This design comes from an exercise in tuning for a short achievable clock period and few clock cycles on the open sky130 flow, not from production work.
Function was checked by simulation only, so behaviour that the tests miss may differ from the original.
Not every run is shown, and edits may drop behaviour that the tests do not exercise.
Power and IR drop assume default switching activity.

<file path="flow/design.v">
module mux2to1 #(
		parameter DW = 32
)
(
		input select,
		input [DW-1:0] input_a, input_b,
		output [DW-1:0] out
);
assign out = (select) ? input_b : input_a;
endmodule
module mux4to1 #(
		parameter N = 32
)
(
		input[N-1:0] I0,I1,I2,I3,
		input[1:0] s,
		output reg[N-1:0] out
);
always @(*) begin
		case(s)
			2'b00: out = I0;
			2'b01: out = I1;
			2'b10: out = I2;
			2'b11: out = I3;
		endcase
	end	
endmodule 
module Sign_extend(
	input[15:0] in,
	input [1:0] mode,	 
	output reg [31:0] out
);
always @(*) begin
	case (mode)
		2'b00: out = { {16{in[15]}}, in};
		2'b01: out = { 16'h0000, in};
		default: out = { in, 16'h0000};
	endcase
end
endmodule
module ALU #(
	parameter WIDTH = 32
)
(
	output reg [WIDTH -1: 0] y,
	output zero, 
	input [WIDTH -1: 0] a, b,
	input [2:0] select,
	input c_in
);
reg cero;
always @(*) begin
		case ({select, c_in})
			4'b000_0: y = a + b;
			4'b001_0: y = a & b;
			4'b010_0: y = a | b;
			4'b011_0: y = a - b;
			4'b100_0: y = $signed(a) < $signed(b) ? 1 : 0;    
			4'b101_0: y = a << 1;
			4'b110_0: y = a >> 1;
			4'b111_0: y = b;
			default:		y = 32'h0;
		endcase
		cero = (y == 32'h0) ? 1 : 0; 
	end	
		assign zero = cero;
endmodule	
module Register #(
	parameter N=32
)
(	
	input [N-1:0] D,
	input clk, rst, en,  
	output reg [N-1:0] Q	
);
always@(negedge rst or posedge clk) begin	
	if(rst==0)
		Q <= 1'b0;
	else if (en==1)
		Q <= D;
	end
endmodule 
module PC #(
      parameter N = 32
)
(
		input enable , clk, reset,
		input [N-1:0] PCin,
		output reg [N-1:0] PCout
);
always @(posedge clk or negedge reset) begin
		if(!reset)begin	
			PCout <= 32'h400000;
		end
		else if(enable) begin
			PCout <= PCin; 
		end
end 
endmodule 
module Pri_deco(
input [4:0] Wregister,
output reg [31:0] out
);
always @(*) begin
	case(Wregister)
		0: out = 32'b0000_0000_0000_0000_0000_0000_0000_0000;
		1: out = 32'b0000_0000_0000_0000_0000_0000_0000_0010;
		2: out = 32'b0000_0000_0000_0000_0000_0000_0000_0100;
		3: out = 32'b0000_0000_0000_0000_0000_0000_0000_1000;
		4: out = 32'b0000_0000_0000_0000_0000_0000_0001_0000;
		5: out = 32'b0000_0000_0000_0000_0000_0000_0010_0000;
		6: out = 32'b0000_0000_0000_0000_0000_0000_0100_0000; 
		7: out = 32'b0000_0000_0000_0000_0000_0000_1000_0000;
		8: out = 32'b0000_0000_0000_0000_0000_0001_0000_0000;
		9: out = 32'b0000_0000_0000_0000_0000_0010_0000_0000;
		10: out = 32'b0000_0000_0000_0000_0000_0100_0000_0000;
		11: out = 32'b0000_0000_0000_0000_0000_1000_0000_0000;
		12: out = 32'b0000_0000_0000_0000_0001_0000_0000_0000;
		13: out = 32'b0000_0000_0000_0000_0010_0000_0000_0000;
		14: out = 32'b0000_0000_0000_0000_0100_0000_0000_0000;
		15: out = 32'b0000_0000_0000_0000_1000_0000_0000_0000;
		16: out = 32'b0000_0000_0000_0001_0000_0000_0000_0000;
		17: out = 32'b0000_0000_0000_0010_0000_0000_0000_0000;
		18: out = 32'b0000_0000_0000_0100_0000_0000_0000_0000;
		19: out = 32'b0000_0000_0000_1000_0000_0000_0000_0000;
		20: out = 32'b0000_0000_0001_0000_0000_0000_0000_0000;
		21: out = 32'b0000_0000_0010_0000_0000_0000_0000_0000;
		22: out = 32'b0000_0000_0100_0000_0000_0000_0000_0000;
		23: out = 32'b0000_0000_1000_0000_0000_0000_0000_0000;
		24: out = 32'b0000_0001_0000_0000_0000_0000_0000_0000;
		25: out = 32'b0000_0010_0000_0000_0000_0000_0000_0000;
		26: out = 32'b0000_0100_0000_0000_0000_0000_0000_0000;
		27: out = 32'b0000_1000_0000_0000_0000_0000_0000_0000;
		28: out = 32'b0001_0000_0000_0000_0000_0000_0000_0000;
		29: out = 32'b0010_0000_0000_0000_0000_0000_0000_0000;
		30: out = 32'b0100_0000_0000_0000_0000_0000_0000_0000;
		31: out = 32'b1000_0000_0000_0000_0000_0000_0000_0000;
	endcase
end
endmodule 
module Mux32to1 #(
	parameter WIDTH=32
)
(
	input [4:0] Sel,
	input [WIDTH-1:0] I0,I1,I2,I3,I4,I5,I6,I7,I8,I9,I10,I11,I12,I13,I14,I15,I16,I17,I18,I19,I20,
							I21,I22,I23,I24,I25,I26,I27,I28,I29,I30,I31,
   output reg [WIDTH-1:0] Data_out
); 
always@(*) begin
      case(Sel)
         0: Data_out = I0;
         1: Data_out = I1;
         2: Data_out = I2;
			3: Data_out = I3;
         4: Data_out = I4;
         5: Data_out = I5;
			6: Data_out = I6;
         7: Data_out = I7;
         8: Data_out = I8;
			9: Data_out = I9;
         10: Data_out = I10;
			11: Data_out = I11;
         12: Data_out = I12;
			13: Data_out = I13;
         14: Data_out = I14;
         15: Data_out = I15;
			16: Data_out = I16;
         17: Data_out = I17;
         18: Data_out = I18;
			19: Data_out = I19;
         20: Data_out = I20;
			21: Data_out = I21;
         22: Data_out = I22;
			23: Data_out = I23;
         24: Data_out = I24;
         25: Data_out = I25;
			26: Data_out = I26;
         27: Data_out = I27;
         28: Data_out = I28;
			29: Data_out = I29;
         30: Data_out = I30;
			31: Data_out = I31;
			endcase
		end
endmodule
module Register_File
#(
	parameter N = 32
)
(
	input clk, reset, Reg_write_in,
	input [4:0] Write_Register_1, Read_Register_1, Read_Register_2,
	input [N-1:0] Write_Data,
	output wire [N-1:0] Read_Data_1, Read_Data_2
);
wire [32 * N - 1: 0] q;
wire [32:0] t;  
Pri_deco decoprioridad(.Wregister(Write_Register_1), .out(t));
Register zero (.D(Write_Data), .clk(clk), .rst(reset), .en(Reg_write_in & t[0]), .Q(q[N-1:0]));
Register at (.D(Write_Data), .clk(clk), .rst(reset), .en(Reg_write_in & t[1]), .Q(q[2*N-1:1*N]));
Register v0 (.D(Write_Data), .clk(clk), .rst(reset), .en(Reg_write_in & t[2]), .Q(q[3*N-1:2*N]));
Register v1 (.D(Write_Data), .clk(clk), .rst(reset), .en(Reg_write_in & t[3]), .Q(q[4*N-1:3*N]));
Register a0 (.D(Write_Data), .clk(clk), .rst(reset), .en(Reg_write_in & t[4]), .Q(q[5*N-1:4*N]));
Register a1 (.D(Write_Data), .clk(clk), .rst(reset), .en(Reg_write_in & t[5]), .Q(q[6*N-1:5*N]));
Register a2 (.D(Write_Data), .clk(clk), .rst(reset), .en(Reg_write_in & t[6]), .Q(q[7*N-1:6*N]));
Register a3 (.D(Write_Data), .clk(clk), .rst(reset), .en(Reg_write_in & t[7]), .Q(q[8*N-1:7*N]));
Register t0 (.D(Write_Data), .clk(clk), .rst(reset), .en(Reg_write_in & t[8]), .Q(q[9*N-1:8*N]));
Register t1 (.D(Write_Data), .clk(clk), .rst(reset), .en(Reg_write_in & t[9]), .Q(q[10*N-1:9*N]));
Register t2 (.D(Write_Data), .clk(clk), .rst(reset), .en(Reg_write_in & t[10]), .Q(q[11*N-1:10*N]));
Register t3 (.D(Write_Data), .clk(clk), .rst(reset), .en(Reg_write_in & t[11]), .Q(q[12*N-1:11*N]));
Register t4 (.D(Write_Data), .clk(clk), .rst(reset), .en(Reg_write_in & t[12]), .Q(q[13*N-1:12*N]));
Register t5 (.D(Write_Data), .clk(clk), .rst(reset), .en(Reg_write_in & t[13]), .Q(q[14*N-1:13*N]));
Register t6 (.D(Write_Data), .clk(clk), .rst(reset), .en(Reg_write_in & t[14]), .Q(q[15*N-1:14*N]));
Register t7 (.D(Write_Data), .clk(clk), .rst(reset), .en(Reg_write_in & t[15]), .Q(q[16*N-1:15*N]));
Register s0 (.D(Write_Data), .clk(clk), .rst(reset), .en(Reg_write_in & t[16]), .Q(q[17*N-1:16*N]));
Register s1 (.D(Write_Data), .clk(clk), .rst(reset), .en(Reg_write_in & t[17]), .Q(q[18*N-1:17*N]));
Register s2 (.D(Write_Data), .clk(clk), .rst(reset), .en(Reg_write_in & t[18]), .Q(q[19*N-1:18*N]));
Register s3 (.D(Write_Data), .clk(clk), .rst(reset), .en(Reg_write_in & t[19]), .Q(q[20*N-1:19*N]));
Register s4 (.D(Write_Data), .clk(clk), .rst(reset), .en(Reg_write_in & t[20]), .Q(q[21*N-1:20*N]));
Register s5 (.D(Write_Data), .clk(clk), .rst(reset), .en(Reg_write_in & t[21]), .Q(q[22*N-1:21*N]));
Register s6 (.D(Write_Data), .clk(clk), .rst(reset), .en(Reg_write_in & t[22]), .Q(q[23*N-1:22*N]));
Register s7 (.D(Write_Data), .clk(clk), .rst(reset), .en(Reg_write_in & t[23]), .Q(q[24*N-1:23*N]));
Register t8 (.D(Write_Data), .clk(clk), .rst(reset), .en(Reg_write_in & t[24]), .Q(q[25*N-1:24*N]));
Register t9 (.D(Write_Data), .clk(clk), .rst(reset), .en(Reg_write_in & t[25]), .Q(q[26*N-1:25*N]));
Register k0 (.D(Write_Data), .clk(clk), .rst(reset), .en(Reg_write_in & t[26]), .Q(q[27*N-1:26*N]));
Register k1 (.D(Write_Data), .clk(clk), .rst(reset), .en(Reg_write_in & t[27]), .Q(q[28*N-1:27*N]));
Register gp (.D(Write_Data), .clk(clk), .rst(reset), .en(Reg_write_in & t[28]), .Q(q[29*N-1:28*N]));
Register sp (.D(Write_Data), .clk(clk), .rst(reset), .en(Reg_write_in & t[29]), .Q(q[30*N-1:29*N]));
Register fp (.D(Write_Data), .clk(clk), .rst(reset), .en(Reg_write_in & t[30]), .Q(q[31*N-1:30*N]));
Register ra (.D(Write_Data), .clk(clk), .rst(reset), .en(Reg_write_in & t[31]), .Q(q[32*N-1:31*N]));
Mux32to1 MUX1 (.I0(q[N-1:0]),
					.I1(q[2*N-1:1*N]),
					.I2(q[3*N-1:2*N]),
					.I3(q[4*N-1:3*N]),
					.I4(q[5*N-1:4*N]),
					.I5(q[6*N-1:5*N]),
					.I6(q[7*N-1:6*N]),
					.I7(q[8*N-1:7*N]),
					.I8(q[9*N-1:8*N]),
					.I9(q[10*N-1:9*N]),
					.I10(q[11*N-1:10*N]),
					.I11(q[12*N-1:11*N]),
					.I12(q[13*N-1:12*N]),
					.I13(q[14*N-1:13*N]),
					.I14(q[15*N-1:14*N]),
					.I15(q[16*N-1:15*N]),
					.I16(q[17*N-1:16*N]),
					.I17(q[18*N-1:17*N]),
					.I18(q[19*N-1:18*N]),
					.I19(q[20*N-1:19*N]),
					.I20(q[21*N-1:20*N]),
					.I21(q[22*N-1:21*N]),
					.I22(q[23*N-1:22*N]),
					.I23(q[24*N-1:23*N]),
					.I24(q[25*N-1:24*N]),
					.I25(q[26*N-1:25*N]),
					.I26(q[27*N-1:26*N]),
					.I27(q[28*N-1:27*N]),
					.I28(q[29*N-1:28*N]),
					.I29(q[30*N-1:29*N]),
					.I30(q[31*N-1:30*N]),
					.I31(q[32*N-1:31*N]),
					.Sel(Read_Register_1), 
					.Data_out(Read_Data_1));
Mux32to1 MUX2 (.I0(q[N-1:0]),
					.I1(q[2*N-1:1*N]),
					.I2(q[3*N-1:2*N]),
					.I3(q[4*N-1:3*N]),
					.I4(q[5*N-1:4*N]),
					.I5(q[6*N-1:5*N]),
					.I6(q[7*N-1:6*N]),
					.I7(q[8*N-1:7*N]),
					.I8(q[9*N-1:8*N]),
					.I9(q[10*N-1:9*N]),
					.I10(q[11*N-1:10*N]),
					.I11(q[12*N-1:11*N]),
					.I12(q[13*N-1:12*N]),
					.I13(q[14*N-1:13*N]),
					.I14(q[15*N-1:14*N]),
					.I15(q[16*N-1:15*N]),
					.I16(q[17*N-1:16*N]),
					.I17(q[18*N-1:17*N]),
					.I18(q[19*N-1:18*N]),
					.I19(q[20*N-1:19*N]),
					.I20(q[21*N-1:20*N]),
					.I21(q[22*N-1:21*N]),
					.I22(q[23*N-1:22*N]),
					.I23(q[24*N-1:23*N]),
					.I24(q[25*N-1:24*N]),
					.I25(q[26*N-1:25*N]),
					.I26(q[27*N-1:26*N]),
					.I27(q[28*N-1:27*N]),
					.I28(q[29*N-1:28*N]),
					.I29(q[30*N-1:29*N]),
					.I30(q[31*N-1:30*N]),
					.I31(q[32*N-1:31*N]),
					.Sel(Read_Register_2), 
					.Data_out(Read_Data_2));					
endmodule 
module Reg_wrap#(
	parameter N = 32
)
(
	input clk, reset, Reg_write_in,
	input [4:0] Write_Register_1, Read_Register_1, Read_Register_2,
	input [N-1:0] Write_Data,
	output [N-1:0] Read_Data_1, Read_Data_2	
);
Register_File register(
		.clk(clk), 
		.reset(reset), 
		.Reg_write_in(Reg_write_in),
		.Write_Register_1(Write_Register_1), 
		.Read_Register_1(Read_Register_1), 
		.Read_Register_2(Read_Register_2),
		.Write_Data(Write_Data),
		.Read_Data_1(Read_Data_1), 
		.Read_Data_2(Read_Data_2)
);
endmodule 
module data_path #(
	parameter WIDTH = 32
)
(
input clk_dp, rst, IorD, IRWrite, 
input RegWrite, ALUSrcA, MemtoReg, RegDst, PCene,
input [1:0] PCSrc,
input [1:0] ALUSrcB, 
input [1:0] ExtOp,
input [2:0] ALUSControl,
input  [WIDTH-1:0] Mem_Rdata,
output [WIDTH-1:0] Mem_Addr,
output [WIDTH-1:0] Mem_Wdata,
output [5:0] op, funct,
output Zero
);
wire[WIDTH-1:0] Sysmemout, rd1, rd2, adr, SrcA, ALUres; 
wire[WIDTH-1:0] SrcB, ALUout, outPCin, PCout, InstrOut, DataOut;
wire[WIDTH-1:0] wd3, regOUT, outreg1, outreg2, outmux;
wire[WIDTH-1:0] sigextOut, recOut, PCplus4, JumpAddr;
wire[4:0] A1, A2, A3_out;
wire zero_o, zero_i;
assign Zero = zero_i;
assign Mem_Addr = adr;
assign Mem_Wdata = outreg2;
assign Sysmemout = Mem_Rdata;
assign JumpAddr = {PCout[31:28], InstrOut[25:0], 2'b00};
assign op = InstrOut[31:26];
assign funct = InstrOut[5:0];
mux2to1 Adr( 
		.select(IorD),
		.input_a(PCout),
		.input_b(regOUT), 
		.out(adr)  
);
mux2to1 WD3( 
		.select(MemtoReg),
		.input_a(regOUT), 
		.input_b(DataOut),
		.out(wd3)  
);
mux2to1 AnALU( 
		.select(ALUSrcA),
		.input_a(PCout),
		.input_b(outreg1),
		.out(outmux)  
);
mux4to1 deALU( 
		.s(PCSrc),
		.I0(ALUres),  
		.I1(regOUT),
		.I2(JumpAddr),
		.I3(JumpAddr),
		.out(outPCin)  
);
mux2to1 #( .DW(5)) rtorrd
(		
		.select(RegDst),
		.input_a(InstrOut[20:16]),  
		.input_b(InstrOut[15:11]),
		.out(A3_out)  
);
mux4to1 mux4t01(
		.I0(outreg2),
		.I1(32'h4),
		.I2(sigextOut),
		.I3({sigextOut[29:0], 2'b00}),
		.s(ALUSrcB),
		.out(SrcB)
);
Register Instr (	
	.D(Sysmemout),
	.clk(clk_dp), 
	.rst(rst), 
	.en(IRWrite),  
	.Q(InstrOut)	
);
Register Data(	
	.D(Sysmemout),
	.clk(clk_dp), 
	.rst(rst), 
	.en(1'b1),  
	.Q(DataOut)	
);
Register Aluout(	
	.D(ALUres),
	.clk(clk_dp), 
	.rst(rst), 
	.en(1'b1),  
	.Q(regOUT)	
);
Register RD1(	
	.D(rd1),
	.clk(clk_dp), 
	.rst(rst), 
	.en(1'b1),  
	.Q(outreg1)	
);
Register RD2(	
	.D(rd2),
	.clk(clk_dp), 
	.rst(rst), 
	.en(1'b1),  
	.Q(outreg2)	 
);
PC PC(	
	.PCin(outPCin),
	.clk(clk_dp), 
	.reset(rst), 
	.enable(PCene),  
	.PCout(PCout)	
);
Reg_wrap RegiterFile(
	.clk(clk_dp), 
	.reset(rst),
	.Reg_write_in(RegWrite),
	.Write_Register_1(A3_out), 
	.Read_Register_1(InstrOut[25:21]), 
	.Read_Register_2(InstrOut[20:16]),
	.Write_Data(wd3), 
	.Read_Data_1(rd1),  
	.Read_Data_2(rd2)	  
);
ALU ALUv  
(  .y(ALUres), 
	.a(outmux), 
	.b(SrcB),
   .c_in(1'b0),
	.zero(zero_i),
	.select(ALUSControl)
);
Sign_extend sigext(
	.in(InstrOut[15:0]),
	.mode(ExtOp),
	.out(sigextOut)
);
endmodule 
module Data_Path_wrapper #(
	parameter DataWidth = 32
)
(
	input clk,
	input reset,
	input  [31:0] Mem_Rdata,
	output [31:0] Mem_Addr,
	output [31:0] Mem_Wdata,
	input  PCWrite,
	input  [1:0]PCSrc,
	input  RegWrite,
	input  IorD,
	input  IRWrite,
	input  RegDst,
	input  MemtoReg, 
	input  ALUSrcA,
	input  [1:0] ALUSrcB,
	input  [1:0] ExtOp,
	input  [2:0] ALUControl,
	output [5:0] Op,
	output [5:0] Funct,
	output		 Zero
);
data_path DP(
.clk_dp(clk),
.rst(reset),
.IorD(IorD),
.IRWrite(IRWrite), 
.RegWrite(RegWrite), 
.PCSrc(PCSrc), 
.ALUSrcA(ALUSrcA), 
.MemtoReg(MemtoReg), 
.RegDst(RegDst), 
.PCene(PCWrite),
.ALUSrcB(ALUSrcB), 
.ExtOp(ExtOp),
.ALUSControl(ALUControl),
.Mem_Rdata(Mem_Rdata),
.Mem_Addr(Mem_Addr),
.Mem_Wdata(Mem_Wdata),
.op(Op),
.funct(Funct),
.Zero(Zero)
);
endmodule  
module Control_Unit
(
	input clk,reset,Zero,
	input [5:0] Op, Funct, 
	output PCWrite,
	output reg I_or_D, Mem_Write, IR_Write,
	output reg Reg_Write, Mem_to_Reg, Reg_Dst, ALUSrcA,
	output reg [1:0] PC_Src,
	output reg [1:0]ALUSrcB,
	output reg [1:0] Ext_Op,
	output reg [2:0] ALU_Control 
);
	parameter
				FETCH = 4'b0000,
				DECODE = 4'b0001,
				EXECUTION_I = 4'b0010,
				EXECUTION_R = 4'b0011,
				EXECUTION_B = 4'b0100,
				EXECUTION_J = 4'b0101,
				EXECUTION_Iori = 4'b0110, 
				WRITEBACK_I = 4'b0111,
				WRITEBACK_R = 4'b1000,
				MEMADR = 4'b1001,
				MEMREAD = 4'b1010,
				MEMWB = 4'b1011,
				MEMWRITE = 4'b1100;
	reg [3:0] state, next_state;
	reg PC_Write, Branch;
	assign PCWrite = PC_Write | (Branch & (Zero ^ Op[0])); 
  always @ (posedge clk or negedge reset) begin
    if (!reset)
      	state <= FETCH;
    else 
         state <= next_state;
  end
always @(*) begin
	PC_Write = 0;
	Branch = 0;
	I_or_D = 0;
	Mem_Write = 0;
	IR_Write = 0;
	Reg_Write = 0;
	ALUSrcA = 0;
	ALUSrcB = 2'b00;
	ALU_Control = 3'b000;
	PC_Src = 2'b00;
	Reg_Dst = 1'b0;
	Mem_to_Reg = 1'b0;
	Ext_Op = 2'b00;
	next_state = FETCH;
	case (state) 
	FETCH:begin
				PC_Write= 1;
				IR_Write = 1;
				ALUSrcA = 0;
				ALUSrcB = 2'b01;
				ALU_Control  = 3'b000;
				PC_Src = 2'b00;
		next_state = DECODE;
			end
	DECODE:begin
				ALUSrcA = 1'b0;
				ALUSrcB = 2'b11;
				ALU_Control  = 3'b000;
				if(Op == 6'b000000)
					next_state = EXECUTION_R;		
				else if (Op == 6'b000100 || Op == 6'b000101)
					next_state = EXECUTION_B;		
				else if (Op == 6'b000010)
					next_state = EXECUTION_J;		
				else if (Op == 6'b001100 || Op == 6'b001101 || Op == 6'b001111)
					next_state = EXECUTION_Iori; 
				else if (Op == 6'b100011 || Op == 6'b101011)
					next_state = MEMADR;
				else
					next_state = EXECUTION_I;		
          end
	EXECUTION_I:begin
				ALUSrcA = 1;				
				ALUSrcB = 2'b10;		
				Ext_Op = 2'b00;
				if (Op == 6'b001010)
					ALU_Control= 3'b100;	 
				else
					ALU_Control= 3'b000;	 
			next_state = WRITEBACK_I;
		  end
		EXECUTION_R:  begin
			ALUSrcA = 1;
			ALUSrcB = 2'b00;
			case (Funct)
				6'b100010, 6'b100011: ALU_Control = 3'b011;	 
				6'b100100: ALU_Control = 3'b001;				 
				6'b100101: ALU_Control = 3'b010;				 
				6'b101010: ALU_Control = 3'b100;				 
				default:   ALU_Control = 3'b000;				 
			endcase
		next_state = WRITEBACK_R;
		end
		EXECUTION_B:  begin
			ALUSrcA = 1;
			ALUSrcB = 2'b00;
			ALU_Control= 3'b011;  
			PC_Src = 2'b01;				
			Branch = 1;
		next_state = FETCH;
		end
		EXECUTION_J:begin
			PC_Src = 2'b10;	
			PC_Write = 1;
		next_state = FETCH;
		end
		EXECUTION_Iori:begin
				ALUSrcA = 1;
				ALUSrcB = 2'b10;
				if (Op == 6'b001111) begin
					Ext_Op = 2'b10;
					ALU_Control= 3'b111;	 
				end else begin
					Ext_Op = 2'b01;
					ALU_Control= (Op == 6'b001100) ? 3'b001 : 3'b010;	 
				end
			next_state = WRITEBACK_I;
		  end
	MEMADR:begin
				ALUSrcA = 1;
				ALUSrcB = 2'b10;
				Ext_Op = 2'b00;
				ALU_Control = 3'b000;
			if (Op == 6'b100011)
				next_state = MEMREAD;
			else
				next_state = MEMWRITE;
			end
	MEMREAD:begin
				I_or_D = 1'b1;
			next_state = MEMWB;
			end
	MEMWB:begin
				Reg_Dst = 1'b0;
				Mem_to_Reg = 1'b1;
				Reg_Write = 1;
			next_state = FETCH;
			end
	MEMWRITE:begin
				I_or_D = 1'b1;
				Mem_Write = 1;
			next_state = FETCH;
			end
	WRITEBACK_I:begin
	         Reg_Dst = 0; 
            Mem_to_Reg = 0;
            Reg_Write = 1;
			next_state = FETCH;
			end
	WRITEBACK_R: begin
				Reg_Dst = 1;			 
            Mem_to_Reg = 0;
            Reg_Write = 1;
			next_state = FETCH;
			end
	default: next_state = FETCH;
		endcase 
	end
endmodule 
module MIPS
(
input clk_m,
input reset_m,
input  [31:0] mem_rdata,
output [31:0] mem_addr,
output [31:0] mem_wdata,
output        mem_we
);
wire [5:0] OP;
wire [5:0] FUNCT;
wire PCWRITE;
wire IORD;
wire MEMWRITE;
wire IRWRITE;
wire REGDST;
wire MEMREG;
wire REGWRITE;
wire ALUSRCA;
wire [1:0]ALUSRCB;
wire [2:0]ALUCONTROL;
wire [1:0] PCSRC;
wire [1:0] EXTOP;
wire 			ZERO;
Control_Unit cu(
	.clk(clk_m),
	.reset(reset_m),
	.Zero(ZERO),
	.Op(OP), 
	.Funct(FUNCT), 
	.PCWrite(PCWRITE),
	.I_or_D(IORD), 
	.Mem_Write(MEMWRITE), 
	.IR_Write(IRWRITE),
	.PC_Src(PCSRC), 
	.Reg_Write(REGWRITE), 
	.Mem_to_Reg(MEMREG), 
	.Reg_Dst(REGDST), 
	.ALUSrcA(ALUSRCA),
	.ALUSrcB(ALUSRCB),
	.Ext_Op(EXTOP),
	.ALU_Control(ALUCONTROL) 
);
Data_Path_wrapper dpw(
	.clk(clk_m),
	.reset(reset_m),
	.Mem_Rdata(mem_rdata),
	.Mem_Addr(mem_addr),
	.Mem_Wdata(mem_wdata),
	.PCWrite(PCWRITE),
	.PCSrc(PCSRC),
	.RegWrite(REGWRITE),
	.IorD(IORD),
	.IRWrite(IRWRITE),
	.RegDst(REGDST),
	.MemtoReg(MEMREG),
	.ALUSrcA(ALUSRCA),
	.ALUSrcB(ALUSRCB),
	.ExtOp(EXTOP),
	.ALUControl(ALUCONTROL),
	.Op(OP),
	.Funct(FUNCT),
	.Zero(ZERO)
);
assign mem_we = MEMWRITE;
endmodule
</file>
<file path="flow/run.sh">
#!/bin/bash
# synth_recipe.tcl (not shown) runs the flow's synth.tcl, then flattens the netlist and writes it again
# the make line also repeats each setting of config.mk as NAME=value (left out here)
make -C /OpenROAD-flow-scripts/flow DESIGN_CONFIG=/design/flow/config.mk WORK_HOME=/design/flow/orfs CLKGATE_MAP_FILE= SYNTH_SCRIPT=/design/flow/synth_recipe.tcl finish
</file>
<file path="flow/config.mk">
export PLATFORM = sky130hd
export DESIGN_NAME = MIPS
export DESIGN_NICKNAME = MIPS
export VERILOG_FILES = /design/flow/design.v
export SDC_FILE = /design/flow/constraint.sdc
export NUM_CORES = 4
export LEC_CHECK = 0
export CAP_MARGIN = 20
export CORE_MARGIN = 2
export CORE_UTILIZATION = 40
export SLEW_MARGIN = 20
</file>
<file path="flow/constraint.sdc">
create_clock -name core_clock -period 10.0 [get_ports {clk_m}]
set_input_delay 2.0000 -clock core_clock [delete_from_list [all_inputs] [get_ports {clk_m}]]
set_output_delay 2.0000 -clock core_clock [all_outputs]
set_load 0.01 [all_outputs]
</file>
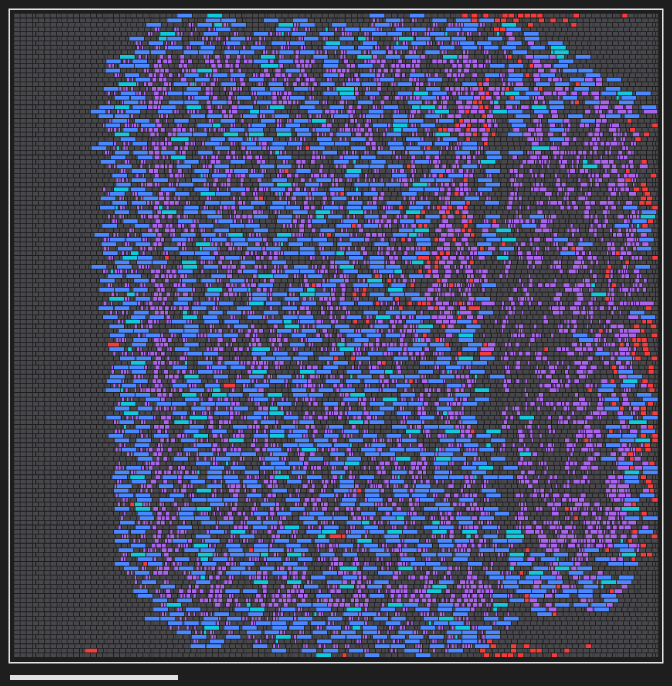
*Cell classes on the final placement, run 1*
Bar = 100 um. Fill, decap, tap and diode cells in gray.
remaining buffers and delay cells: shown in red, cells 264, share of their area 3.6%. clock drivers and dummy loads: shown in cyan, cells 239, share of their area 7.0%. sequential cells: shown in blue, cells 1188, share of their area 46%. combinational and other logic: shown in purple, cells 4555, share of their area 43%.

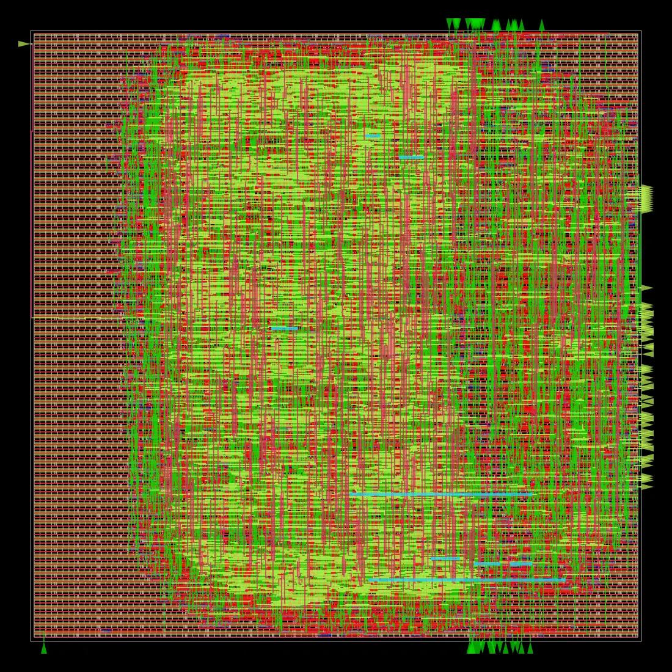
*The routed nets, run 1*
met2 WL: 122 mm
met3 routed WL: 47.8 mm
post-DR wirelength/cell: 36.9 um

==> flow_summary.ini, run 1 <==
[yosys]
synthXorXnorAreaFrac_pct = 0.0445
synth_edf_count = 0
syn-cell-area_mm2 = 0.0591
synthSimpleGateAreaFrac_pct = 13.3
syn-num-nets = 6456
synth_mux_area_share_pct = 2.68
synth_seq_cells = 1188
synth_compound_area_share_pct = 26.9
avgSynthCellArea_um2 = 9.34
netlist_instances = 6324
synth_warnings = 9
synth_top_family_by_area = compound AO/OA/AOI/OAI gates
synth_cell_types = 92
yosysSeqAreaShare_pct = 50.3
synth_area_leaders = dfrtp_1 (50%), a22oi_1 (7.9%), a21oi_1 (5.2%), o21ai_0 (4.7%), nor2_1 (4.3%)
synth_top_cell_by_area = dfrtp_1
synth_common_cells = dfrtp_1 (1187), nor2_1 (678), a22oi_1 (620)
synth_flop_cell = dfrtp_1
synth_top_area_share_pct = 50.3
synthArstFlopShare_pct = 100
synth.most_common_cell = dfrtp_1
synthAdderAreaFrac_pct = 2.10

[min_path]
min_delay_path_depth = 2
hold_path_end = dpw.DP.RegiterFile.register.at.Q[0]$_DFFE_PN0P_
min_from = dpw.DP.RegiterFile.register.at.Q[0]$_DFFE_PN0P_
hp-class = reg2reg

[final_layout]
antenna_cells = 10
inv_count = 128
seq_cells = 1188
final_common_cell = dfrtp_1
seq_area_mm2 = 0.0297
nonClkBufAreaFrac_pct = 3.45
final_cell_mix = dfrtp_1 (1187), a22oi_1 (620), a21oi_1 (611)
sh_seq_area_pct = 44.4
nets = 6273
largestClassByArea = flip-flops and latches
nNonClkBuffers = 264
num-fill-cells = 14007
nClkBuffers = 182
fin_area_mm2 = 0.0670
areaGrowthSynthToFinish_pct = 13.4
multiInputGateArea_mm2 = 0.0275
clk_share_pct = 6.79
drive_gt1_share_pct = 10.4
multi_input_gates = 4427
multi_input_area_share_pct = 41.0

[detailed_routing]
drc = 0
vias_per_cell = 7.02
highest-signal-layer = met5
num_vias = 57429
dr.pass1.iters = 10
antenna_left = 0
drt_iter0_drc = 10174
wl_mm = 302
wirelength_met1_mm = 107

[floorplanning]
start_util_pct = 40.1
dieArea_mm2 = 0.151
placementRows = 141
die_width_um = 388
io_pins = 99
chipHeight_um = 388
tapCellCount = 1930
core_area_mm2 = 0.147

[clock_network]
numCtsBuffers = 132
cts_tree = built
h-tree-depth = 4
cts_sinks = 1188
clk_path_buf_depth = 3
clk_latency_ns = 0.81
post_cts_resized = 0
cts-root-buf = clkbuf_16
postCtsSetupBuffers = 0
hold_buffers = 0
clk_pin_slew_worst_paths_ns = 0.06

[critical_path]
r2r_slack_ns = 1.05
crit_start = cu.state[3]$_DFF_PN0_
worstPathRequired_ns = 10.65
arrival_ns = 9.60
crit_buf_inv = 4
cp-start-kind = register
cp_slowest_cell = a221oi_1
cp.depth = 24
crit_top_cell = nor2_1
worstPathCellList = nor2b_1 > inv_1 > nor2_1 > nor2_1 > buf_4 > nor2_1 > nand2_1 > nand3_1 > o21a_1 > inv_1 > ha_1 > o311ai_0 > a21oi_1 > a311oi_1 > a21oi_1 > a221oi_1 > nor4_1 > nor3b_1 > o32ai_1 > or4b_2 > a311oi_1 > nand3_2 > buf_4 > mux2i_1
cp-end-kind = register
slowest_delay_ns = 0.94
r2r_start = cu.state[3]$_DFF_PN0_
crit_family = compound AO/OA/AOI/OAI gates
critPathMaxFanout = 18
ff2ff_path_depth = 24
crit_type = reg2reg
r2r-end = dpw.DP.PC.PCout[6]$_DFFE_PN0P_
setup.worst_path.end = dpw.DP.PC.PCout[6]$_DFFE_PN0P_

[placed_design]
io_buffers = 98
gp_congestion = 0.959
hpwl_mm = 171
dp.cells = 7934
dp_worst_setup_slack_ns = 1.26
dpl-instance-area_mm2 = 0.0624

[power_and_ir_drop]
leakagePower_nw = 29.0
pg_seq_mw = 7.79
switching_share_pct = 47.0
power_frac_seq_pct = 33.1
p_per_area_mw_per_mm2 = 351
clkPwrFrac_pct = 22.0
netSwitchingPower_mw = 11.1
clock_power_mw = 5.19
p_int_mw = 12.5
comb_cell_power_mw = 10.6
peakVddDrop_mv = 0.146
power-top-group = combinational logic
total_power_mw = 23.5
pwr-share-comb_pct = 44.9

[grt]
grt_pass1_vias = 54443
grt_start_max_net_pins = 180
track_usage_pct = 39.3
grt_use_met2_pct = 55.0
gr-usage-met1_pct = 49.1
met3_usage_pct = 17.2
grt_pass1_wl_mm = 422
antenna_found_initial = 15
grt-busiest-layer = met2
grt-ovfl-total = 0

[timing]
skew_ns = 0.0354
setup_viol = 0
relSlewSlack_pct = 15.0
hold_viol = 0
slew_viol_final = 0
finalCriticalPeriod_ns = 8.95
timing.hold.ws_ns = 0.511
rsz0062_at_grt = false
final.period_utilization_pct = 89.5
fmax_mhz = 112
tightest_slew_ns = 1.27

[flow_run]
drv_cap = 0

[run_status]
status = complete, no violations
Testbench counts for the RTL of run 1, summed over its fixed seeds: cycles 64,030.
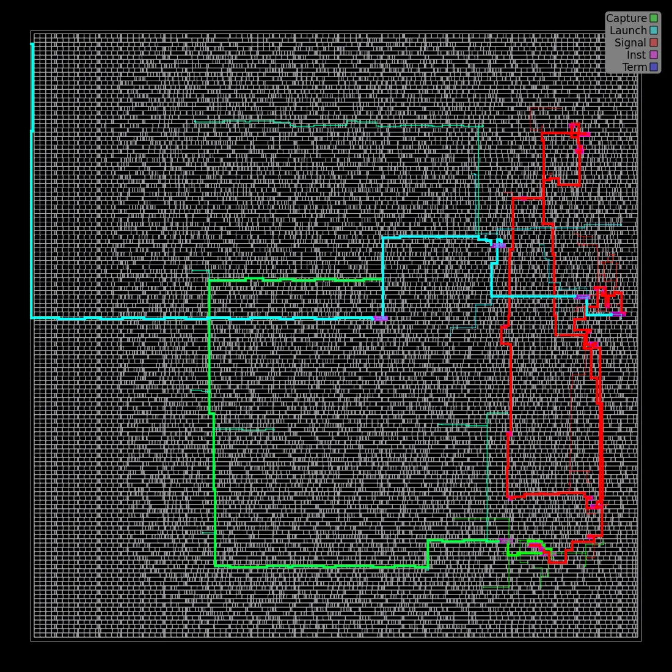
*Path with the least slack, run 1*
PnR worst setup slack: 1.05 ns
Setup TNS: 0 ns
Finished Core Util: 45.5%
Final Non-Filler Cells: 8186

### Met1 routing, run 1

Supply wires on this layer in gray.
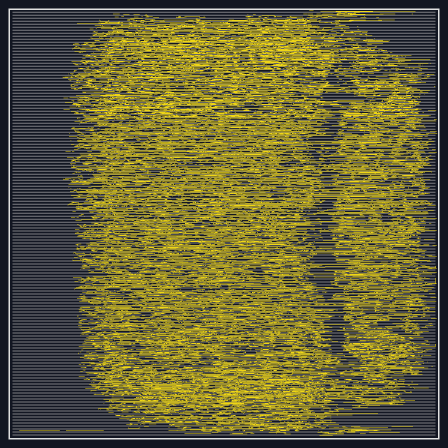

--- run 2 (changed files replaced; the others as in run 1) ---
==> flow/design.v <==
module MIPS
(
input clk_m,
input reset_m,
input  [31:0] mem_rdata,
output [31:0] mem_addr,
output [31:0] mem_wdata,
output        mem_we
);
localparam [31:0] RESET_PC = 32'h0040_0000;
reg  [31:0] addr_q, wd_q;
reg         we_q;
reg         m_act, m_ld;         
reg  [4:0]  m_rd;
reg         m_wen;
reg  [31:0] fpc;                 
reg  [31:0] ir, dpc;
reg         dv;
reg         xv;
reg  [31:0] xa, xb, xs, x_alt;
reg         fwdA, fwdB, fwdS;
reg  [4:0]  x_rd;
reg         x_wen;
reg         x_sub, x_and, x_or, x_slt;
reg         x_ld, x_st, x_br, x_bne, x_pred;
reg  [31:0] R;
reg  [4:0]  rdR;
reg         wenR;
assign mem_addr  = addr_q;
assign mem_wdata = wd_q;
assign mem_we    = we_q;
wire [31:0] rf [0:31];
assign rf[0] = 32'h0;
genvar gi;
generate
  for (gi = 1; gi < 32; gi = gi + 1) begin : g_rf
    reg [31:0] q;
    always @(posedge clk_m or negedge reset_m) begin
      if (!reset_m)
        q <= 32'h0;
      else if (wenR && rdR == gi)
        q <= R;
    end
    assign rf[gi] = q;
  end
endgenerate
wire [5:0]  op  = ir[31:26];
wire [4:0]  rs  = ir[25:21];
wire [4:0]  rt  = ir[20:16];
wire [4:0]  rd  = ir[15:11];
wire [5:0]  fn  = ir[5:0];
wire [31:0] simm = {{16{ir[15]}}, ir[15:0]};
wire [31:0] zimm = {16'h0, ir[15:0]};
wire d_r    = (op == 6'h00);
wire d_j    = (op == 6'h02);
wire d_beq  = (op == 6'h04);
wire d_bne  = (op == 6'h05);
wire d_br   = d_beq | d_bne;
wire d_slti = (op == 6'h0a);
wire d_andi = (op == 6'h0c);
wire d_ori  = (op == 6'h0d);
wire d_lui  = (op == 6'h0f);
wire d_ld   = (op == 6'h23);
wire d_st   = (op == 6'h2b);
wire d_rsub = d_r & (fn == 6'h22 || fn == 6'h23);
wire d_rand = d_r & (fn == 6'h24);
wire d_ror  = d_r & (fn == 6'h25);
wire d_rslt = d_r & (fn == 6'h2a);
wire [4:0] d_dst = d_r ? rd : rt;
wire       d_wen = !(d_j | d_br | d_st) && d_dst != 5'd0;
wire [31:0] rs_v = (wenR && rdR == rs) ? R : rf[rs];
wire [31:0] rt_v = (wenR && rdR == rt) ? R : rf[rt];
wire        d_bimm = !(d_r | d_br);
wire [31:0] d_b    = d_lui ? {ir[15:0], 16'h0} :
                     (d_andi | d_ori) ? zimm :
                     d_bimm ? simm : rt_v;
wire [31:0] d_a    = d_lui ? 32'h0 : rs_v;
wire x_fw  = xv & x_wen;
wire d_fwA = x_fw & (x_rd == rs) & !d_lui;
wire d_fwB = x_fw & (x_rd == rt) & !d_bimm;
wire d_fwS = x_fw & (x_rd == rt);
wire [31:0] dpc4     = dpc + 32'd4;
wire [31:0] d_btgt   = dpc4 + {simm[29:0], 2'b00};
wire [31:0] d_jtgt   = {dpc4[31:28], ir[25:0], 2'b00};
wire        d_pred   = d_br & ir[15];           
wire [31:0] a = fwdA ? R : xa;
wire [31:0] b = fwdB ? R : xb;
wire [31:0] s = fwdS ? R : xs;
wire [31:0] b2  = x_sub ? ~b : b;
wire [31:0] sum = a + b2 + {31'b0, x_sub};
wire        lt  = (a[31] ^ b[31]) ? a[31] : sum[31];
wire [31:0] res = x_and ? (a & b) :
                  x_or  ? (a | b) :
                  x_slt ? {31'b0, lt} : sum;
wire        eq  = (a == b);
wire        mispred = xv & x_br & ((eq ^ x_bne) ^ x_pred);
wire d_redir = dv & (d_j | d_pred);
wire [31:0] d_raddr = d_j ? d_jtgt : d_btgt;
wire [31:0] nfpc = mispred ? x_alt : d_redir ? d_raddr : (fpc + 32'd4);
always @(posedge clk_m or negedge reset_m) begin
  if (!reset_m) begin
    addr_q <= RESET_PC;
    fpc    <= RESET_PC;
    wd_q   <= 32'h0;
    we_q   <= 1'b0;
    m_act  <= 1'b0;
    m_ld   <= 1'b0;
    m_rd   <= 5'd0;
    m_wen  <= 1'b0;
    ir     <= 32'h0;
    dpc    <= 32'h0;
    dv     <= 1'b0;
    xv     <= 1'b0;
    xa     <= 32'h0;
    xb     <= 32'h0;
    xs     <= 32'h0;
    x_alt  <= 32'h0;
    fwdA   <= 1'b0;
    fwdB   <= 1'b0;
    fwdS   <= 1'b0;
    x_rd   <= 5'd0;
    x_wen  <= 1'b0;
    x_sub  <= 1'b0;
    x_and  <= 1'b0;
    x_or   <= 1'b0;
    x_slt  <= 1'b0;
    x_ld   <= 1'b0;
    x_st   <= 1'b0;
    x_br   <= 1'b0;
    x_bne  <= 1'b0;
    x_pred <= 1'b0;
    R      <= 32'h0;
    rdR    <= 5'd0;
    wenR   <= 1'b0;
  end else if (m_act) begin
    m_act  <= 1'b0;
    we_q   <= 1'b0;
    addr_q <= fpc;
    if (m_ld) begin
      R    <= mem_rdata;
      rdR  <= m_rd;
      wenR <= m_wen;
    end
  end else begin
    if (xv & x_wen & !x_ld) begin
      R    <= res;
      rdR  <= x_rd;
      wenR <= 1'b1;
    end
    if (xv & (x_ld | x_st) & !mispred) begin
      m_act  <= 1'b1;
      m_ld   <= x_ld;
      m_rd   <= x_rd;
      m_wen  <= x_wen;
      we_q   <= x_st;
      wd_q   <= s;
      addr_q <= sum;
    end else begin
      addr_q <= nfpc;
    end
    fpc <= nfpc;
    xv     <= dv & !mispred;
    xa     <= d_a;
    xb     <= d_b;
    xs     <= rt_v;
    fwdA   <= d_fwA;
    fwdB   <= d_fwB;
    fwdS   <= d_fwS;
    x_rd   <= d_dst;
    x_wen  <= d_wen;
    x_sub  <= d_rsub | d_rslt | d_slti;
    x_and  <= d_rand | d_andi;
    x_or   <= d_ror | d_ori;
    x_slt  <= d_rslt | d_slti;
    x_ld   <= d_ld;
    x_st   <= d_st;
    x_br   <= d_br;
    x_bne  <= d_bne;
    x_pred <= d_pred;
    x_alt  <= d_pred ? dpc4 : d_btgt;
    ir  <= mem_rdata;
    dpc <= fpc;
    dv  <= !mispred & !d_redir;
  end
end
endmodule
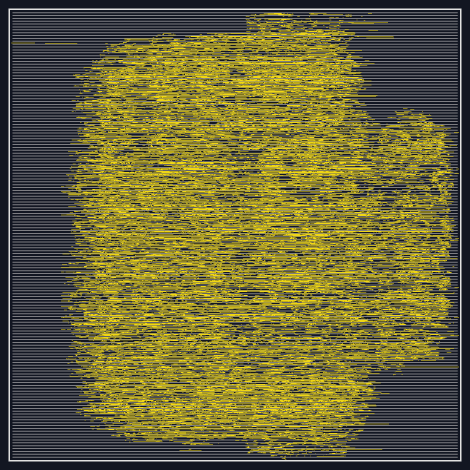
*Met1 routing, run 2*
Supply wires on this layer in gray.
The layer holds 35% of the routed length. 6219 nets have wire on it. The longest straight run is 102 um. The layer carries 124 mm of wire. The wires run mostly horizontal.

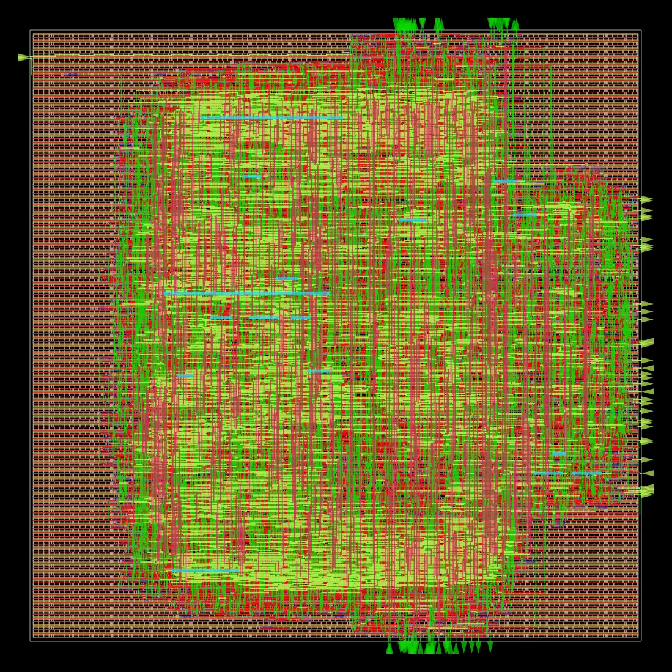
*The routed nets, run 2*
met3 routed WL: 54.5 mm
post-DR wirelength/cell: 39.5 um
gr usage total: 38.0%
DRT Wirelength: 353 mm

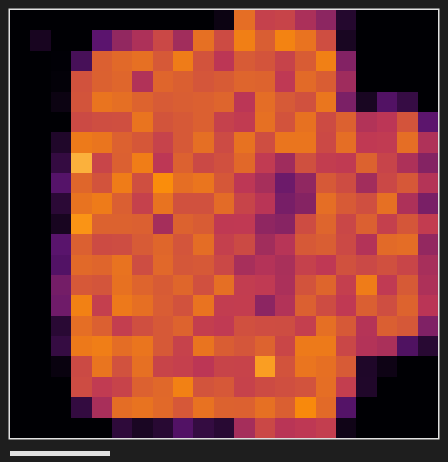
*Placement density heat map, run 2*
Bar = 100 um. 21 x 21 tiles, from black (low) to pale yellow (high), 0 to 100% covered.
The fullest tile reaches 83%. 20% of the tiles are nearly empty. The emptiest ninth of the die: upper left. 0.90% of the tiles are over 75% full.

==> flow_summary.ini, run 2 <==
[power_and_ir_drop]
pwr-share-comb_pct = 33.3
netSwitchingPower_mw = 9.28
leakagePower_nw = 33.7
p_int_mw = 14.5
clkPwrFrac_pct = 23.8
p_per_area_mw_per_mm2 = 295
total_power_mw = 23.7
peakVddDrop_mv = 0.217
comb_cell_power_mw = 7.90
power-top-group = registers

[final_layout]
nets = 6613
inv_count = 105
final_cells = 8943
nNonClkBuffers = 303
sh_seq_area_pct = 42.0
largestClassByArea = multi-input gates
clk_share_pct = 6.09
multiInputGateArea_mm2 = 0.0357
areaGrowthSynthToFinish_pct = 12.3
nClkBuffers = 207
seq_area_mm2 = 0.0337
multi_input_gates = 4541
seq_cells = 1347
num-fill-cells = 16442
antenna_cells = 31
nonClkBufAreaFrac_pct = 3.27
final_common_cell = dfrtp_1
fin_util_pct = 45.1
fin_area_mm2 = 0.0803

[min_path]
min_delay_path_depth = 2
hp-class = reg2reg
min_from = wd_q[26]$_DFFE_PN0P_

[timing]
setup_viol = 0
fin_ws_ns = 4.20
slew_viol_final = 0
skew_ns = 0.0376
hold_viol = 0
rsz0062_at_grt = false
timing.hold.ws_ns = 0.481
final.period_utilization_pct = 58.0

[clock_network]
clk_path_buf_depth = 3
hold_buffers = 0
postCtsSetupBuffers = 0
numCtsBuffers = 147
cts_sinks = 1347
cts-root-buf = clkbuf_16

[critical_path]
crit_buf_inv = 3
cp-end-kind = register
critPathMaxFanout = 79
crit_start = fwdB$_DFFE_PN0N_
worstPathRequired_ns = 10.75
r2r_slack_ns = 4.20
slowest_delay_ns = 0.72
ff2ff_path_depth = 13
setup.worst_path.end = addr_q[27]$_DFF_PN0_
cp-start-kind = register
worstPathCellList = buf_4 > mux2i_1 > ha_1 > nor4_1 > nand4_1 > o21ai_1 > and3_2 > buf_4 > nor2_1 > nand2_4 > inv_2 > and3_1 > nor4_1
r2r-end = addr_q[27]$_DFF_PN0_
crit_type = reg2reg
r2r_start = fwdB$_DFFE_PN0N_
crit_family = simple AND/OR/NAND/NOR gates
cp_slowest_cell = nand2_4
arrival_ns = 6.55

[yosys]
synth_mux_area_share_pct = 18.3
synth_top_family_by_area = multiplexers
synth_flop_cell = dfrtp_1
avgSynthCellArea_um2 = 10.8
netlist_instances = 6608
synth_top_area_share_pct = 47.1
synthArstFlopShare_pct = 100
yosysSeqAreaShare_pct = 47.1
synth_edf_count = 0
synth_top_cell_by_area = dfrtp_1
synth_seq_cells = 1347
synth_common_cells = dfrtp_1 (1345), mux2_2 (994), clkbuf_1 (574)
syn-cell-area_mm2 = 0.0715
synth.most_common_cell = dfrtp_1
synthAdderAreaFrac_pct = 2.37

[detailed_routing]
wirelength_met1_mm = 124
vias_per_cell = 7.28
drc = 0
drt_iter0_drc = 11966
dr.pass1.iters = 13
dr_wl_met2_mm = 139
highest-signal-layer = met5

[floorplanning]
tapCellCount = 2355
start_util_pct = 40.2

[grt]
gr-usage-met1_pct = 46.3
grt_start_max_net_pins = 199
antenna_found_initial = 24
grt_pass1_vias = 60895
grt-ovfl-total = 0
met3_usage_pct = 17.1

[run_status]
status = complete, no violations

[flow_run]
drv_cap = 0

[placed_design]
io_buffers = 98
dp_worst_setup_slack_ns = 4.39
Testbench counts for the RTL of run 2, summed over its fixed seeds: cycles 22,933.
### Cell classes on the final placement, run 2

Bar = 100 um. Fill, decap, tap and diode cells in gray.
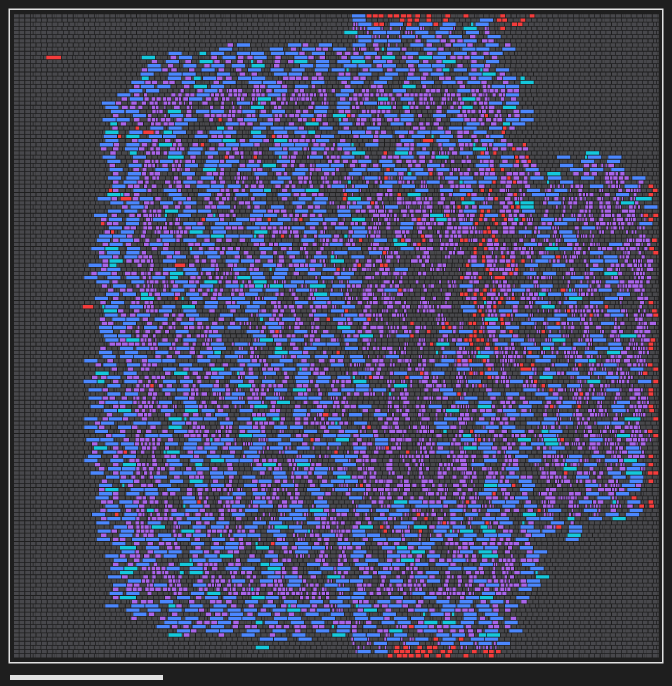

==> run 3: a larger rewrite; changed files in full <==
removed: flow/run.sh
==> flow/design.v <==
module MIPS
(
input clk_m,
input reset_m,
input  [31:0] mem_rdata,
output [31:0] mem_addr,
output [31:0] mem_wdata,
output        mem_we
);
localparam [31:0] RESET_PC = 32'h0040_0000;
reg  [31:0] addr_q;              
reg         we_q;
reg  [31:0] fpc;                 
reg         m_act;               
reg         dv, xv;              
reg         wenR;                
reg  [31:1] rv;                  
reg  [31:0] wd_q;
reg         m_ld, m_wen;
reg  [4:0]  m_rd;
reg  [31:0] ir, dpc4;            
reg         dpred;               
reg  [31:0] xa, xb, xs, x_alt;   
reg         ldfA, ldfB, ldfS;    
reg         ldnB;                
reg  [4:0]  x_rd;
reg         x_wen;
reg         x_sub, x_and, x_or, x_slt, x_ar;
reg         x_ld, x_st, x_br, x_bne, x_pred;
reg  [31:0] R;
reg  [4:0]  rdR;
assign mem_addr  = addr_q;
assign mem_wdata = wd_q;
assign mem_we    = we_q;
reg  [31:1] rs_oh, rt_oh;
wire [31:0] rf [1:31];
genvar gi;
generate
  for (gi = 1; gi < 32; gi = gi + 1) begin : g_rf
    reg [31:0] q;
    always @(posedge clk_m) begin
      if (wenR && rdR == gi)
        q <= R;
    end
    always @(posedge clk_m or negedge reset_m) begin
      if (!reset_m)
        rv[gi] <= 1'b0;
      else if (wenR && rdR == gi)
        rv[gi] <= 1'b1;
    end
    assign rf[gi] = q;
  end
endgenerate
reg [31:0] rf_rs, rf_rt;
integer ri;
always @(*) begin
  rf_rs = 32'h0;
  rf_rt = 32'h0;
  for (ri = 1; ri < 32; ri = ri + 1) begin
    rf_rs = rf_rs | ({32{rs_oh[ri] & rv[ri]}} & rf[ri]);
    rf_rt = rf_rt | ({32{rt_oh[ri] & rv[ri]}} & rf[ri]);
  end
end
wire [5:0]  op  = ir[31:26];
wire [4:0]  rs  = ir[25:21];
wire [4:0]  rt  = ir[20:16];
wire [4:0]  rd  = ir[15:11];
wire [5:0]  fn  = ir[5:0];
wire [31:0] simm = {{16{ir[15]}}, ir[15:0]};
wire [31:0] zimm = {16'h0, ir[15:0]};
wire d_r    = (op == 6'h00);
wire d_j    = (op == 6'h02);
wire d_beq  = (op == 6'h04);
wire d_bne  = (op == 6'h05);
wire d_br   = d_beq | d_bne;
wire d_slti = (op == 6'h0a);
wire d_andi = (op == 6'h0c);
wire d_ori  = (op == 6'h0d);
wire d_lui  = (op == 6'h0f);
wire d_ld   = (op == 6'h23);
wire d_st   = (op == 6'h2b);
wire d_rsub = d_r & (fn == 6'h22 || fn == 6'h23);
wire d_rand = d_r & (fn == 6'h24);
wire d_ror  = d_r & (fn == 6'h25);
wire d_rslt = d_r & (fn == 6'h2a);
wire d_sub  = d_rsub | d_rslt | d_slti;
wire [4:0] d_dst = d_r ? rd : rt;
wire       d_wen = !(d_j | d_br | d_st) && d_dst != 5'd0;
wire [31:0] rs_v = (wenR && rdR == rs) ? R : rf_rs;
wire [31:0] rt_v = (wenR && rdR == rt) ? R : rf_rt;
wire        d_bimm = !(d_r | d_br);
wire [31:0] d_b    = d_lui ? {ir[15:0], 16'h0} :
                     (d_andi | d_ori) ? zimm :
                     d_bimm ? simm : rt_v;
wire [31:0] d_a    = d_lui ? 32'h0 : rs_v;
wire x_fw   = xv & x_wen;
wire d_mA   = x_fw & (x_rd == rs) & !d_lui;
wire d_mB   = x_fw & (x_rd == rt) & !d_bimm;
wire d_mS   = x_fw & (x_rd == rt);
wire [31:0] d_btgt = dpc4 + {simm[29:0], 2'b00};
wire        d_pred = dpred;
wire [31:0] sum = xa + xb + {31'b0, x_sub};
wire        lt  = (xa[31] == xb[31]) ? xa[31] : sum[31];    
wire [31:0] lg  = ({32{x_and}} & (xa & xb)) | ({32{x_or}} & (xa | xb)) |
                  {31'b0, x_slt & lt};
wire [31:0] res = x_ar ? sum : lg;
wire        eq  = (xa == xb);
wire        mispred = xv & x_br & ((eq ^ x_bne) ^ x_pred);
wire        x_go    = xv & (x_ld | x_st);       
wire        x_alu   = xv & x_wen & !x_ld;       
wire [31:0] fpc4    = fpc + 32'd4;
wire [5:0]  f_op    = mem_rdata[31:26];
wire        f_j     = (f_op == 6'h02);
wire        f_bp    = (f_op == 6'h04 || f_op == 6'h05) && f_short && f_blo[6];
wire [31:0] f_jt    = {fpc4[31:28], mem_rdata[25:0], 2'b00};
wire        f_short = &mem_rdata[15:6];
wire [6:0]  f_blo   = {1'b0, fpc4[7:2]} + {1'b0, mem_rdata[5:0]};
wire [31:0] f_bt    = {fpc4[31:8], f_blo[5:0], 2'b00};
wire [31:0] f_next  = f_j ? f_jt : f_bp ? f_bt : fpc4;
wire [31:0] nfpc    = mispred ? x_alt : f_next;
wire        fA = x_alu & d_mA;
wire        fB = x_alu & d_mB;
wire        fS = x_alu & d_mS;
wire [31:0] sum_b = sum ^ {32{d_sub}};
wire [31:0] lg_b  = lg ^ {32{d_sub}};
wire [31:0] db_b  = d_b ^ {32{d_sub}};
wire [31:0] xa_n = (fA & x_ar) ? sum   : fA ? lg   : d_a;
wire [31:0] xb_n = (fB & x_ar) ? sum_b : fB ? lg_b : db_b;
wire [31:0] xs_n = (fS & x_ar) ? sum   : fS ? lg   : rt_v;
always @(posedge clk_m or negedge reset_m) begin
  if (!reset_m) begin
    fpc    <= RESET_PC;
    m_act  <= 1'b0;
    dv     <= 1'b0;
    xv     <= 1'b0;
    wenR   <= 1'b0;
  end else begin
    if (m_act) begin
      m_act  <= 1'b0;
      if (m_ld)
        wenR <= m_wen;
    end else begin
      if (x_alu)
        wenR <= 1'b1;
      m_act  <= x_go;
      fpc    <= {nfpc[31:2], 2'b00};   
      xv     <= dv & !mispred;
      dv     <= !mispred;
    end
  end
end
always @(posedge clk_m) begin
  if (!reset_m) begin
    addr_q <= RESET_PC;
    we_q   <= 1'b0;
  end else if (m_act) begin
    addr_q <= fpc;
    we_q   <= 1'b0;
  end else begin
    addr_q <= x_go ? sum : nfpc;
    we_q   <= x_go & x_st;
  end
end
always @(posedge clk_m) begin
  wd_q <= xs;                    
  if (m_act) begin
    if (m_ld) begin
      R   <= mem_rdata;
      rdR <= m_rd;
      if (ldfA) xa <= mem_rdata;
      if (ldfB) xb <= ldnB ? ~mem_rdata : mem_rdata;
      if (ldfS) xs <= mem_rdata;
    end
    ldfA <= 1'b0;
    ldfB <= 1'b0;
    ldfS <= 1'b0;
  end else begin
    if (x_alu) begin
      R   <= res;
      rdR <= x_rd;
    end
    m_ld  <= x_ld;
    m_rd  <= x_rd;
    m_wen <= x_wen;
    xa     <= xa_n;
    xb     <= xb_n;
    xs     <= xs_n;
    ldfA   <= x_go & x_ld & x_wen & d_mA;
    ldfB   <= x_go & x_ld & x_wen & d_mB;
    ldfS   <= x_go & x_ld & x_wen & d_mS;
    ldnB   <= x_go & x_ld & x_wen & d_mB & d_sub;
    x_rd   <= d_dst;
    x_wen  <= d_wen;
    x_sub  <= d_sub;
    x_and  <= d_rand | d_andi;
    x_or   <= d_ror | d_ori;
    x_slt  <= d_rslt | d_slti;
    x_ar   <= !(d_rand | d_andi | d_ror | d_ori | d_rslt | d_slti);
    x_ld   <= d_ld;
    x_st   <= d_st;
    x_br   <= d_br;
    x_bne  <= d_bne;
    x_pred <= d_pred;
    x_alt  <= d_pred ? dpc4 : d_btgt;
    ir   <= mem_rdata;
    for (ri = 1; ri < 32; ri = ri + 1) begin
      rs_oh[ri] <= (mem_rdata[25:21] == ri);
      rt_oh[ri] <= (mem_rdata[20:16] == ri);
    end
    dpred <= f_bp;
    dpc4 <= fpc4;
  end
end
endmodule
==> flow/flow/run.sh <==
#!/bin/bash
# Layout flow: the standard flow (standard synthesis, floorplan, placement,
# CTS, routing), with the timing repair steps aiming for extra setup slack so
# that the layout closes at a shorter period than the design's clock.
set -euo pipefail
MARGIN=$(cat flow/setup_margin.txt)
bash standard.sh SETUP_SLACK_MARGIN=$MARGIN finish > standard_flow.log 2>&1
==> flow/flow/setup_margin.txt <==
7.0
==> flow/standard.sh <==
#!/bin/bash
# synth_recipe.tcl (not shown) runs the flow's synth.tcl, then flattens the netlist and writes it again
# the make line also repeats each setting of config.mk as NAME=value (left out here)
make -C /OpenROAD-flow-scripts/flow DESIGN_CONFIG=/design/flow/config.mk WORK_HOME=/design/flow/orfs CLKGATE_MAP_FILE= SYNTH_SCRIPT=/design/flow/synth_recipe.tcl "${@:-finish}"
==> flow/config.mk <==
export PLATFORM = sky130hd
export DESIGN_NAME = MIPS
export DESIGN_NICKNAME = MIPS
export VERILOG_FILES = /design/flow/design.v
export SDC_FILE = /design/flow/constraint.sdc
export NUM_CORES = 4
export LEC_CHECK = 0
export CAP_MARGIN = 20
export CORE_MARGIN = 2
export CORE_UTILIZATION = 45
export SLEW_MARGIN = 20
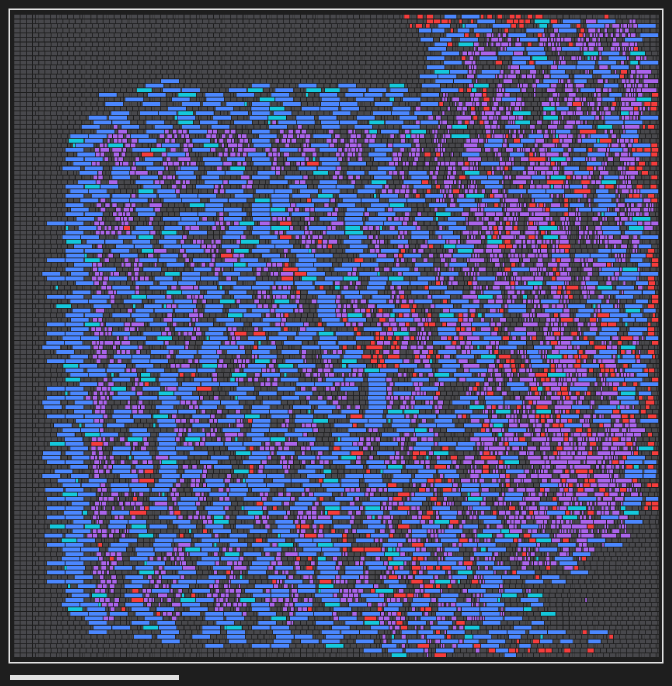
*Cell classes on the final placement, run 3*
Bar = 100 um. Fill, decap, tap and diode cells in gray.
clock drivers and dummy loads: shown in cyan, cells 269, share of their area 6.3%. remaining buffers and delay cells: shown in red, cells 535, share of their area 6.9%. sequential cells: shown in blue, cells 1437, share of their area 54%. combinational and other logic: shown in purple, cells 3282, share of their area 33%.

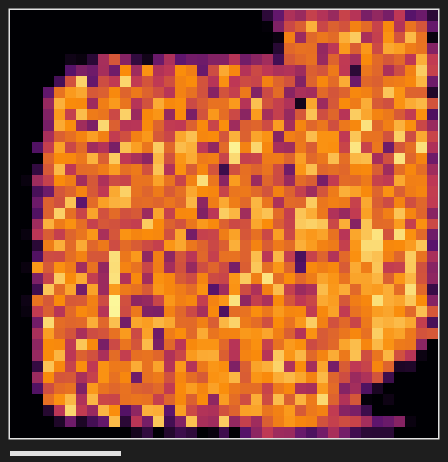
*Placement density heat map, run 3*
Bar = 100 um. 39 x 39 tiles, from black (low) to pale yellow (high), 0 to 100% covered.
The mean over all tiles is 53%. The emptiest ninth of the die: upper left. The fullest tile reaches 98%. 14% of the tiles are nearly empty.

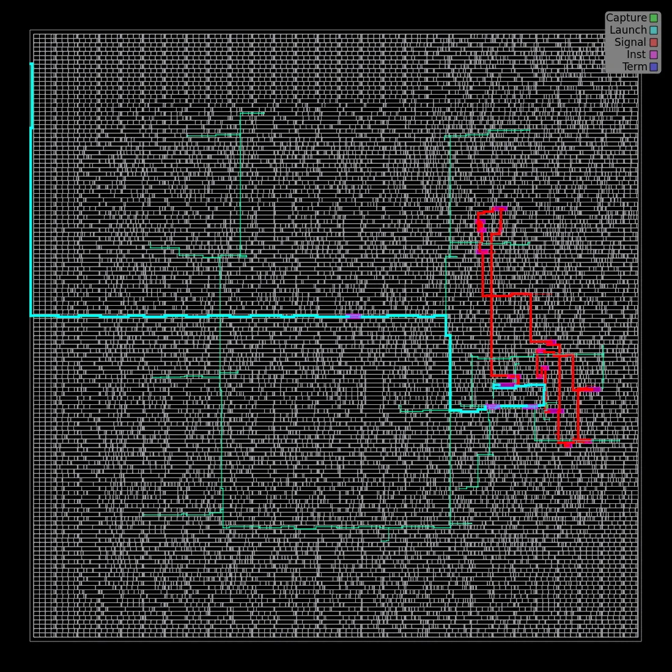
*Path with the least slack, run 3*
Finished Core Util: 55.5%
PnR worst setup slack: 6.48 ns
Final Non-Filler Cells: 7451

==> flow_summary.ini, run 3 <==
[run_status]
status = complete, no violations

[power_and_ir_drop]
pwr-share-comb_pct = 46.3
pg_seq_mw = 10.0
netSwitchingPower_mw = 12.4
comb_cell_power_mw = 13.6
p_per_area_mw_per_mm2 = 364
leakagePower_nw = 27.6

[floorplanning]
placementRows = 140
die_width_um = 386
tapCellCount = 1917
core_area_mm2 = 0.145
start_util_pct = 45.2

[grt]
met3_usage_pct = 18.7
gr-usage-met1_pct = 49.1
track_usage_pct = 40.3
grt_pass1_wl_mm = 413
grt-busiest-layer = met2
antenna_found_initial = 13
grt_pass1_vias = 51179

[clock_network]
h-tree-depth = 4
numCtsBuffers = 153
cts-root-buf = clkbuf_16
clk_latency_ns = 0.85
post_cts_resized = 892
postCtsSetupBuffers = 125
cts_sinks = 1437
hold_buffers = 0

[timing]
skew_ns = 0.0461
finalCriticalPeriod_ns = 3.52
final.period_utilization_pct = 35.2
fin_setup_tns_ns = 0
relSlewSlack_pct = 18.2
setup_viol = 0
timing.hold.ws_ns = 0.312

[critical_path]
r2r-end = xb[28]$_DFFE_PP_
cp_slowest_cell = or3b_4
crit_family = compound AO/OA/AOI/OAI gates
arrival_ns = 4.11
cp.depth = 13
cp-start-kind = register
setup.worst_path.end = xb[28]$_DFFE_PP_

[detailed_routing]
dr.pass1.iters = 11
wirelength_met1_mm = 102
vias_per_cell = 7.51
wl_mm = 313
highest-signal-layer = met5
drc = 0

[yosys]
synth_top_cell_by_area = edfxtp_1
synth_flop_cell = edfxtp_1
syn-num-nets = 5244
synth_area_leaders = edfxtp_1 (60%), a22oi_1 (5.8%), a22o_1 (2.7%), a221oi_1 (2.6%), dfrtp_1 (2.4%)
synth.most_common_cell = edfxtp_1
synthSimpleGateAreaFrac_pct = 8.98
synthAdderAreaFrac_pct = 2.03
avgSynthCellArea_um2 = 12.9

[final_layout]
seq_area_mm2 = 0.0422
multiInputGateArea_mm2 = 0.0253
sh_seq_area_pct = 52.3
largestClassByArea = flip-flops and latches
areaGrowthSynthToFinish_pct = 22.9
nNonClkBuffers = 535

[placed_design]
hpwl_mm = 170
dp.cells = 6876

[min_path]
min_delay_path_depth = 0
Testbench counts for the RTL of run 3, summed over its fixed seeds: cycles 22,124.
### M2 wires, run 3

Bar = 100 um.
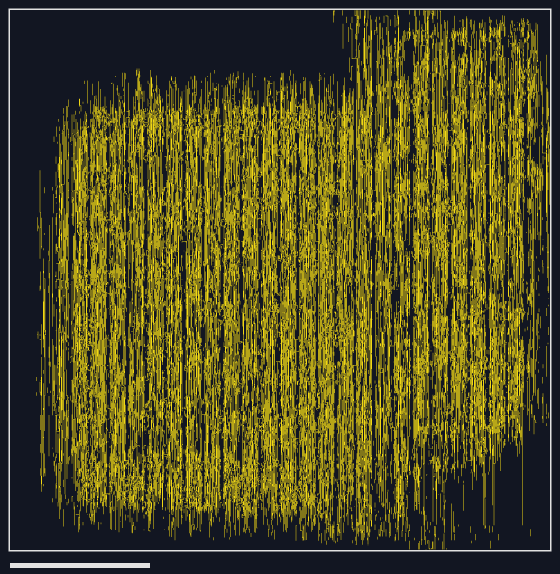

==> run 4: a larger rewrite; changed files in full <==
==> flow/design.v <==
module ks_add #(parameter W = 32)
(
  input  [W-1:0] a,
  input  [W-1:0] b,
  input          cin,
  output [W-1:0] s
);
  localparam L = 5;               
  wire [W-1:0] g [0:L];
  wire [W-1:0] p [0:L];
  wire [W-1:0] h = a ^ b;
  assign g[0] = (a & b) | {{(W-1){1'b0}}, h[0] & cin};
  assign p[0] = h;
  genvar i, k;
  generate
    for (k = 0; k < L; k = k + 1) begin : g_lvl
      for (i = 0; i < W; i = i + 1) begin : g_bit
        if (i >= (1 << k)) begin : g_comb
          assign g[k+1][i] = g[k][i] | (p[k][i] & g[k][i-(1<<k)]);
          assign p[k+1][i] = p[k][i] & p[k][i-(1<<k)];
        end else begin : g_pass
          assign g[k+1][i] = g[k][i];
          assign p[k+1][i] = p[k][i];
        end
      end
    end
  endgenerate
  wire [W-1:0] c = {g[L][W-2:0], cin};
  assign s = h ^ c;
endmodule
module MIPS
(
input clk_m,
input reset_m,
input  [31:0] mem_rdata,
output [31:0] mem_addr,
output [31:0] mem_wdata,
output        mem_we
);
localparam [31:0] RESET_PC = 32'h0040_0000;
reg  [31:0] addr_q;              
reg         we_q;
reg  [31:0] rpc;                 
reg         m_act;               
reg         dv, xv;              
reg         wenR;                
reg  [31:1] rv;                  
reg  [31:0] wd_q;
reg         m_ld, m_wen;
reg  [4:0]  m_rd;
reg  [31:0] ir, dpc4;            
reg         dpred;               
reg  [31:0] xa, xb, xs, x_alt;   
reg         ldfA, ldfB, ldfS;    
reg         ldnB;                
reg  [31:0] sa, sb;              
reg  [4:0]  x_rd;
reg         x_wen;
reg         x_sub, x_and, x_or, x_slt, x_ar;
reg         x_ld, x_st, x_br, x_bne, x_pred;
reg  [31:0] R;
reg  [4:0]  rdR;
assign mem_addr  = addr_q;
assign mem_wdata = wd_q;
assign mem_we    = we_q;
reg  [31:1] rs_oh, rt_oh;
wire [31:0] rf [1:31];
genvar gi;
generate
  for (gi = 1; gi < 32; gi = gi + 1) begin : g_rf
    reg [31:0] q;
    always @(posedge clk_m) begin
      if (wenR && rdR == gi)
        q <= R;
    end
    always @(posedge clk_m or negedge reset_m) begin
      if (!reset_m)
        rv[gi] <= 1'b0;
      else if (wenR && rdR == gi)
        rv[gi] <= 1'b1;
    end
    assign rf[gi] = q;
  end
endgenerate
reg [31:0] rf_rs, rf_rt;
integer ri;
always @(*) begin
  rf_rs = 32'h0;
  rf_rt = 32'h0;
  for (ri = 1; ri < 32; ri = ri + 1) begin
    rf_rs = rf_rs | ({32{rs_oh[ri] & rv[ri]}} & rf[ri]);
    rf_rt = rf_rt | ({32{rt_oh[ri] & rv[ri]}} & rf[ri]);
  end
end
wire [5:0]  op  = ir[31:26];
wire [4:0]  rs  = ir[25:21];
wire [4:0]  rt  = ir[20:16];
wire [4:0]  rd  = ir[15:11];
wire [5:0]  fn  = ir[5:0];
wire [31:0] simm = {{16{ir[15]}}, ir[15:0]};
wire [31:0] zimm = {16'h0, ir[15:0]};
wire d_r    = (op == 6'h00);
wire d_j    = (op == 6'h02);
wire d_beq  = (op == 6'h04);
wire d_bne  = (op == 6'h05);
wire d_br   = d_beq | d_bne;
wire d_slti = (op == 6'h0a);
wire d_andi = (op == 6'h0c);
wire d_ori  = (op == 6'h0d);
wire d_lui  = (op == 6'h0f);
wire d_ld   = (op == 6'h23);
wire d_st   = (op == 6'h2b);
wire d_rsub = d_r & (fn == 6'h22 || fn == 6'h23);
wire d_rand = d_r & (fn == 6'h24);
wire d_ror  = d_r & (fn == 6'h25);
wire d_rslt = d_r & (fn == 6'h2a);
wire d_sub  = d_rsub | d_rslt | d_slti;
wire [4:0] d_dst = d_r ? rd : rt;
wire       d_wen = !(d_j | d_br | d_st) && d_dst != 5'd0;
reg         byp_s, byp_t;
wire [31:0] rs_v = byp_s ? R : rf_rs;
wire [31:0] rt_v = byp_t ? R : rf_rt;
wire        d_bimm = !(d_r | d_br);
wire [31:0] d_b    = d_lui ? {ir[15:0], 16'h0} :
                     (d_andi | d_ori) ? zimm :
                     d_bimm ? simm : rt_v;
wire [31:0] d_a    = d_lui ? 32'h0 : rs_v;
wire x_fw   = xv & x_wen;
wire d_mA   = x_fw & (x_rd == rs) & !d_lui;
wire d_mB   = x_fw & (x_rd == rt) & !d_bimm;
wire d_mS   = x_fw & (x_rd == rt);
wire [31:0] d_btgt = dpc4 + {simm[29:0], 2'b00};
wire        d_pred = dpred;
wire [31:0] sum;
ks_add #(32) u_sum (.a(xa), .b(xb), .cin(x_sub), .s(sum));
wire        lt  = (xa[31] == xb[31]) ? xa[31] : sum[31];    
wire [31:0] lg  = ({32{x_and}} & (xa & xb)) | ({32{x_or}} & (xa | xb)) |
                  {31'b0, x_slt & lt};
wire [31:0] res = x_ar ? sum : lg;
wire        eq  = (xa == xb);
wire        mispred = xv & x_br & ((eq ^ x_bne) ^ x_pred);
wire        x_go    = xv & (x_ld | x_st);       
wire        x_alu   = xv & x_wen & !x_ld;       
wire [31:0] fpc4    = {addr_q[31:2] + 30'd1, 2'b00};
wire [5:0]  f_op    = mem_rdata[31:26];
wire        f_j     = (f_op == 6'h02);
wire        f_bp    = (f_op == 6'h04 || f_op == 6'h05) && f_short && f_c6;
wire [31:0] f_jt    = {fpc4[31:28], mem_rdata[25:0], 2'b00};
wire        f_short = &mem_rdata[15:6];
wire [6:0]  f_blo   = {1'b0, fpc4[7:2]} + {1'b0, mem_rdata[5:0]};
wire [63:0] f_ctab;
genvar ck;
generate
  for (ck = 0; ck < 64; ck = ck + 1) begin : g_ctab
    assign f_ctab[ck] = ({1'b0, fpc4[7:2]} + ck) >= 64;
  end
endgenerate
wire        f_c6    = f_ctab[mem_rdata[5:0]];
wire [31:0] f_bt    = {fpc4[31:8], f_blo[5:0], 2'b00};
wire        f_sel   = reset_m & !m_act & !x_go & !mispred & (f_j | f_bp);
wire [31:0] f_raddr = f_j ? f_jt : f_bt;
wire [31:0] d_jtgt  = {dpc4[31:28], ir[25:0], 2'b00};
wire [31:0] resume  = (dv & d_j) ? d_jtgt : (dv & d_pred) ? d_btgt : rpc;
wire [31:0] a_early = !reset_m ? RESET_PC : m_act ? resume : x_go ? sum :
                      mispred ? x_alt : fpc4;
wire [31:0] addr_n  = f_sel ? f_raddr : a_early;
wire        fA = x_alu & d_mA;
wire        fB = x_alu & d_mB;
wire        fS = x_alu & d_mS;
wire [31:0] sum_b = sum ^ {32{d_sub}};
wire [31:0] lg_b  = lg ^ {32{d_sub}};
wire [31:0] db_b  = d_b ^ {32{d_sub}};
wire [31:0] xa_n = (fA & x_ar) ? sum   : fA ? lg   : d_a;
wire [31:0] xb_n = (fB & x_ar) ? sum_b : fB ? lg_b : db_b;
wire [31:0] xs_n = (fS & x_ar) ? sum   : fS ? lg   : rt_v;
wire        wenR_n = m_act ? (m_ld ? m_wen : wenR) : (x_alu | wenR);
wire [4:0]  rdR_n  = m_act ? (m_ld ? m_rd : rdR) : (x_alu ? x_rd : rdR);
wire [4:0]  nrs    = m_act ? rs : mem_rdata[25:21];
wire [4:0]  nrt    = m_act ? rt : mem_rdata[20:16];
always @(posedge clk_m) begin
  byp_s <= wenR_n && rdR_n == nrs;
  byp_t <= wenR_n && rdR_n == nrt;
end
always @(posedge clk_m or negedge reset_m) begin
  if (!reset_m) begin
    m_act  <= 1'b0;
    dv     <= 1'b0;
    xv     <= 1'b0;
    wenR   <= 1'b0;
  end else begin
    if (m_act) begin
      m_act  <= 1'b0;
      if (m_ld)
        wenR <= m_wen;
    end else begin
      if (x_alu)
        wenR <= 1'b1;
      m_act  <= x_go;
      xv     <= dv & !mispred;
      dv     <= !mispred;
    end
  end
end
always @(posedge clk_m) begin
  addr_q <= addr_n;
  we_q   <= reset_m & !m_act & x_go & x_st;
end
always @(posedge clk_m) begin
  wd_q <= xs;                    
  if (m_act) begin
    if (m_ld) begin
      R   <= mem_rdata;
      rdR <= m_rd;
      if (ldfS) xs <= mem_rdata;
    end
    xa <= ldfA ? mem_rdata : sa;
    xb <= ldfB ? (ldnB ? ~mem_rdata : mem_rdata) : sb;
    ldfA <= 1'b0;
    ldfB <= 1'b0;
    ldfS <= 1'b0;
  end else begin
    if (x_alu) begin
      R   <= res;
      rdR <= x_rd;
    end
    m_ld  <= x_ld;
    m_rd  <= x_rd;
    m_wen <= x_wen;
    xa     <= xa_n;
    xb     <= xb_n;
    sa     <= xa_n;
    sb     <= xb_n;
    xs     <= xs_n;
    ldfA   <= x_go & x_ld & x_wen & d_mA;
    ldfB   <= x_go & x_ld & x_wen & d_mB;
    ldfS   <= x_go & x_ld & x_wen & d_mS;
    ldnB   <= x_go & x_ld & x_wen & d_mB & d_sub;
    x_rd   <= d_dst;
    x_wen  <= d_wen;
    x_sub  <= d_sub;
    x_and  <= d_rand | d_andi;
    x_or   <= d_ror | d_ori;
    x_slt  <= d_rslt | d_slti;
    x_ar   <= !(d_rand | d_andi | d_ror | d_ori | d_rslt | d_slti);
    x_ld   <= d_ld;
    x_st   <= d_st;
    x_br   <= d_br;
    x_bne  <= d_bne;
    x_pred <= d_pred;
    x_alt  <= d_pred ? dpc4 : d_btgt;
    ir   <= mem_rdata;
    for (ri = 1; ri < 32; ri = ri + 1) begin
      rs_oh[ri] <= (mem_rdata[25:21] == ri);
      rt_oh[ri] <= (mem_rdata[20:16] == ri);
    end
    dpred <= f_bp;
    dpc4 <= fpc4;
    rpc  <= fpc4;
  end
end
endmodule
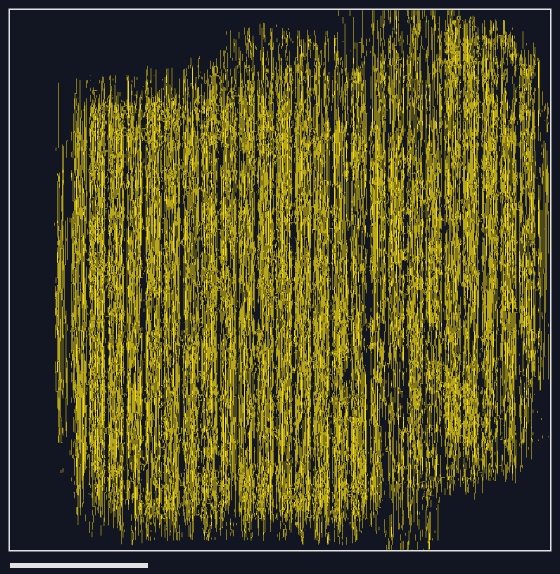
*M2 wires, run 4*
Bar = 100 um.
The layer holds 41% of the routed length. The layer carries 132 mm of wire. 5053 nets have wire on it. The longest straight run is 129 um.

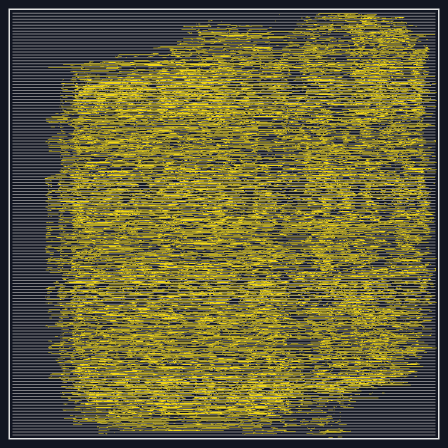
*Met1 routing, run 4*
Supply wires on this layer in gray.
The layer carries 104 mm of wire. The longest straight run is 163 um. 5557 nets have wire on it. The wires run mostly horizontal. The layer holds 32% of the routed length.

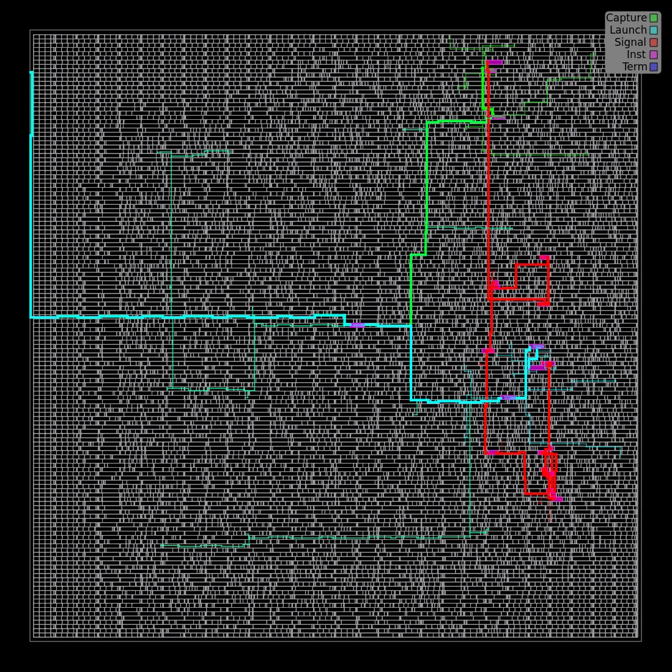
*Path with the least slack, run 4*
Final min period: 3.56 ns
Finished Core Util: 55.5%
PnR worst setup slack: 6.44 ns
Final Non-Filler Cells: 7861

==> flow_summary.ini, run 4 <==
[clock_network]
post_cts_resized = 987
cts_tree = built
clk_latency_ns = 0.83
h-tree-depth = 4
clk_path_buf_depth = 3
numCtsBuffers = 156
cts_sinks = 1473
hold_buffers = 0
postCtsSetupBuffers = 187
clk_pin_slew_worst_paths_ns = 0.06
cts-root-buf = clkbuf_16

[detailed_routing]
dr_wl_met3_mm = 52.3
highest-signal-layer = met5
drt_iter0_drc = 11475
drc = 0
antenna_left = 0
wl_mm = 322
dr.pass1.iters = 8
dr_wl_met2_mm = 132
wirelength_met1_mm = 104
num_vias = 57687
vias_per_cell = 7.34
wl_per_cell_um = 40.9

[critical_path]
worstPathRequired_ns = 10.56
crit_type = reg2reg
crit_start = x_sub$_DFFE_PN_
crit_buf_inv = 5
cp.depth = 16
arrival_ns = 4.12
r2r_start = x_sub$_DFFE_PN_
crit_family = compound AO/OA/AOI/OAI gates
cp-end-kind = register
cp_slowest_cell = a21oi_2
ff2ff_path_depth = 16
critPathMaxFanout = 5
slowest_delay_ns = 0.42
cp-start-kind = register
r2r-end = xs[0]$_DFFE_PP_
setup.worst_path.end = xs[0]$_DFFE_PP_
r2r_slack_ns = 6.44
worstPathCellList = fa_2 > buf_4 > buf_6 > buf_6 > buf_6 > a21oi_4 > nand4b_1 > nand3_4 > nand3_4 > a31oi_4 > buf_6 > a21oi_4 > a41oi_2 > nor2_1 > nor3_1 > a21oi_2

[placed_design]
dpl-instance-area_mm2 = 0.0714
dp_worst_setup_slack_ns = 4.21
gp_congestion = 0.966
hpwl_mm = 174
io_buffers = 98
dp.cells = 7255

[timing]
slew_viol_final = 0
timing.hold.ws_ns = 0.325
skew_ns = 0.0286
hold_viol = 0
tightest_slew_ns = 1.20
fmax_mhz = 281
fin_setup_tns_ns = 0
relSlewSlack_pct = 19.8
final.period_utilization_pct = 35.6
rsz0062_at_grt = true
setup_viol = 0

[power_and_ir_drop]
clock_power_mw = 6.07
leakagePower_nw = 28.8
clkPwrFrac_pct = 20.9
total_power_mw = 29.1
p_int_mw = 17.0
power-top-group = combinational logic
pwr-share-comb_pct = 45.2
peakVddDrop_mv = 0.226
pg_seq_mw = 9.88
p_per_area_mw_per_mm2 = 351
comb_cell_power_mw = 13.1
netSwitchingPower_mw = 12.1
power_frac_seq_pct = 34.0

[final_layout]
num-fill-cells = 12145
inv_count = 126
final_common_cell = edfxtp_1
antenna_cells = 10
seq_area_mm2 = 0.0428
final_cell_mix = edfxtp_1 (1299), a22oi_1 (535), buf_4 (315)
largestClassByArea = flip-flops and latches
fin_area_mm2 = 0.0830
multi_input_gates = 3373
clk_share_pct = 6.33
multiInputGateArea_mm2 = 0.0263
multi_input_area_share_pct = 31.7
nets = 5843
drive_gt1_share_pct = 24.3
nNonClkBuffers = 573
nonClkBufAreaFrac_pct = 6.69
nClkBuffers = 191

[grt]
met3_usage_pct = 16.3
grt-busiest-layer = met2
grt_pass1_wl_mm = 430
grt-ovfl-total = 0
antenna_found_initial = 13
gr-usage-met1_pct = 48.5
grt_use_met2_pct = 58.5
grt_start_max_net_pins = 134
track_usage_pct = 40.6
grt_pass1_vias = 53463

[yosys]
synth_warnings = 2
netlist_instances = 5362
synth_seq_cells = 1473
avgSynthCellArea_um2 = 12.6
synth_mux_area_share_pct = 1.97
synthSimpleGateAreaFrac_pct = 8.89
synth_common_cells = edfxtp_1 (1299), a22oi_1 (536), clkbuf_1 (314)
syn-cell-area_mm2 = 0.0677
synth_top_cell_by_area = edfxtp_1
synth_area_leaders = edfxtp_1 (58%), a22oi_1 (5.9%), dfxtp_1 (4.1%), a221oi_1 (2.7%), a22o_1 (2.7%)
synth.most_common_cell = edfxtp_1
synth_compound_area_share_pct = 18.9
synth_cell_types = 98
synthAdderAreaFrac_pct = 2.02
synthXorXnorAreaFrac_pct = 2.21
synth_edf_count = 1299
synth_top_area_share_pct = 57.6
synthArstFlopShare_pct = 2.38
yosysSeqAreaShare_pct = 63.0
syn-num-nets = 5502
synth_top_family_by_area = compound AO/OA/AOI/OAI gates

[floorplanning]
tapCellCount = 2016
io_pins = 99
chipHeight_um = 392
placementRows = 142
core_area_mm2 = 0.150
dieArea_mm2 = 0.154
start_util_pct = 45.3
die_width_um = 392

[min_path]
hold_path_end = wd_q[19]$_DFF_P_
min_delay_path_depth = 0
min_from = xs[19]$_DFFE_PP_
hp-class = reg2reg

[run_status]
status = complete, no violations

[flow_run]
drv_cap = 0
Testbench counts for the RTL of run 4, summed over its fixed seeds: cycles 22,124.
### Cell classes on the final placement, run 4

Bar = 100 um. Fill, decap, tap and diode cells in gray.
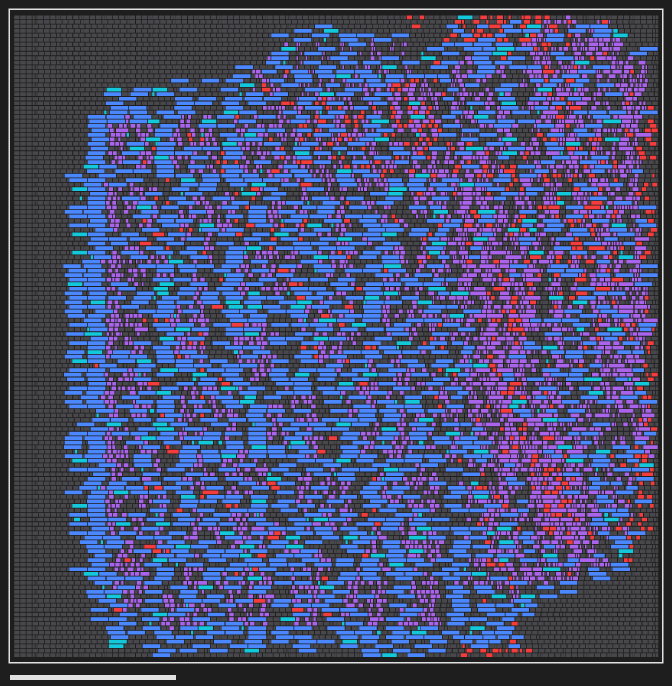

--- run 5 (diff from run 4) ---
--- a/flow/design.v
+++ b/flow/design.v
@@ -51,13 +51,14 @@
 reg  [31:0] ir, dpc4;            
 reg         dpred;               
 reg  [31:0] xa, xb, xs, x_alt;   
-reg         ldfA, ldfB, ldfS;    
+reg         ldfA, ldfB;          
+reg         fwS;                 
 reg         ldnB;                
-reg  [31:0] sa, sb;              
 reg  [4:0]  x_rd;
 reg         x_wen;
 reg         x_sub, x_and, x_or, x_slt, x_ar;
 reg         x_ld, x_st, x_br, x_bne, x_pred;
+reg         x_n0, x_n1;          
 reg  [31:0] R;
 reg  [4:0]  rdR;
 assign mem_addr  = addr_q;
@@ -139,6 +140,9 @@
 wire [31:0] res = x_ar ? sum : lg;
 wire        eq  = (xa == xb);
 wire        mispred = xv & x_br & ((eq ^ x_bne) ^ x_pred);
+wire        d_rdr    = dv & (d_j | d_pred);
+wire        mis_skip = mispred & x_n1 & !d_rdr;
+wire        mis_full = mispred & !x_n0 & !(x_n1 & !d_rdr);
 wire        x_go    = xv & (x_ld | x_st);       
 wire        x_alu   = xv & x_wen & !x_ld;       
 wire [31:0] fpc4    = {addr_q[31:2] + 30'd1, 2'b00};
@@ -157,22 +161,20 @@
 endgenerate
 wire        f_c6    = f_ctab[mem_rdata[5:0]];
 wire [31:0] f_bt    = {fpc4[31:8], f_blo[5:0], 2'b00};
-wire        f_sel   = reset_m & !m_act & !x_go & !mispred & (f_j | f_bp);
+wire        f_sel   = reset_m & !m_act & !x_go & !mis_full & (f_j | f_bp);
 wire [31:0] f_raddr = f_j ? f_jt : f_bt;
 wire [31:0] d_jtgt  = {dpc4[31:28], ir[25:0], 2'b00};
 wire [31:0] resume  = (dv & d_j) ? d_jtgt : (dv & d_pred) ? d_btgt : rpc;
 wire [31:0] a_early = !reset_m ? RESET_PC : m_act ? resume : x_go ? sum :
-                      mispred ? x_alt : fpc4;
+                      mis_full ? x_alt : fpc4;
 wire [31:0] addr_n  = f_sel ? f_raddr : a_early;
 wire        fA = x_alu & d_mA;
 wire        fB = x_alu & d_mB;
-wire        fS = x_alu & d_mS;
 wire [31:0] sum_b = sum ^ {32{d_sub}};
 wire [31:0] lg_b  = lg ^ {32{d_sub}};
 wire [31:0] db_b  = d_b ^ {32{d_sub}};
 wire [31:0] xa_n = (fA & x_ar) ? sum   : fA ? lg   : d_a;
 wire [31:0] xb_n = (fB & x_ar) ? sum_b : fB ? lg_b : db_b;
-wire [31:0] xs_n = (fS & x_ar) ? sum   : fS ? lg   : rt_v;
 wire        wenR_n = m_act ? (m_ld ? m_wen : wenR) : (x_alu | wenR);
 wire [4:0]  rdR_n  = m_act ? (m_ld ? m_rd : rdR) : (x_alu ? x_rd : rdR);
 wire [4:0]  nrs    = m_act ? rs : mem_rdata[25:21];
@@ -196,8 +198,8 @@
       if (x_alu)
         wenR <= 1'b1;
       m_act  <= x_go;
-      xv     <= dv & !mispred;
-      dv     <= !mispred;
+      xv     <= dv & !mis_full & !mis_skip;
+      dv     <= !mis_full;
     end
   end
 end
@@ -206,18 +208,16 @@
   we_q   <= reset_m & !m_act & x_go & x_st;
 end
 always @(posedge clk_m) begin
-  wd_q <= xs;                    
+  wd_q <= fwS ? R : xs;
   if (m_act) begin
     if (m_ld) begin
       R   <= mem_rdata;
       rdR <= m_rd;
-      if (ldfS) xs <= mem_rdata;
-    end
-    xa <= ldfA ? mem_rdata : sa;
-    xb <= ldfB ? (ldnB ? ~mem_rdata : mem_rdata) : sb;
+    end
+    if (ldfA) xa <= mem_rdata;
+    if (ldfB) xb <= ldnB ? ~mem_rdata : mem_rdata;
     ldfA <= 1'b0;
     ldfB <= 1'b0;
-    ldfS <= 1'b0;
   end else begin
     if (x_alu) begin
       R   <= res;
@@ -228,12 +228,10 @@
     m_wen <= x_wen;
     xa     <= xa_n;
     xb     <= xb_n;
-    sa     <= xa_n;
-    sb     <= xb_n;
-    xs     <= xs_n;
+    xs     <= rt_v;
+    fwS    <= d_mS;
     ldfA   <= x_go & x_ld & x_wen & d_mA;
     ldfB   <= x_go & x_ld & x_wen & d_mB;
-    ldfS   <= x_go & x_ld & x_wen & d_mS;
     ldnB   <= x_go & x_ld & x_wen & d_mB & d_sub;
     x_rd   <= d_dst;
     x_wen  <= d_wen;
@@ -247,6 +245,8 @@
     x_br   <= d_br;
     x_bne  <= d_bne;
     x_pred <= d_pred;
+    x_n0   <= (ir[15:0] == 16'd0);
+    x_n1   <= (ir[15:0] == 16'd1);
     x_alt  <= d_pred ? dpc4 : d_btgt;
     ir   <= mem_rdata;
     for (ri = 1; ri < 32; ri = ri + 1) begin
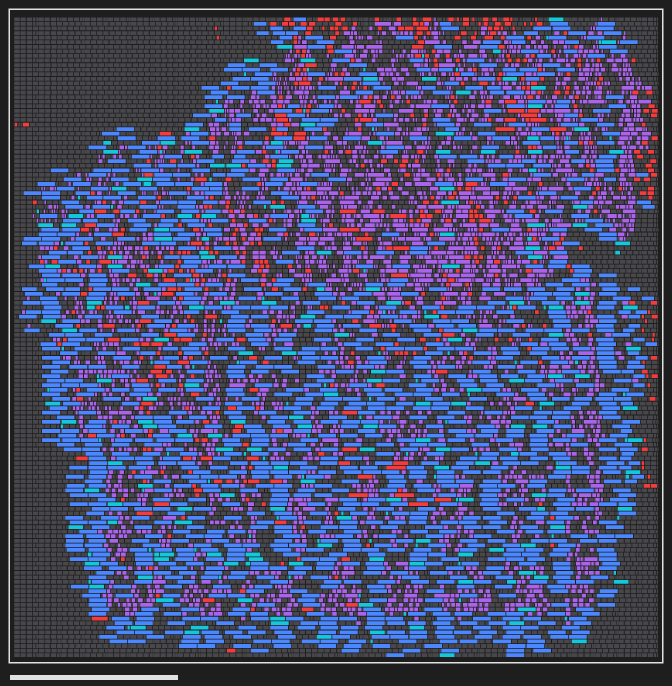
*Cell classes on the final placement, run 5*
Bar = 100 um. Fill, decap, tap and diode cells in gray.
sequential cells: shown in blue, cells 1411, share of their area 52%. remaining buffers and delay cells: shown in red, cells 616, share of their area 8.0%. clock drivers and dummy loads: shown in cyan, cells 278, share of their area 6.2%. combinational and other logic: shown in purple, cells 3450, share of their area 34%.

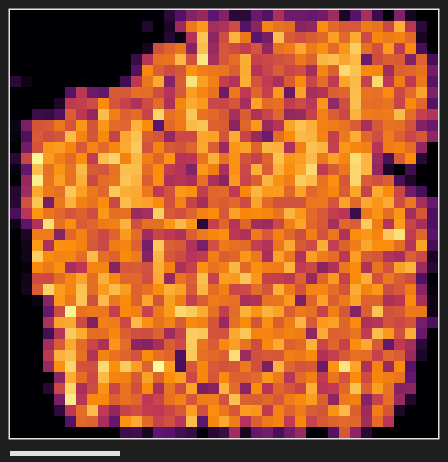
*Placement density heat map, run 5*
Bar = 100 um. 39 x 39 tiles, from black (low) to pale yellow (high), 0 to 100% covered.
13% of the tiles are nearly empty. The emptiest ninth of the die: upper left. The mean over all tiles is 53%. The fullest tile reaches 99%.

==> flow_summary.ini, run 5 <==
[run_status]
status = complete, no violations

[power_and_ir_drop]
netSwitchingPower_mw = 11.6
total_power_mw = 27.5
switching_share_pct = 42.3
clock_power_mw = 5.71
peakVddDrop_mv = 0.189
p_int_mw = 15.8
p_per_area_mw_per_mm2 = 334
leakagePower_nw = 28.4
power_frac_seq_pct = 34.4
pg_seq_mw = 9.45
pwr-share-comb_pct = 44.8
comb_cell_power_mw = 12.3
power-top-group = combinational logic

[yosys]
synth_warnings = 2
synth_seq_cells = 1411
synth_top_area_share_pct = 59.0
synth_area_leaders = edfxtp_1 (59%), a22oi_1 (4.8%), a221oi_1 (3.3%), a22o_1 (3.1%), dfxtp_1 (2.2%)
synth_common_cells = edfxtp_1 (1302), a22oi_1 (420), clkbuf_1 (300)
avgSynthCellArea_um2 = 12.7
synth_top_cell_by_area = edfxtp_1
synth_compound_area_share_pct = 18.5
synthSimpleGateAreaFrac_pct = 10.2
synth_cell_types = 94
syn-num-nets = 5375
synth_top_family_by_area = compound AO/OA/AOI/OAI gates
yosysSeqAreaShare_pct = 62.6

[final_layout]
nets = 5772
num-fill-cells = 11712
inv_count = 101
clk_share_pct = 6.01
sh_seq_area_pct = 50.7
fin_util_pct = 56.3
final_cell_mix = edfxtp_1 (1302), a22oi_1 (409), buf_4 (351)
multi_input_gates = 3349
multi_input_area_share_pct = 32.0
seq_area_mm2 = 0.0416
final_common_cell = edfxtp_1
nonClkBufAreaFrac_pct = 7.76
drive_gt1_share_pct = 25.9
final_cells = 7723
seq_cells = 1411
antenna_cells = 51
nClkBuffers = 199
fin_area_mm2 = 0.0821
areaGrowthSynthToFinish_pct = 24.0

[floorplanning]
die_width_um = 388
start_util_pct = 45.4
core_area_mm2 = 0.146
dieArea_mm2 = 0.150
placementRows = 140
tapCellCount = 1917

[critical_path]
worstPathRequired_ns = 10.73
ff2ff_path_depth = 7
slowest_delay_ns = 0.32
cp-end-kind = register
critPathMaxFanout = 7
r2r_start = m_act$_DFF_PN0_
crit_start = mem_rdata[1]
crit_type = in2reg
crit_family = compound AO/OA/AOI/OAI gates
setup.worst_path.end = addr_q[2]$_DFF_P_
r2r_slack_ns = 6.48
r2r-end = addr_q[16]$_DFF_P_
cp-start-kind = primary input
worstPathCellList = buf_12 > and2_4 > o31ai_4 > o31ai_2 > a211oi_1 > o211ai_1 > a2111oi_4 > buf_4 > buf_6 > o2111a_2 > buf_12 > nor2_2 > a31oi_1
crit_buf_inv = 4
crit_top_cell = buf_12

[timing]
slew_viol_final = 0
setup_viol = 0
relSlewSlack_pct = 14.2
fin_setup_tns_ns = 0
hold_viol = 0
tightest_slew_ns = 1.29
timing.hold.ws_ns = 0.472
final.period_utilization_pct = 35.7
skew_ns = 0.0769
rsz0062_at_grt = true
finalCriticalPeriod_ns = 3.57

[clock_network]
cts_sinks = 1411
clk_latency_ns = 0.86
cts-root-buf = clkbuf_16
numCtsBuffers = 151
postCtsSetupBuffers = 240
post_cts_resized = 992
cts_tree = built
clk_pin_slew_worst_paths_ns = 0.06
h-tree-depth = 4

[grt]
grt_pass1_wl_mm = 458
grt_start_max_net_pins = 80
grt_use_met2_pct = 58.8
grt-ovfl-total = 0
met3_usage_pct = 24.5
antenna_found_initial = 27
grt-busiest-layer = met2
track_usage_pct = 44.5

[detailed_routing]
dr.pass1.iters = 14
highest-signal-layer = met5
num_vias = 61447
vias_per_cell = 7.96
wl_per_cell_um = 45.4
drt_iter0_drc = 13805
dr_wl_met3_mm = 68.6
dr_wl_met2_mm = 133
wl_mm = 350

[min_path]
min_delay_path_depth = 1
hp-class = reg2reg
min_from = xs[10]$_DFFE_PN_
hold_path_end = wd_q[10]$_DFF_P_

[placed_design]
dp.cells = 7059
dp_worst_setup_slack_ns = 4.33
dpl-instance-area_mm2 = 0.0700
gp_congestion = 1.01
io_buffers = 98

[flow_run]
drv_cap = 0
Testbench counts for the RTL of run 5, summed over its fixed seeds: cycles 21,962.
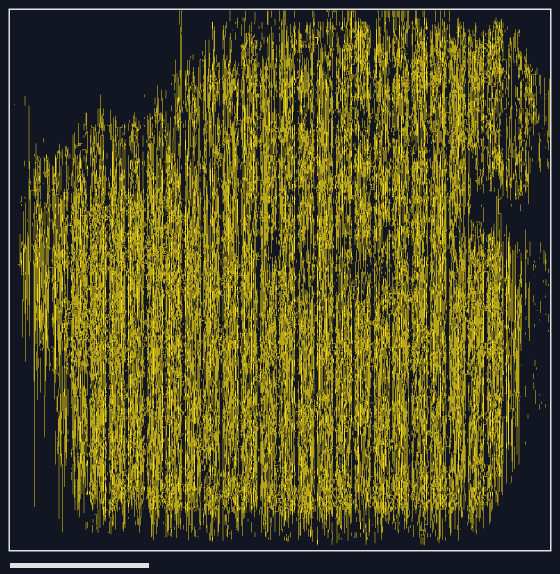
*M2 wires, run 5*
Bar = 100 um.
5043 nets have wire on it. The layer carries 133 mm of wire.

### Path with the least slack, run 5

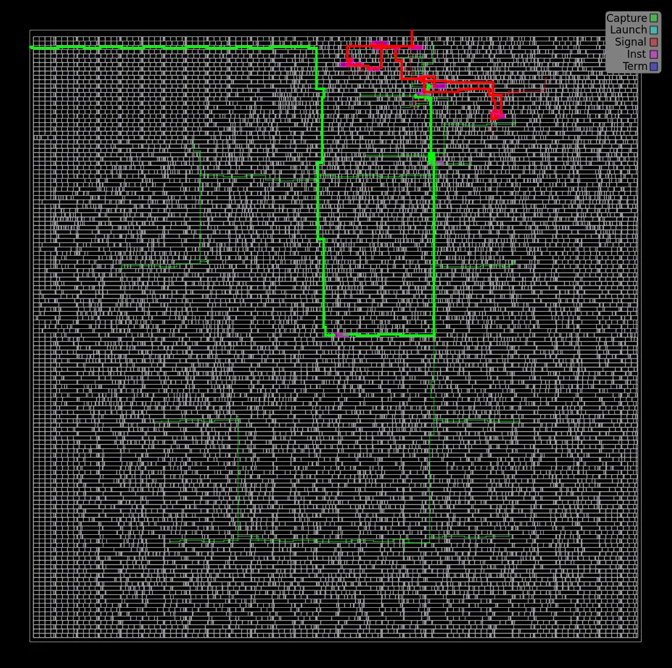

--- run 6 (diff from run 5) ---
--- a/flow/design.v
+++ b/flow/design.v
@@ -148,19 +148,11 @@
 wire [31:0] fpc4    = {addr_q[31:2] + 30'd1, 2'b00};
 wire [5:0]  f_op    = mem_rdata[31:26];
 wire        f_j     = (f_op == 6'h02);
-wire        f_bp    = (f_op == 6'h04 || f_op == 6'h05) && f_short && f_c6;
+wire        f_bp    = (f_op == 6'h04 || f_op == 6'h05) && f_short;
 wire [31:0] f_jt    = {fpc4[31:28], mem_rdata[25:0], 2'b00};
-wire        f_short = &mem_rdata[15:6];
-wire [6:0]  f_blo   = {1'b0, fpc4[7:2]} + {1'b0, mem_rdata[5:0]};
-wire [63:0] f_ctab;
-genvar ck;
-generate
-  for (ck = 0; ck < 64; ck = ck + 1) begin : g_ctab
-    assign f_ctab[ck] = ({1'b0, fpc4[7:2]} + ck) >= 64;
-  end
-endgenerate
-wire        f_c6    = f_ctab[mem_rdata[5:0]];
-wire [31:0] f_bt    = {fpc4[31:8], f_blo[5:0], 2'b00};
+wire        f_short = (&mem_rdata[15:3]) & (|fpc4[7:5]);
+wire [5:0]  f_blo   = fpc4[7:2] + mem_rdata[5:0];
+wire [31:0] f_bt    = {fpc4[31:8], f_blo, 2'b00};
 wire        f_sel   = reset_m & !m_act & !x_go & !mis_full & (f_j | f_bp);
 wire [31:0] f_raddr = f_j ? f_jt : f_bt;
 wire [31:0] d_jtgt  = {dpc4[31:28], ir[25:0], 2'b00};
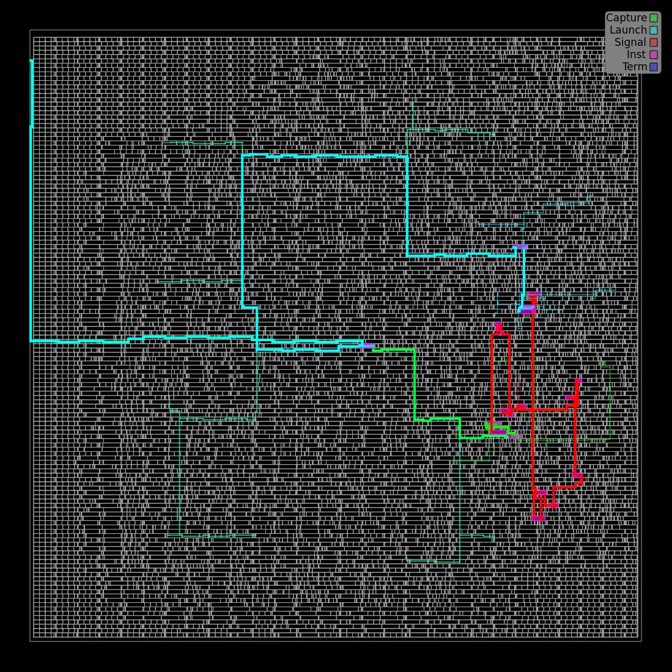
*Path with the least slack, run 6*
PnR worst setup slack: 6.51 ns
Final Non-Filler Cells: 7468
Finished Core Util: 56.0%
Final min period: 3.49 ns

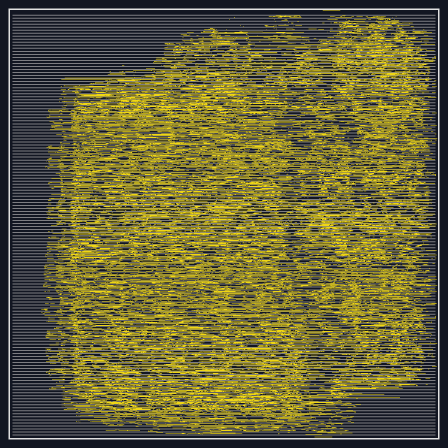
*Met1 routing, run 6*
Supply wires on this layer in gray.
The longest straight run is 117 um. The wires run mostly horizontal. The layer carries 102 mm of wire. The layer holds 32% of the routed length. 5309 nets have wire on it.

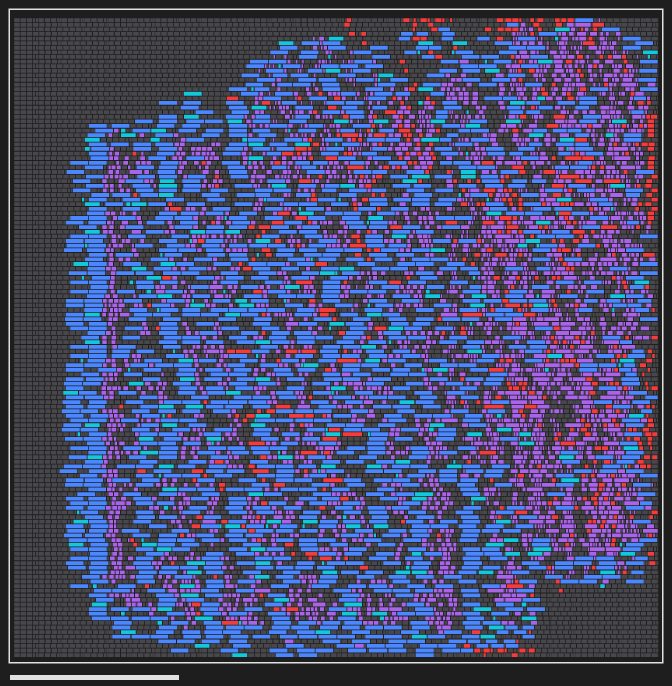
*Cell classes on the final placement, run 6*
Bar = 100 um. Fill, decap, tap and diode cells in gray.
clock drivers and dummy loads: shown in cyan, cells 270, share of their area 6.2%. remaining buffers and delay cells: shown in red, cells 585, share of their area 7.9%. sequential cells: shown in blue, cells 1411, share of their area 53%. combinational and other logic: shown in purple, cells 3288, share of their area 33%.

==> flow_summary.ini, run 6 <==
[detailed_routing]
antenna_left = 0
dr_wl_met2_mm = 131
highest-signal-layer = met5
drt_iter0_drc = 11268
num_vias = 56433
dr_wl_met3_mm = 54.7
wl_mm = 322

[final_layout]
multiInputGateArea_mm2 = 0.0251
inv_count = 134
final_cell_mix = edfxtp_1 (1302), a22oi_1 (406), buf_4 (320)
antenna_cells = 11
num-fill-cells = 11591
nets = 5572
multi_input_area_share_pct = 31.1
multi_input_gates = 3154
nNonClkBuffers = 585
sh_seq_area_pct = 51.6
clk_share_pct = 6.01
drive_gt1_share_pct = 25.6
final_common_cell = edfxtp_1
largestClassByArea = flip-flops and latches

[grt]
grt_pass1_wl_mm = 427
grt-busiest-layer = met2
grt-ovfl-total = 0
grt_start_max_net_pins = 101
antenna_found_initial = 23
track_usage_pct = 41.9

[power_and_ir_drop]
switching_share_pct = 41.2
clkPwrFrac_pct = 20.8
clock_power_mw = 5.67
pg_seq_mw = 9.44
leakagePower_nw = 28.1
pwr-share-comb_pct = 44.5
power_frac_seq_pct = 34.7
power-top-group = combinational logic
netSwitchingPower_mw = 11.2

[timing]
hold_viol = 0
rsz0062_at_grt = true
setup_viol = 0
fmax_mhz = 286
relSlewSlack_pct = 21.7
final.period_utilization_pct = 34.9
tightest_slew_ns = 1.17
timing.hold.ws_ns = 0.472

[yosys]
netlist_instances = 5073
synth_mux_area_share_pct = 2.30
syn-num-nets = 5210
syn-cell-area_mm2 = 0.0655
synth.most_common_cell = edfxtp_1
synth_top_family_by_area = compound AO/OA/AOI/OAI gates
yosysSeqAreaShare_pct = 63.3
avgSynthCellArea_um2 = 12.9
synth_area_leaders = edfxtp_1 (60%), a22oi_1 (4.7%), a221oi_1 (3.7%), a22o_1 (3.7%), dfxtp_1 (2.3%)
synth_flop_cell = edfxtp_1
synth_edf_count = 1302
synth_compound_area_share_pct = 18.8
synth_cell_types = 102
synthSimpleGateAreaFrac_pct = 8.50
synthArstFlopShare_pct = 2.48

[clock_network]
clk_pin_slew_worst_paths_ns = 0.06
cts-root-buf = clkbuf_16
post_cts_resized = 965
clk_path_buf_depth = 3
clk_latency_ns = 0.83
cts_tree = built

[min_path]
hp-class = reg2reg
min_from = xs[10]$_DFFE_PN_

[critical_path]
arrival_ns = 4.01
critPathMaxFanout = 4
slowest_delay_ns = 0.50
r2r-end = xb[26]$_DFFE_PP_
crit_family = compound AO/OA/AOI/OAI gates
ff2ff_path_depth = 14
cp_slowest_cell = fa_2
crit_top_cell = fa_2
cp-start-kind = register
r2r_start = xb[0]$_DFFE_PP_
crit_type = reg2reg
crit_buf_inv = 2
setup.worst_path.end = xb[26]$_DFFE_PP_

[placed_design]
dp.cells = 6877
gp_congestion = 0.996
dp_worst_setup_slack_ns = 3.55

[run_status]
status = complete, no violations

[floorplanning]
dieArea_mm2 = 0.149
chipHeight_um = 385
tapCellCount = 1903
io_pins = 99
die_width_um = 385
start_util_pct = 45.5

[flow_run]
drv_cap = 0
Testbench counts for the RTL of run 6, summed over its fixed seeds: cycles 22,004.
### The routed nets, run 6

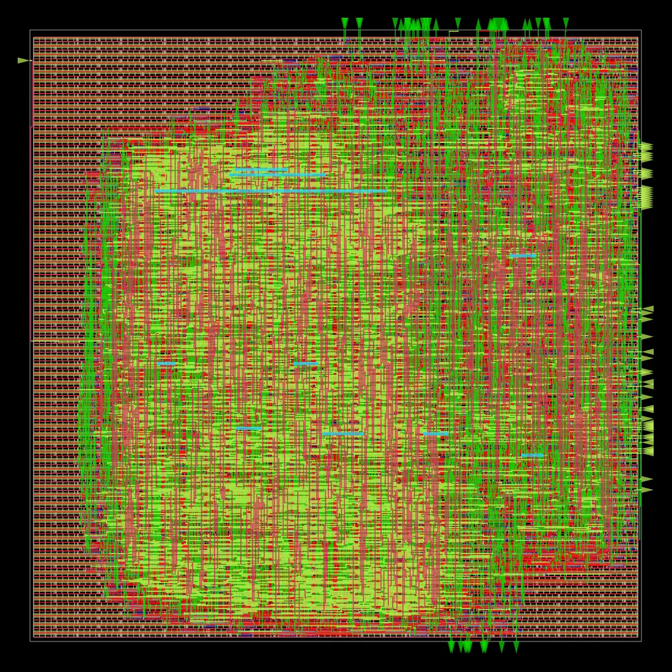

--- run 7 (diff from run 6) ---
==> flow/flow/setup_margin.txt (replaced) <==
7.5
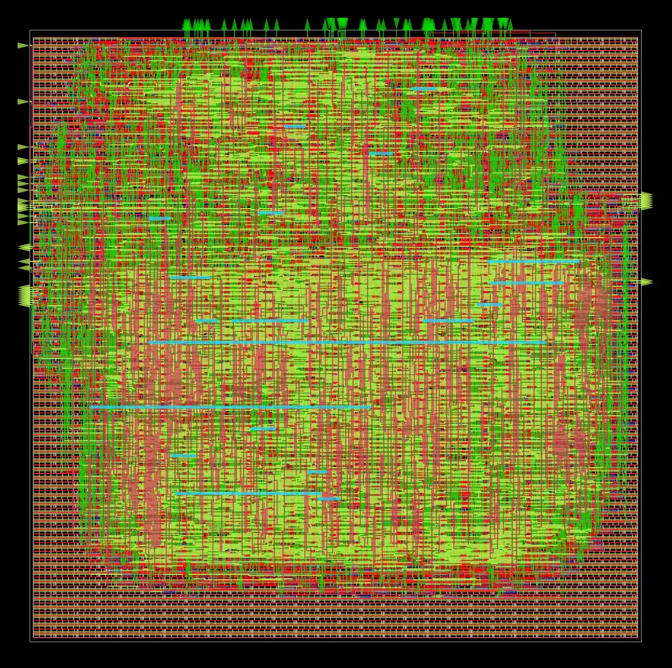
*The routed nets, run 7*
post-DR wirelength/cell: 43.5 um
highest metal used: met5

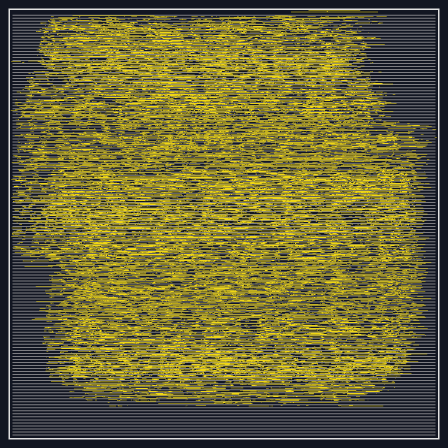
*Met1 routing, run 7*
Supply wires on this layer in gray.
The layer holds 33% of the routed length. The wires run mostly horizontal.

==> flow_summary.ini, run 7 <==
[timing]
final.period_utilization_pct = 34.8
fin_setup_tns_ns = 0
timing.hold.ws_ns = 0.475
fin_ws_ns = 6.52
setup_viol = 0
fmax_mhz = 287
hold_viol = 0
finalCriticalPeriod_ns = 3.48

[floorplanning]
placementRows = 139
die_width_um = 385
start_util_pct = 45.5
tapCellCount = 1903
dieArea_mm2 = 0.149
io_pins = 99
chipHeight_um = 385

[clock_network]
h-tree-depth = 4
cts-root-buf = clkbuf_16
post_cts_resized = 1256
cts_tree = built
clk_path_buf_depth = 3
postCtsSetupBuffers = 361
clk_pin_slew_worst_paths_ns = 0.07

[final_layout]
antenna_cells = 26
inv_count = 134
multi_input_area_share_pct = 30.8
seq_cells = 1411
multi_input_gates = 3154
seq_area_mm2 = 0.0416
fin_util_pct = 58.9
fin_area_mm2 = 0.0848
drive_gt1_share_pct = 31.2
areaGrowthSynthToFinish_pct = 29.5
largestClassByArea = flip-flops and latches
final_cell_mix = edfxtp_1 (1302), buf_4 (413), a22oi_1 (400)
nNonClkBuffers = 791
final_cells = 7694
multiInputGateArea_mm2 = 0.0261
nClkBuffers = 206
nets = 5779
final_common_cell = edfxtp_1
num-fill-cells = 11098

[detailed_routing]
dr.pass1.iters = 13
antenna_left = 0
drc = 0
wirelength_met1_mm = 111
drt_iter0_drc = 12285
wl_mm = 334
dr_wl_met2_mm = 128

[yosys]
synth_warnings = 2
synth_top_area_share_pct = 59.7
synth_flop_cell = edfxtp_1
synthAdderAreaFrac_pct = 2.01
synth_compound_area_share_pct = 18.8
yosysSeqAreaShare_pct = 63.3
synth_area_leaders = edfxtp_1 (60%), a22oi_1 (4.7%), a221oi_1 (3.7%), a22o_1 (3.7%), dfxtp_1 (2.3%)
netlist_instances = 5073
synth_seq_cells = 1411
synth_common_cells = edfxtp_1 (1302), a22oi_1 (409), clkbuf_1 (297)
avgSynthCellArea_um2 = 12.9
synth_edf_count = 1302
synth_top_cell_by_area = edfxtp_1
synthArstFlopShare_pct = 2.48

[critical_path]
cp_slowest_cell = edfxtp_1
cp.depth = 16
crit_start = xb[0]$_DFFE_PP_
r2r_slack_ns = 6.52
worstPathCellList = fa_2 > inv_2 > fa_2 > nand2b_4 > a21o_1 > buf_6 > buf_6 > buf_6 > a211o_1 > a21boi_2 > o21a_1 > o21ai_2 > a31oi_4 > o22ai_2 > xnor2_1 > o21ai_1
crit_buf_inv = 4
cp-start-kind = register
crit_top_cell = buf_6

[min_path]
hold_path_end = wd_q[19]$_DFF_P_
min_from = xs[19]$_DFFE_PN_
min_delay_path_depth = 1

[power_and_ir_drop]
peakVddDrop_mv = 0.186
p_int_mw = 16.8
netSwitchingPower_mw = 11.4
power_frac_seq_pct = 34.0
pg_seq_mw = 9.59
leakagePower_nw = 29.9

[grt]
grt-ovfl-total = 0
grt_pass1_vias = 53499
met3_usage_pct = 22.2
grt-busiest-layer = met2
grt_use_met2_pct = 57.2

[placed_design]
io_buffers = 98
dp_worst_setup_slack_ns = 4.51
dpl-instance-area_mm2 = 0.0696
dp.cells = 6878
gp_congestion = 0.974

[run_status]
status = complete, no violations
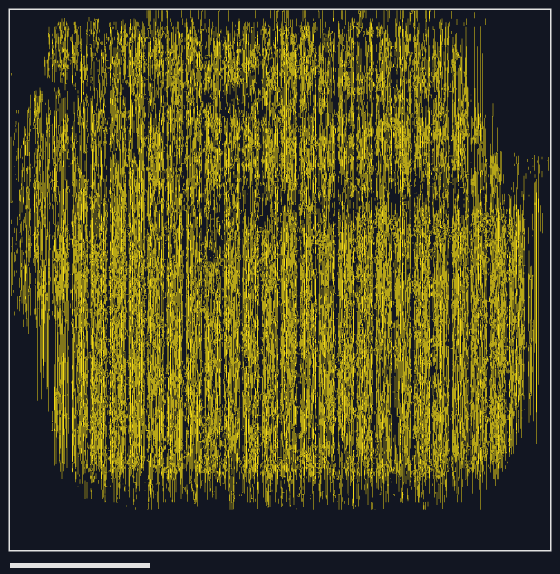
*M2 wires, run 7*
Bar = 100 um.
The wires run mostly vertical. The layer carries 128 mm of wire. The longest straight run is 180 um.

### Cell classes on the final placement, run 7

Bar = 100 um. Fill, decap, tap and diode cells in gray.
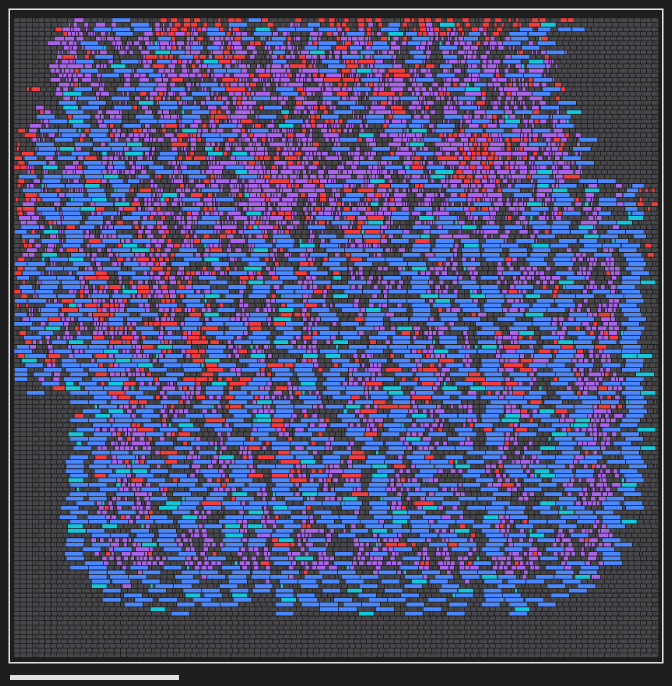

--- run 8 (diff from run 7) ---
==> flow/flow/setup_margin.txt (replaced) <==
7.0
--- a/flow/config.mk
+++ b/flow/config.mk
@@ -7,5 +7,5 @@
 export LEC_CHECK = 0
 export CAP_MARGIN = 20
 export CORE_MARGIN = 2
-export CORE_UTILIZATION = 45
+export CORE_UTILIZATION = 50
 export SLEW_MARGIN = 20
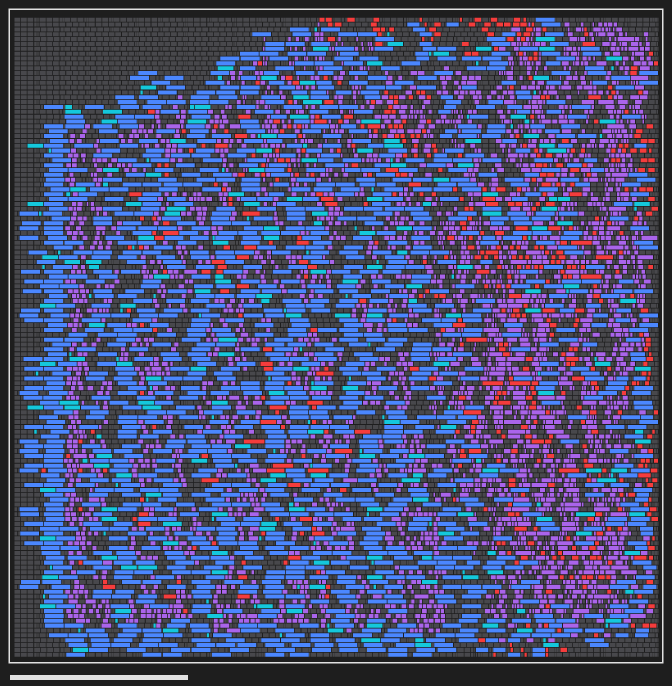
*Cell classes on the final placement, run 8*
Bar = 100 um. Fill, decap, tap and diode cells in gray.
remaining buffers and delay cells: shown in red, cells 585, share of their area 7.6%. clock drivers and dummy loads: shown in cyan, cells 284, share of their area 6.6%. sequential cells: shown in blue, cells 1411, share of their area 53%. combinational and other logic: shown in purple, cells 3288, share of their area 33%.

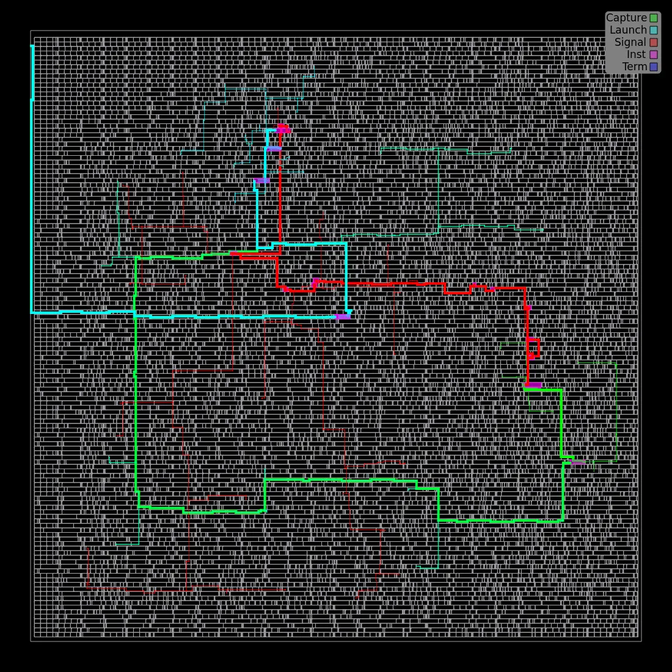
*Path with the least slack, run 8*
Final min period: 3.55 ns
PnR worst setup slack: 6.45 ns

==> flow_summary.ini, run 8 <==
[critical_path]
arrival_ns = 4.19
r2r-end = xb[29]$_DFFE_PP_
critPathMaxFanout = 20
crit_start = rv[9]$_DFFE_PN0P_
cp-end-kind = register
slowest_delay_ns = 0.57
cp-start-kind = register
crit_buf_inv = 1
r2r_slack_ns = 6.45
crit_type = reg2reg
setup.worst_path.end = xb[29]$_DFFE_PP_
cp.depth = 10
crit_family = compound AO/OA/AOI/OAI gates
worstPathCellList = and2_4 > buf_6 > a22oi_1 > and4_1 > a32oi_1 > o21ai_0 > and3_1 > a21oi_1 > a21oi_2 > a211oi_2
worstPathRequired_ns = 10.64
ff2ff_path_depth = 10
cp_slowest_cell = a32oi_1
r2r_start = rv[9]$_DFFE_PN0P_

[final_layout]
largestClassByArea = flip-flops and latches
final_cells = 7327
num-fill-cells = 9912
largest_register_ffs = 992
antenna_cells = 17
final_common_cell = edfxtp_1
nets = 5575
multi_input_gates = 3154
sh_seq_area_pct = 51.7
seq_area_mm2 = 0.0416
drive_gt1_share_pct = 25.9
areaGrowthSynthToFinish_pct = 22.9
multi_input_area_share_pct = 31.1
seq_cells = 1411
nNonClkBuffers = 585
largest-register = g_rf.q
final_cell_mix = edfxtp_1 (1302), a22oi_1 (407), buf_4 (329)
fin_util_pct = 62.0
multiInputGateArea_mm2 = 0.0250
fin_area_mm2 = 0.0805
inv_count = 134
nonClkBufAreaFrac_pct = 7.43
nClkBuffers = 197
clk_share_pct = 6.41

[detailed_routing]
highest-signal-layer = met5
antenna_left = 0
drc = 0
drt_iter0_drc = 11680
vias_per_cell = 7.73
wirelength_met1_mm = 103
dr_wl_met2_mm = 133
dr.pass1.iters = 8
wl_per_cell_um = 44.3
wl_mm = 325
num_vias = 56634
dr_wl_met3_mm = 54.4

[timing]
tightest_slew_ns = 1.23
relSlewSlack_pct = 17.9
timing.hold.ws_ns = 0.474
fmax_mhz = 282
setup_viol = 0
rsz0062_at_grt = true
final.period_utilization_pct = 35.5
hold_viol = 0
slew_viol_final = 0
skew_ns = 0.0455
fin_setup_tns_ns = 0

[floorplanning]
die_width_um = 366
io_pins = 99
placementRows = 132
dieArea_mm2 = 0.134
chipHeight_um = 366
tapCellCount = 1742
start_util_pct = 50.4
core_area_mm2 = 0.130

[power_and_ir_drop]
pg_seq_mw = 9.46
comb_cell_power_mw = 12.3
power_frac_seq_pct = 34.3
clkPwrFrac_pct = 21.3
leakagePower_nw = 28.2
clock_power_mw = 5.89
power-top-group = combinational logic
peakVddDrop_mv = 0.191
pwr-share-comb_pct = 44.4
total_power_mw = 27.6
netSwitchingPower_mw = 11.4
switching_share_pct = 41.4
p_int_mw = 16.2
p_per_area_mw_per_mm2 = 343

[yosys]
synth_seq_cells = 1411
synth_warnings = 2
synth_top_area_share_pct = 59.7
synth_area_leaders = edfxtp_1 (60%), a22oi_1 (4.7%), a221oi_1 (3.7%), a22o_1 (3.7%), dfxtp_1 (2.3%)
synth_top_family_by_area = compound AO/OA/AOI/OAI gates
synth_cell_types = 102
synthXorXnorAreaFrac_pct = 2.06
avgSynthCellArea_um2 = 12.9
synth_common_cells = edfxtp_1 (1302), a22oi_1 (409), clkbuf_1 (297)
netlist_instances = 5073
yosysSeqAreaShare_pct = 63.3
synthAdderAreaFrac_pct = 2.01
synthArstFlopShare_pct = 2.48
synthSimpleGateAreaFrac_pct = 8.50
syn-cell-area_mm2 = 0.0655
synth.most_common_cell = edfxtp_1
synth_mux_area_share_pct = 2.30
synth_flop_cell = edfxtp_1
syn-num-nets = 5210
synth_compound_area_share_pct = 18.8
synth_edf_count = 1302
synth_top_cell_by_area = edfxtp_1

[clock_network]
cts_tree = built
numCtsBuffers = 152
clk_latency_ns = 0.85
hold_buffers = 0
h-tree-depth = 4
clk_path_buf_depth = 3
cts_sinks = 1411
postCtsSetupBuffers = 172
clk_pin_slew_worst_paths_ns = 0.06
cts-root-buf = clkbuf_16
post_cts_resized = 920

[placed_design]
dp.cells = 6703
dp_worst_setup_slack_ns = 4.58
dpl-instance-area_mm2 = 0.0689
hpwl_mm = 174
gp_congestion = 0.992
io_buffers = 98

[grt]
grt_start_max_net_pins = 86
grt-ovfl-total = 0
gr-usage-met1_pct = 55.4
antenna_found_initial = 20
grt_use_met2_pct = 66.4
track_usage_pct = 46.5
grt_pass1_wl_mm = 429
grt_pass1_vias = 52014
met3_usage_pct = 19.8
grt-busiest-layer = met2

[min_path]
hp-class = reg2reg
min_from = xs[7]$_DFFE_PN_
min_delay_path_depth = 1
hold_path_end = wd_q[7]$_DFF_P_

[run_status]
status = complete, no violations

[flow_run]
drv_cap = 0
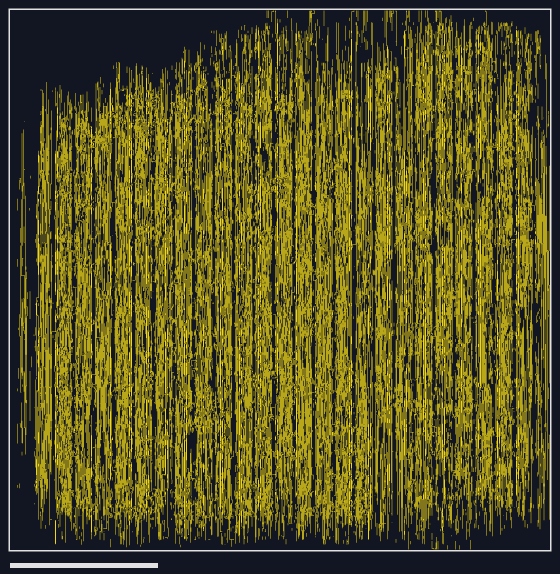
*M2 wires, run 8*
Bar = 100 um.
The layer carries 133 mm of wire. 4868 nets have wire on it. The layer holds 41% of the routed length. The longest straight run is 156 um. The wires run mostly vertical.

## port drivers added, routing unchanged
Ports are ideal in the flow. The routed layouts listed here were re-timed in OpenROAD.
Step 1 sets driving cells, clkbuf_16 on the clock port and buf_2 on the other inputs (assumed; they add their load-dependent delay and slew).
Step 2 moves the port delays by t, midway between the first and last clock arrival at a register: inputs arrive t later, outputs are due t later. That takes back most of the time a late clock gives input paths.
Three values: no drivers, after step 1, after step 2; two values: the first two.
run | t (ns) | setup slack, ns | slew at the worst register clock pin (ns) | worst data-port slew with drivers (ns) | cell pins on the clock port's net
run 1 | 0.869 | 1.053 / 1.053 / 1.053 | 0.07 / 0.07 | 0.09 | 1
run 2 | 0.921 | 4.197 / 4.197 / 4.197 | 0.07 / 0.07 | 0.09 | 1
run 3 | 0.905 | 6.478 / 6.478 / 5.642 | 0.07 / 0.07 | 0.13 | 1
run 4 | 0.893 | 6.439 / 6.439 / 5.675 | 0.07 / 0.07 | 0.12 | 1
run 5 | 0.898 | 6.434 / 6.467 / 5.569 | 0.07 / 0.07 | 0.06 | 1
run 6 | 0.897 | 6.508 / 6.508 / 5.773 | 0.07 / 0.07 | 0.12 | 1
run 7 | 0.889 | 6.521 / 6.521 / 5.790 | 0.07 / 0.07 | 0.19 | 1
run 8 | 0.897 | 6.449 / 6.449 / 5.638 | 0.07 / 0.07 | 0.13 | 1
After both steps every run listed still meets setup and hold. The setup slack of run 5, which loses most, moves by +0.033 ns with the drivers and by -0.865 ns with both steps.
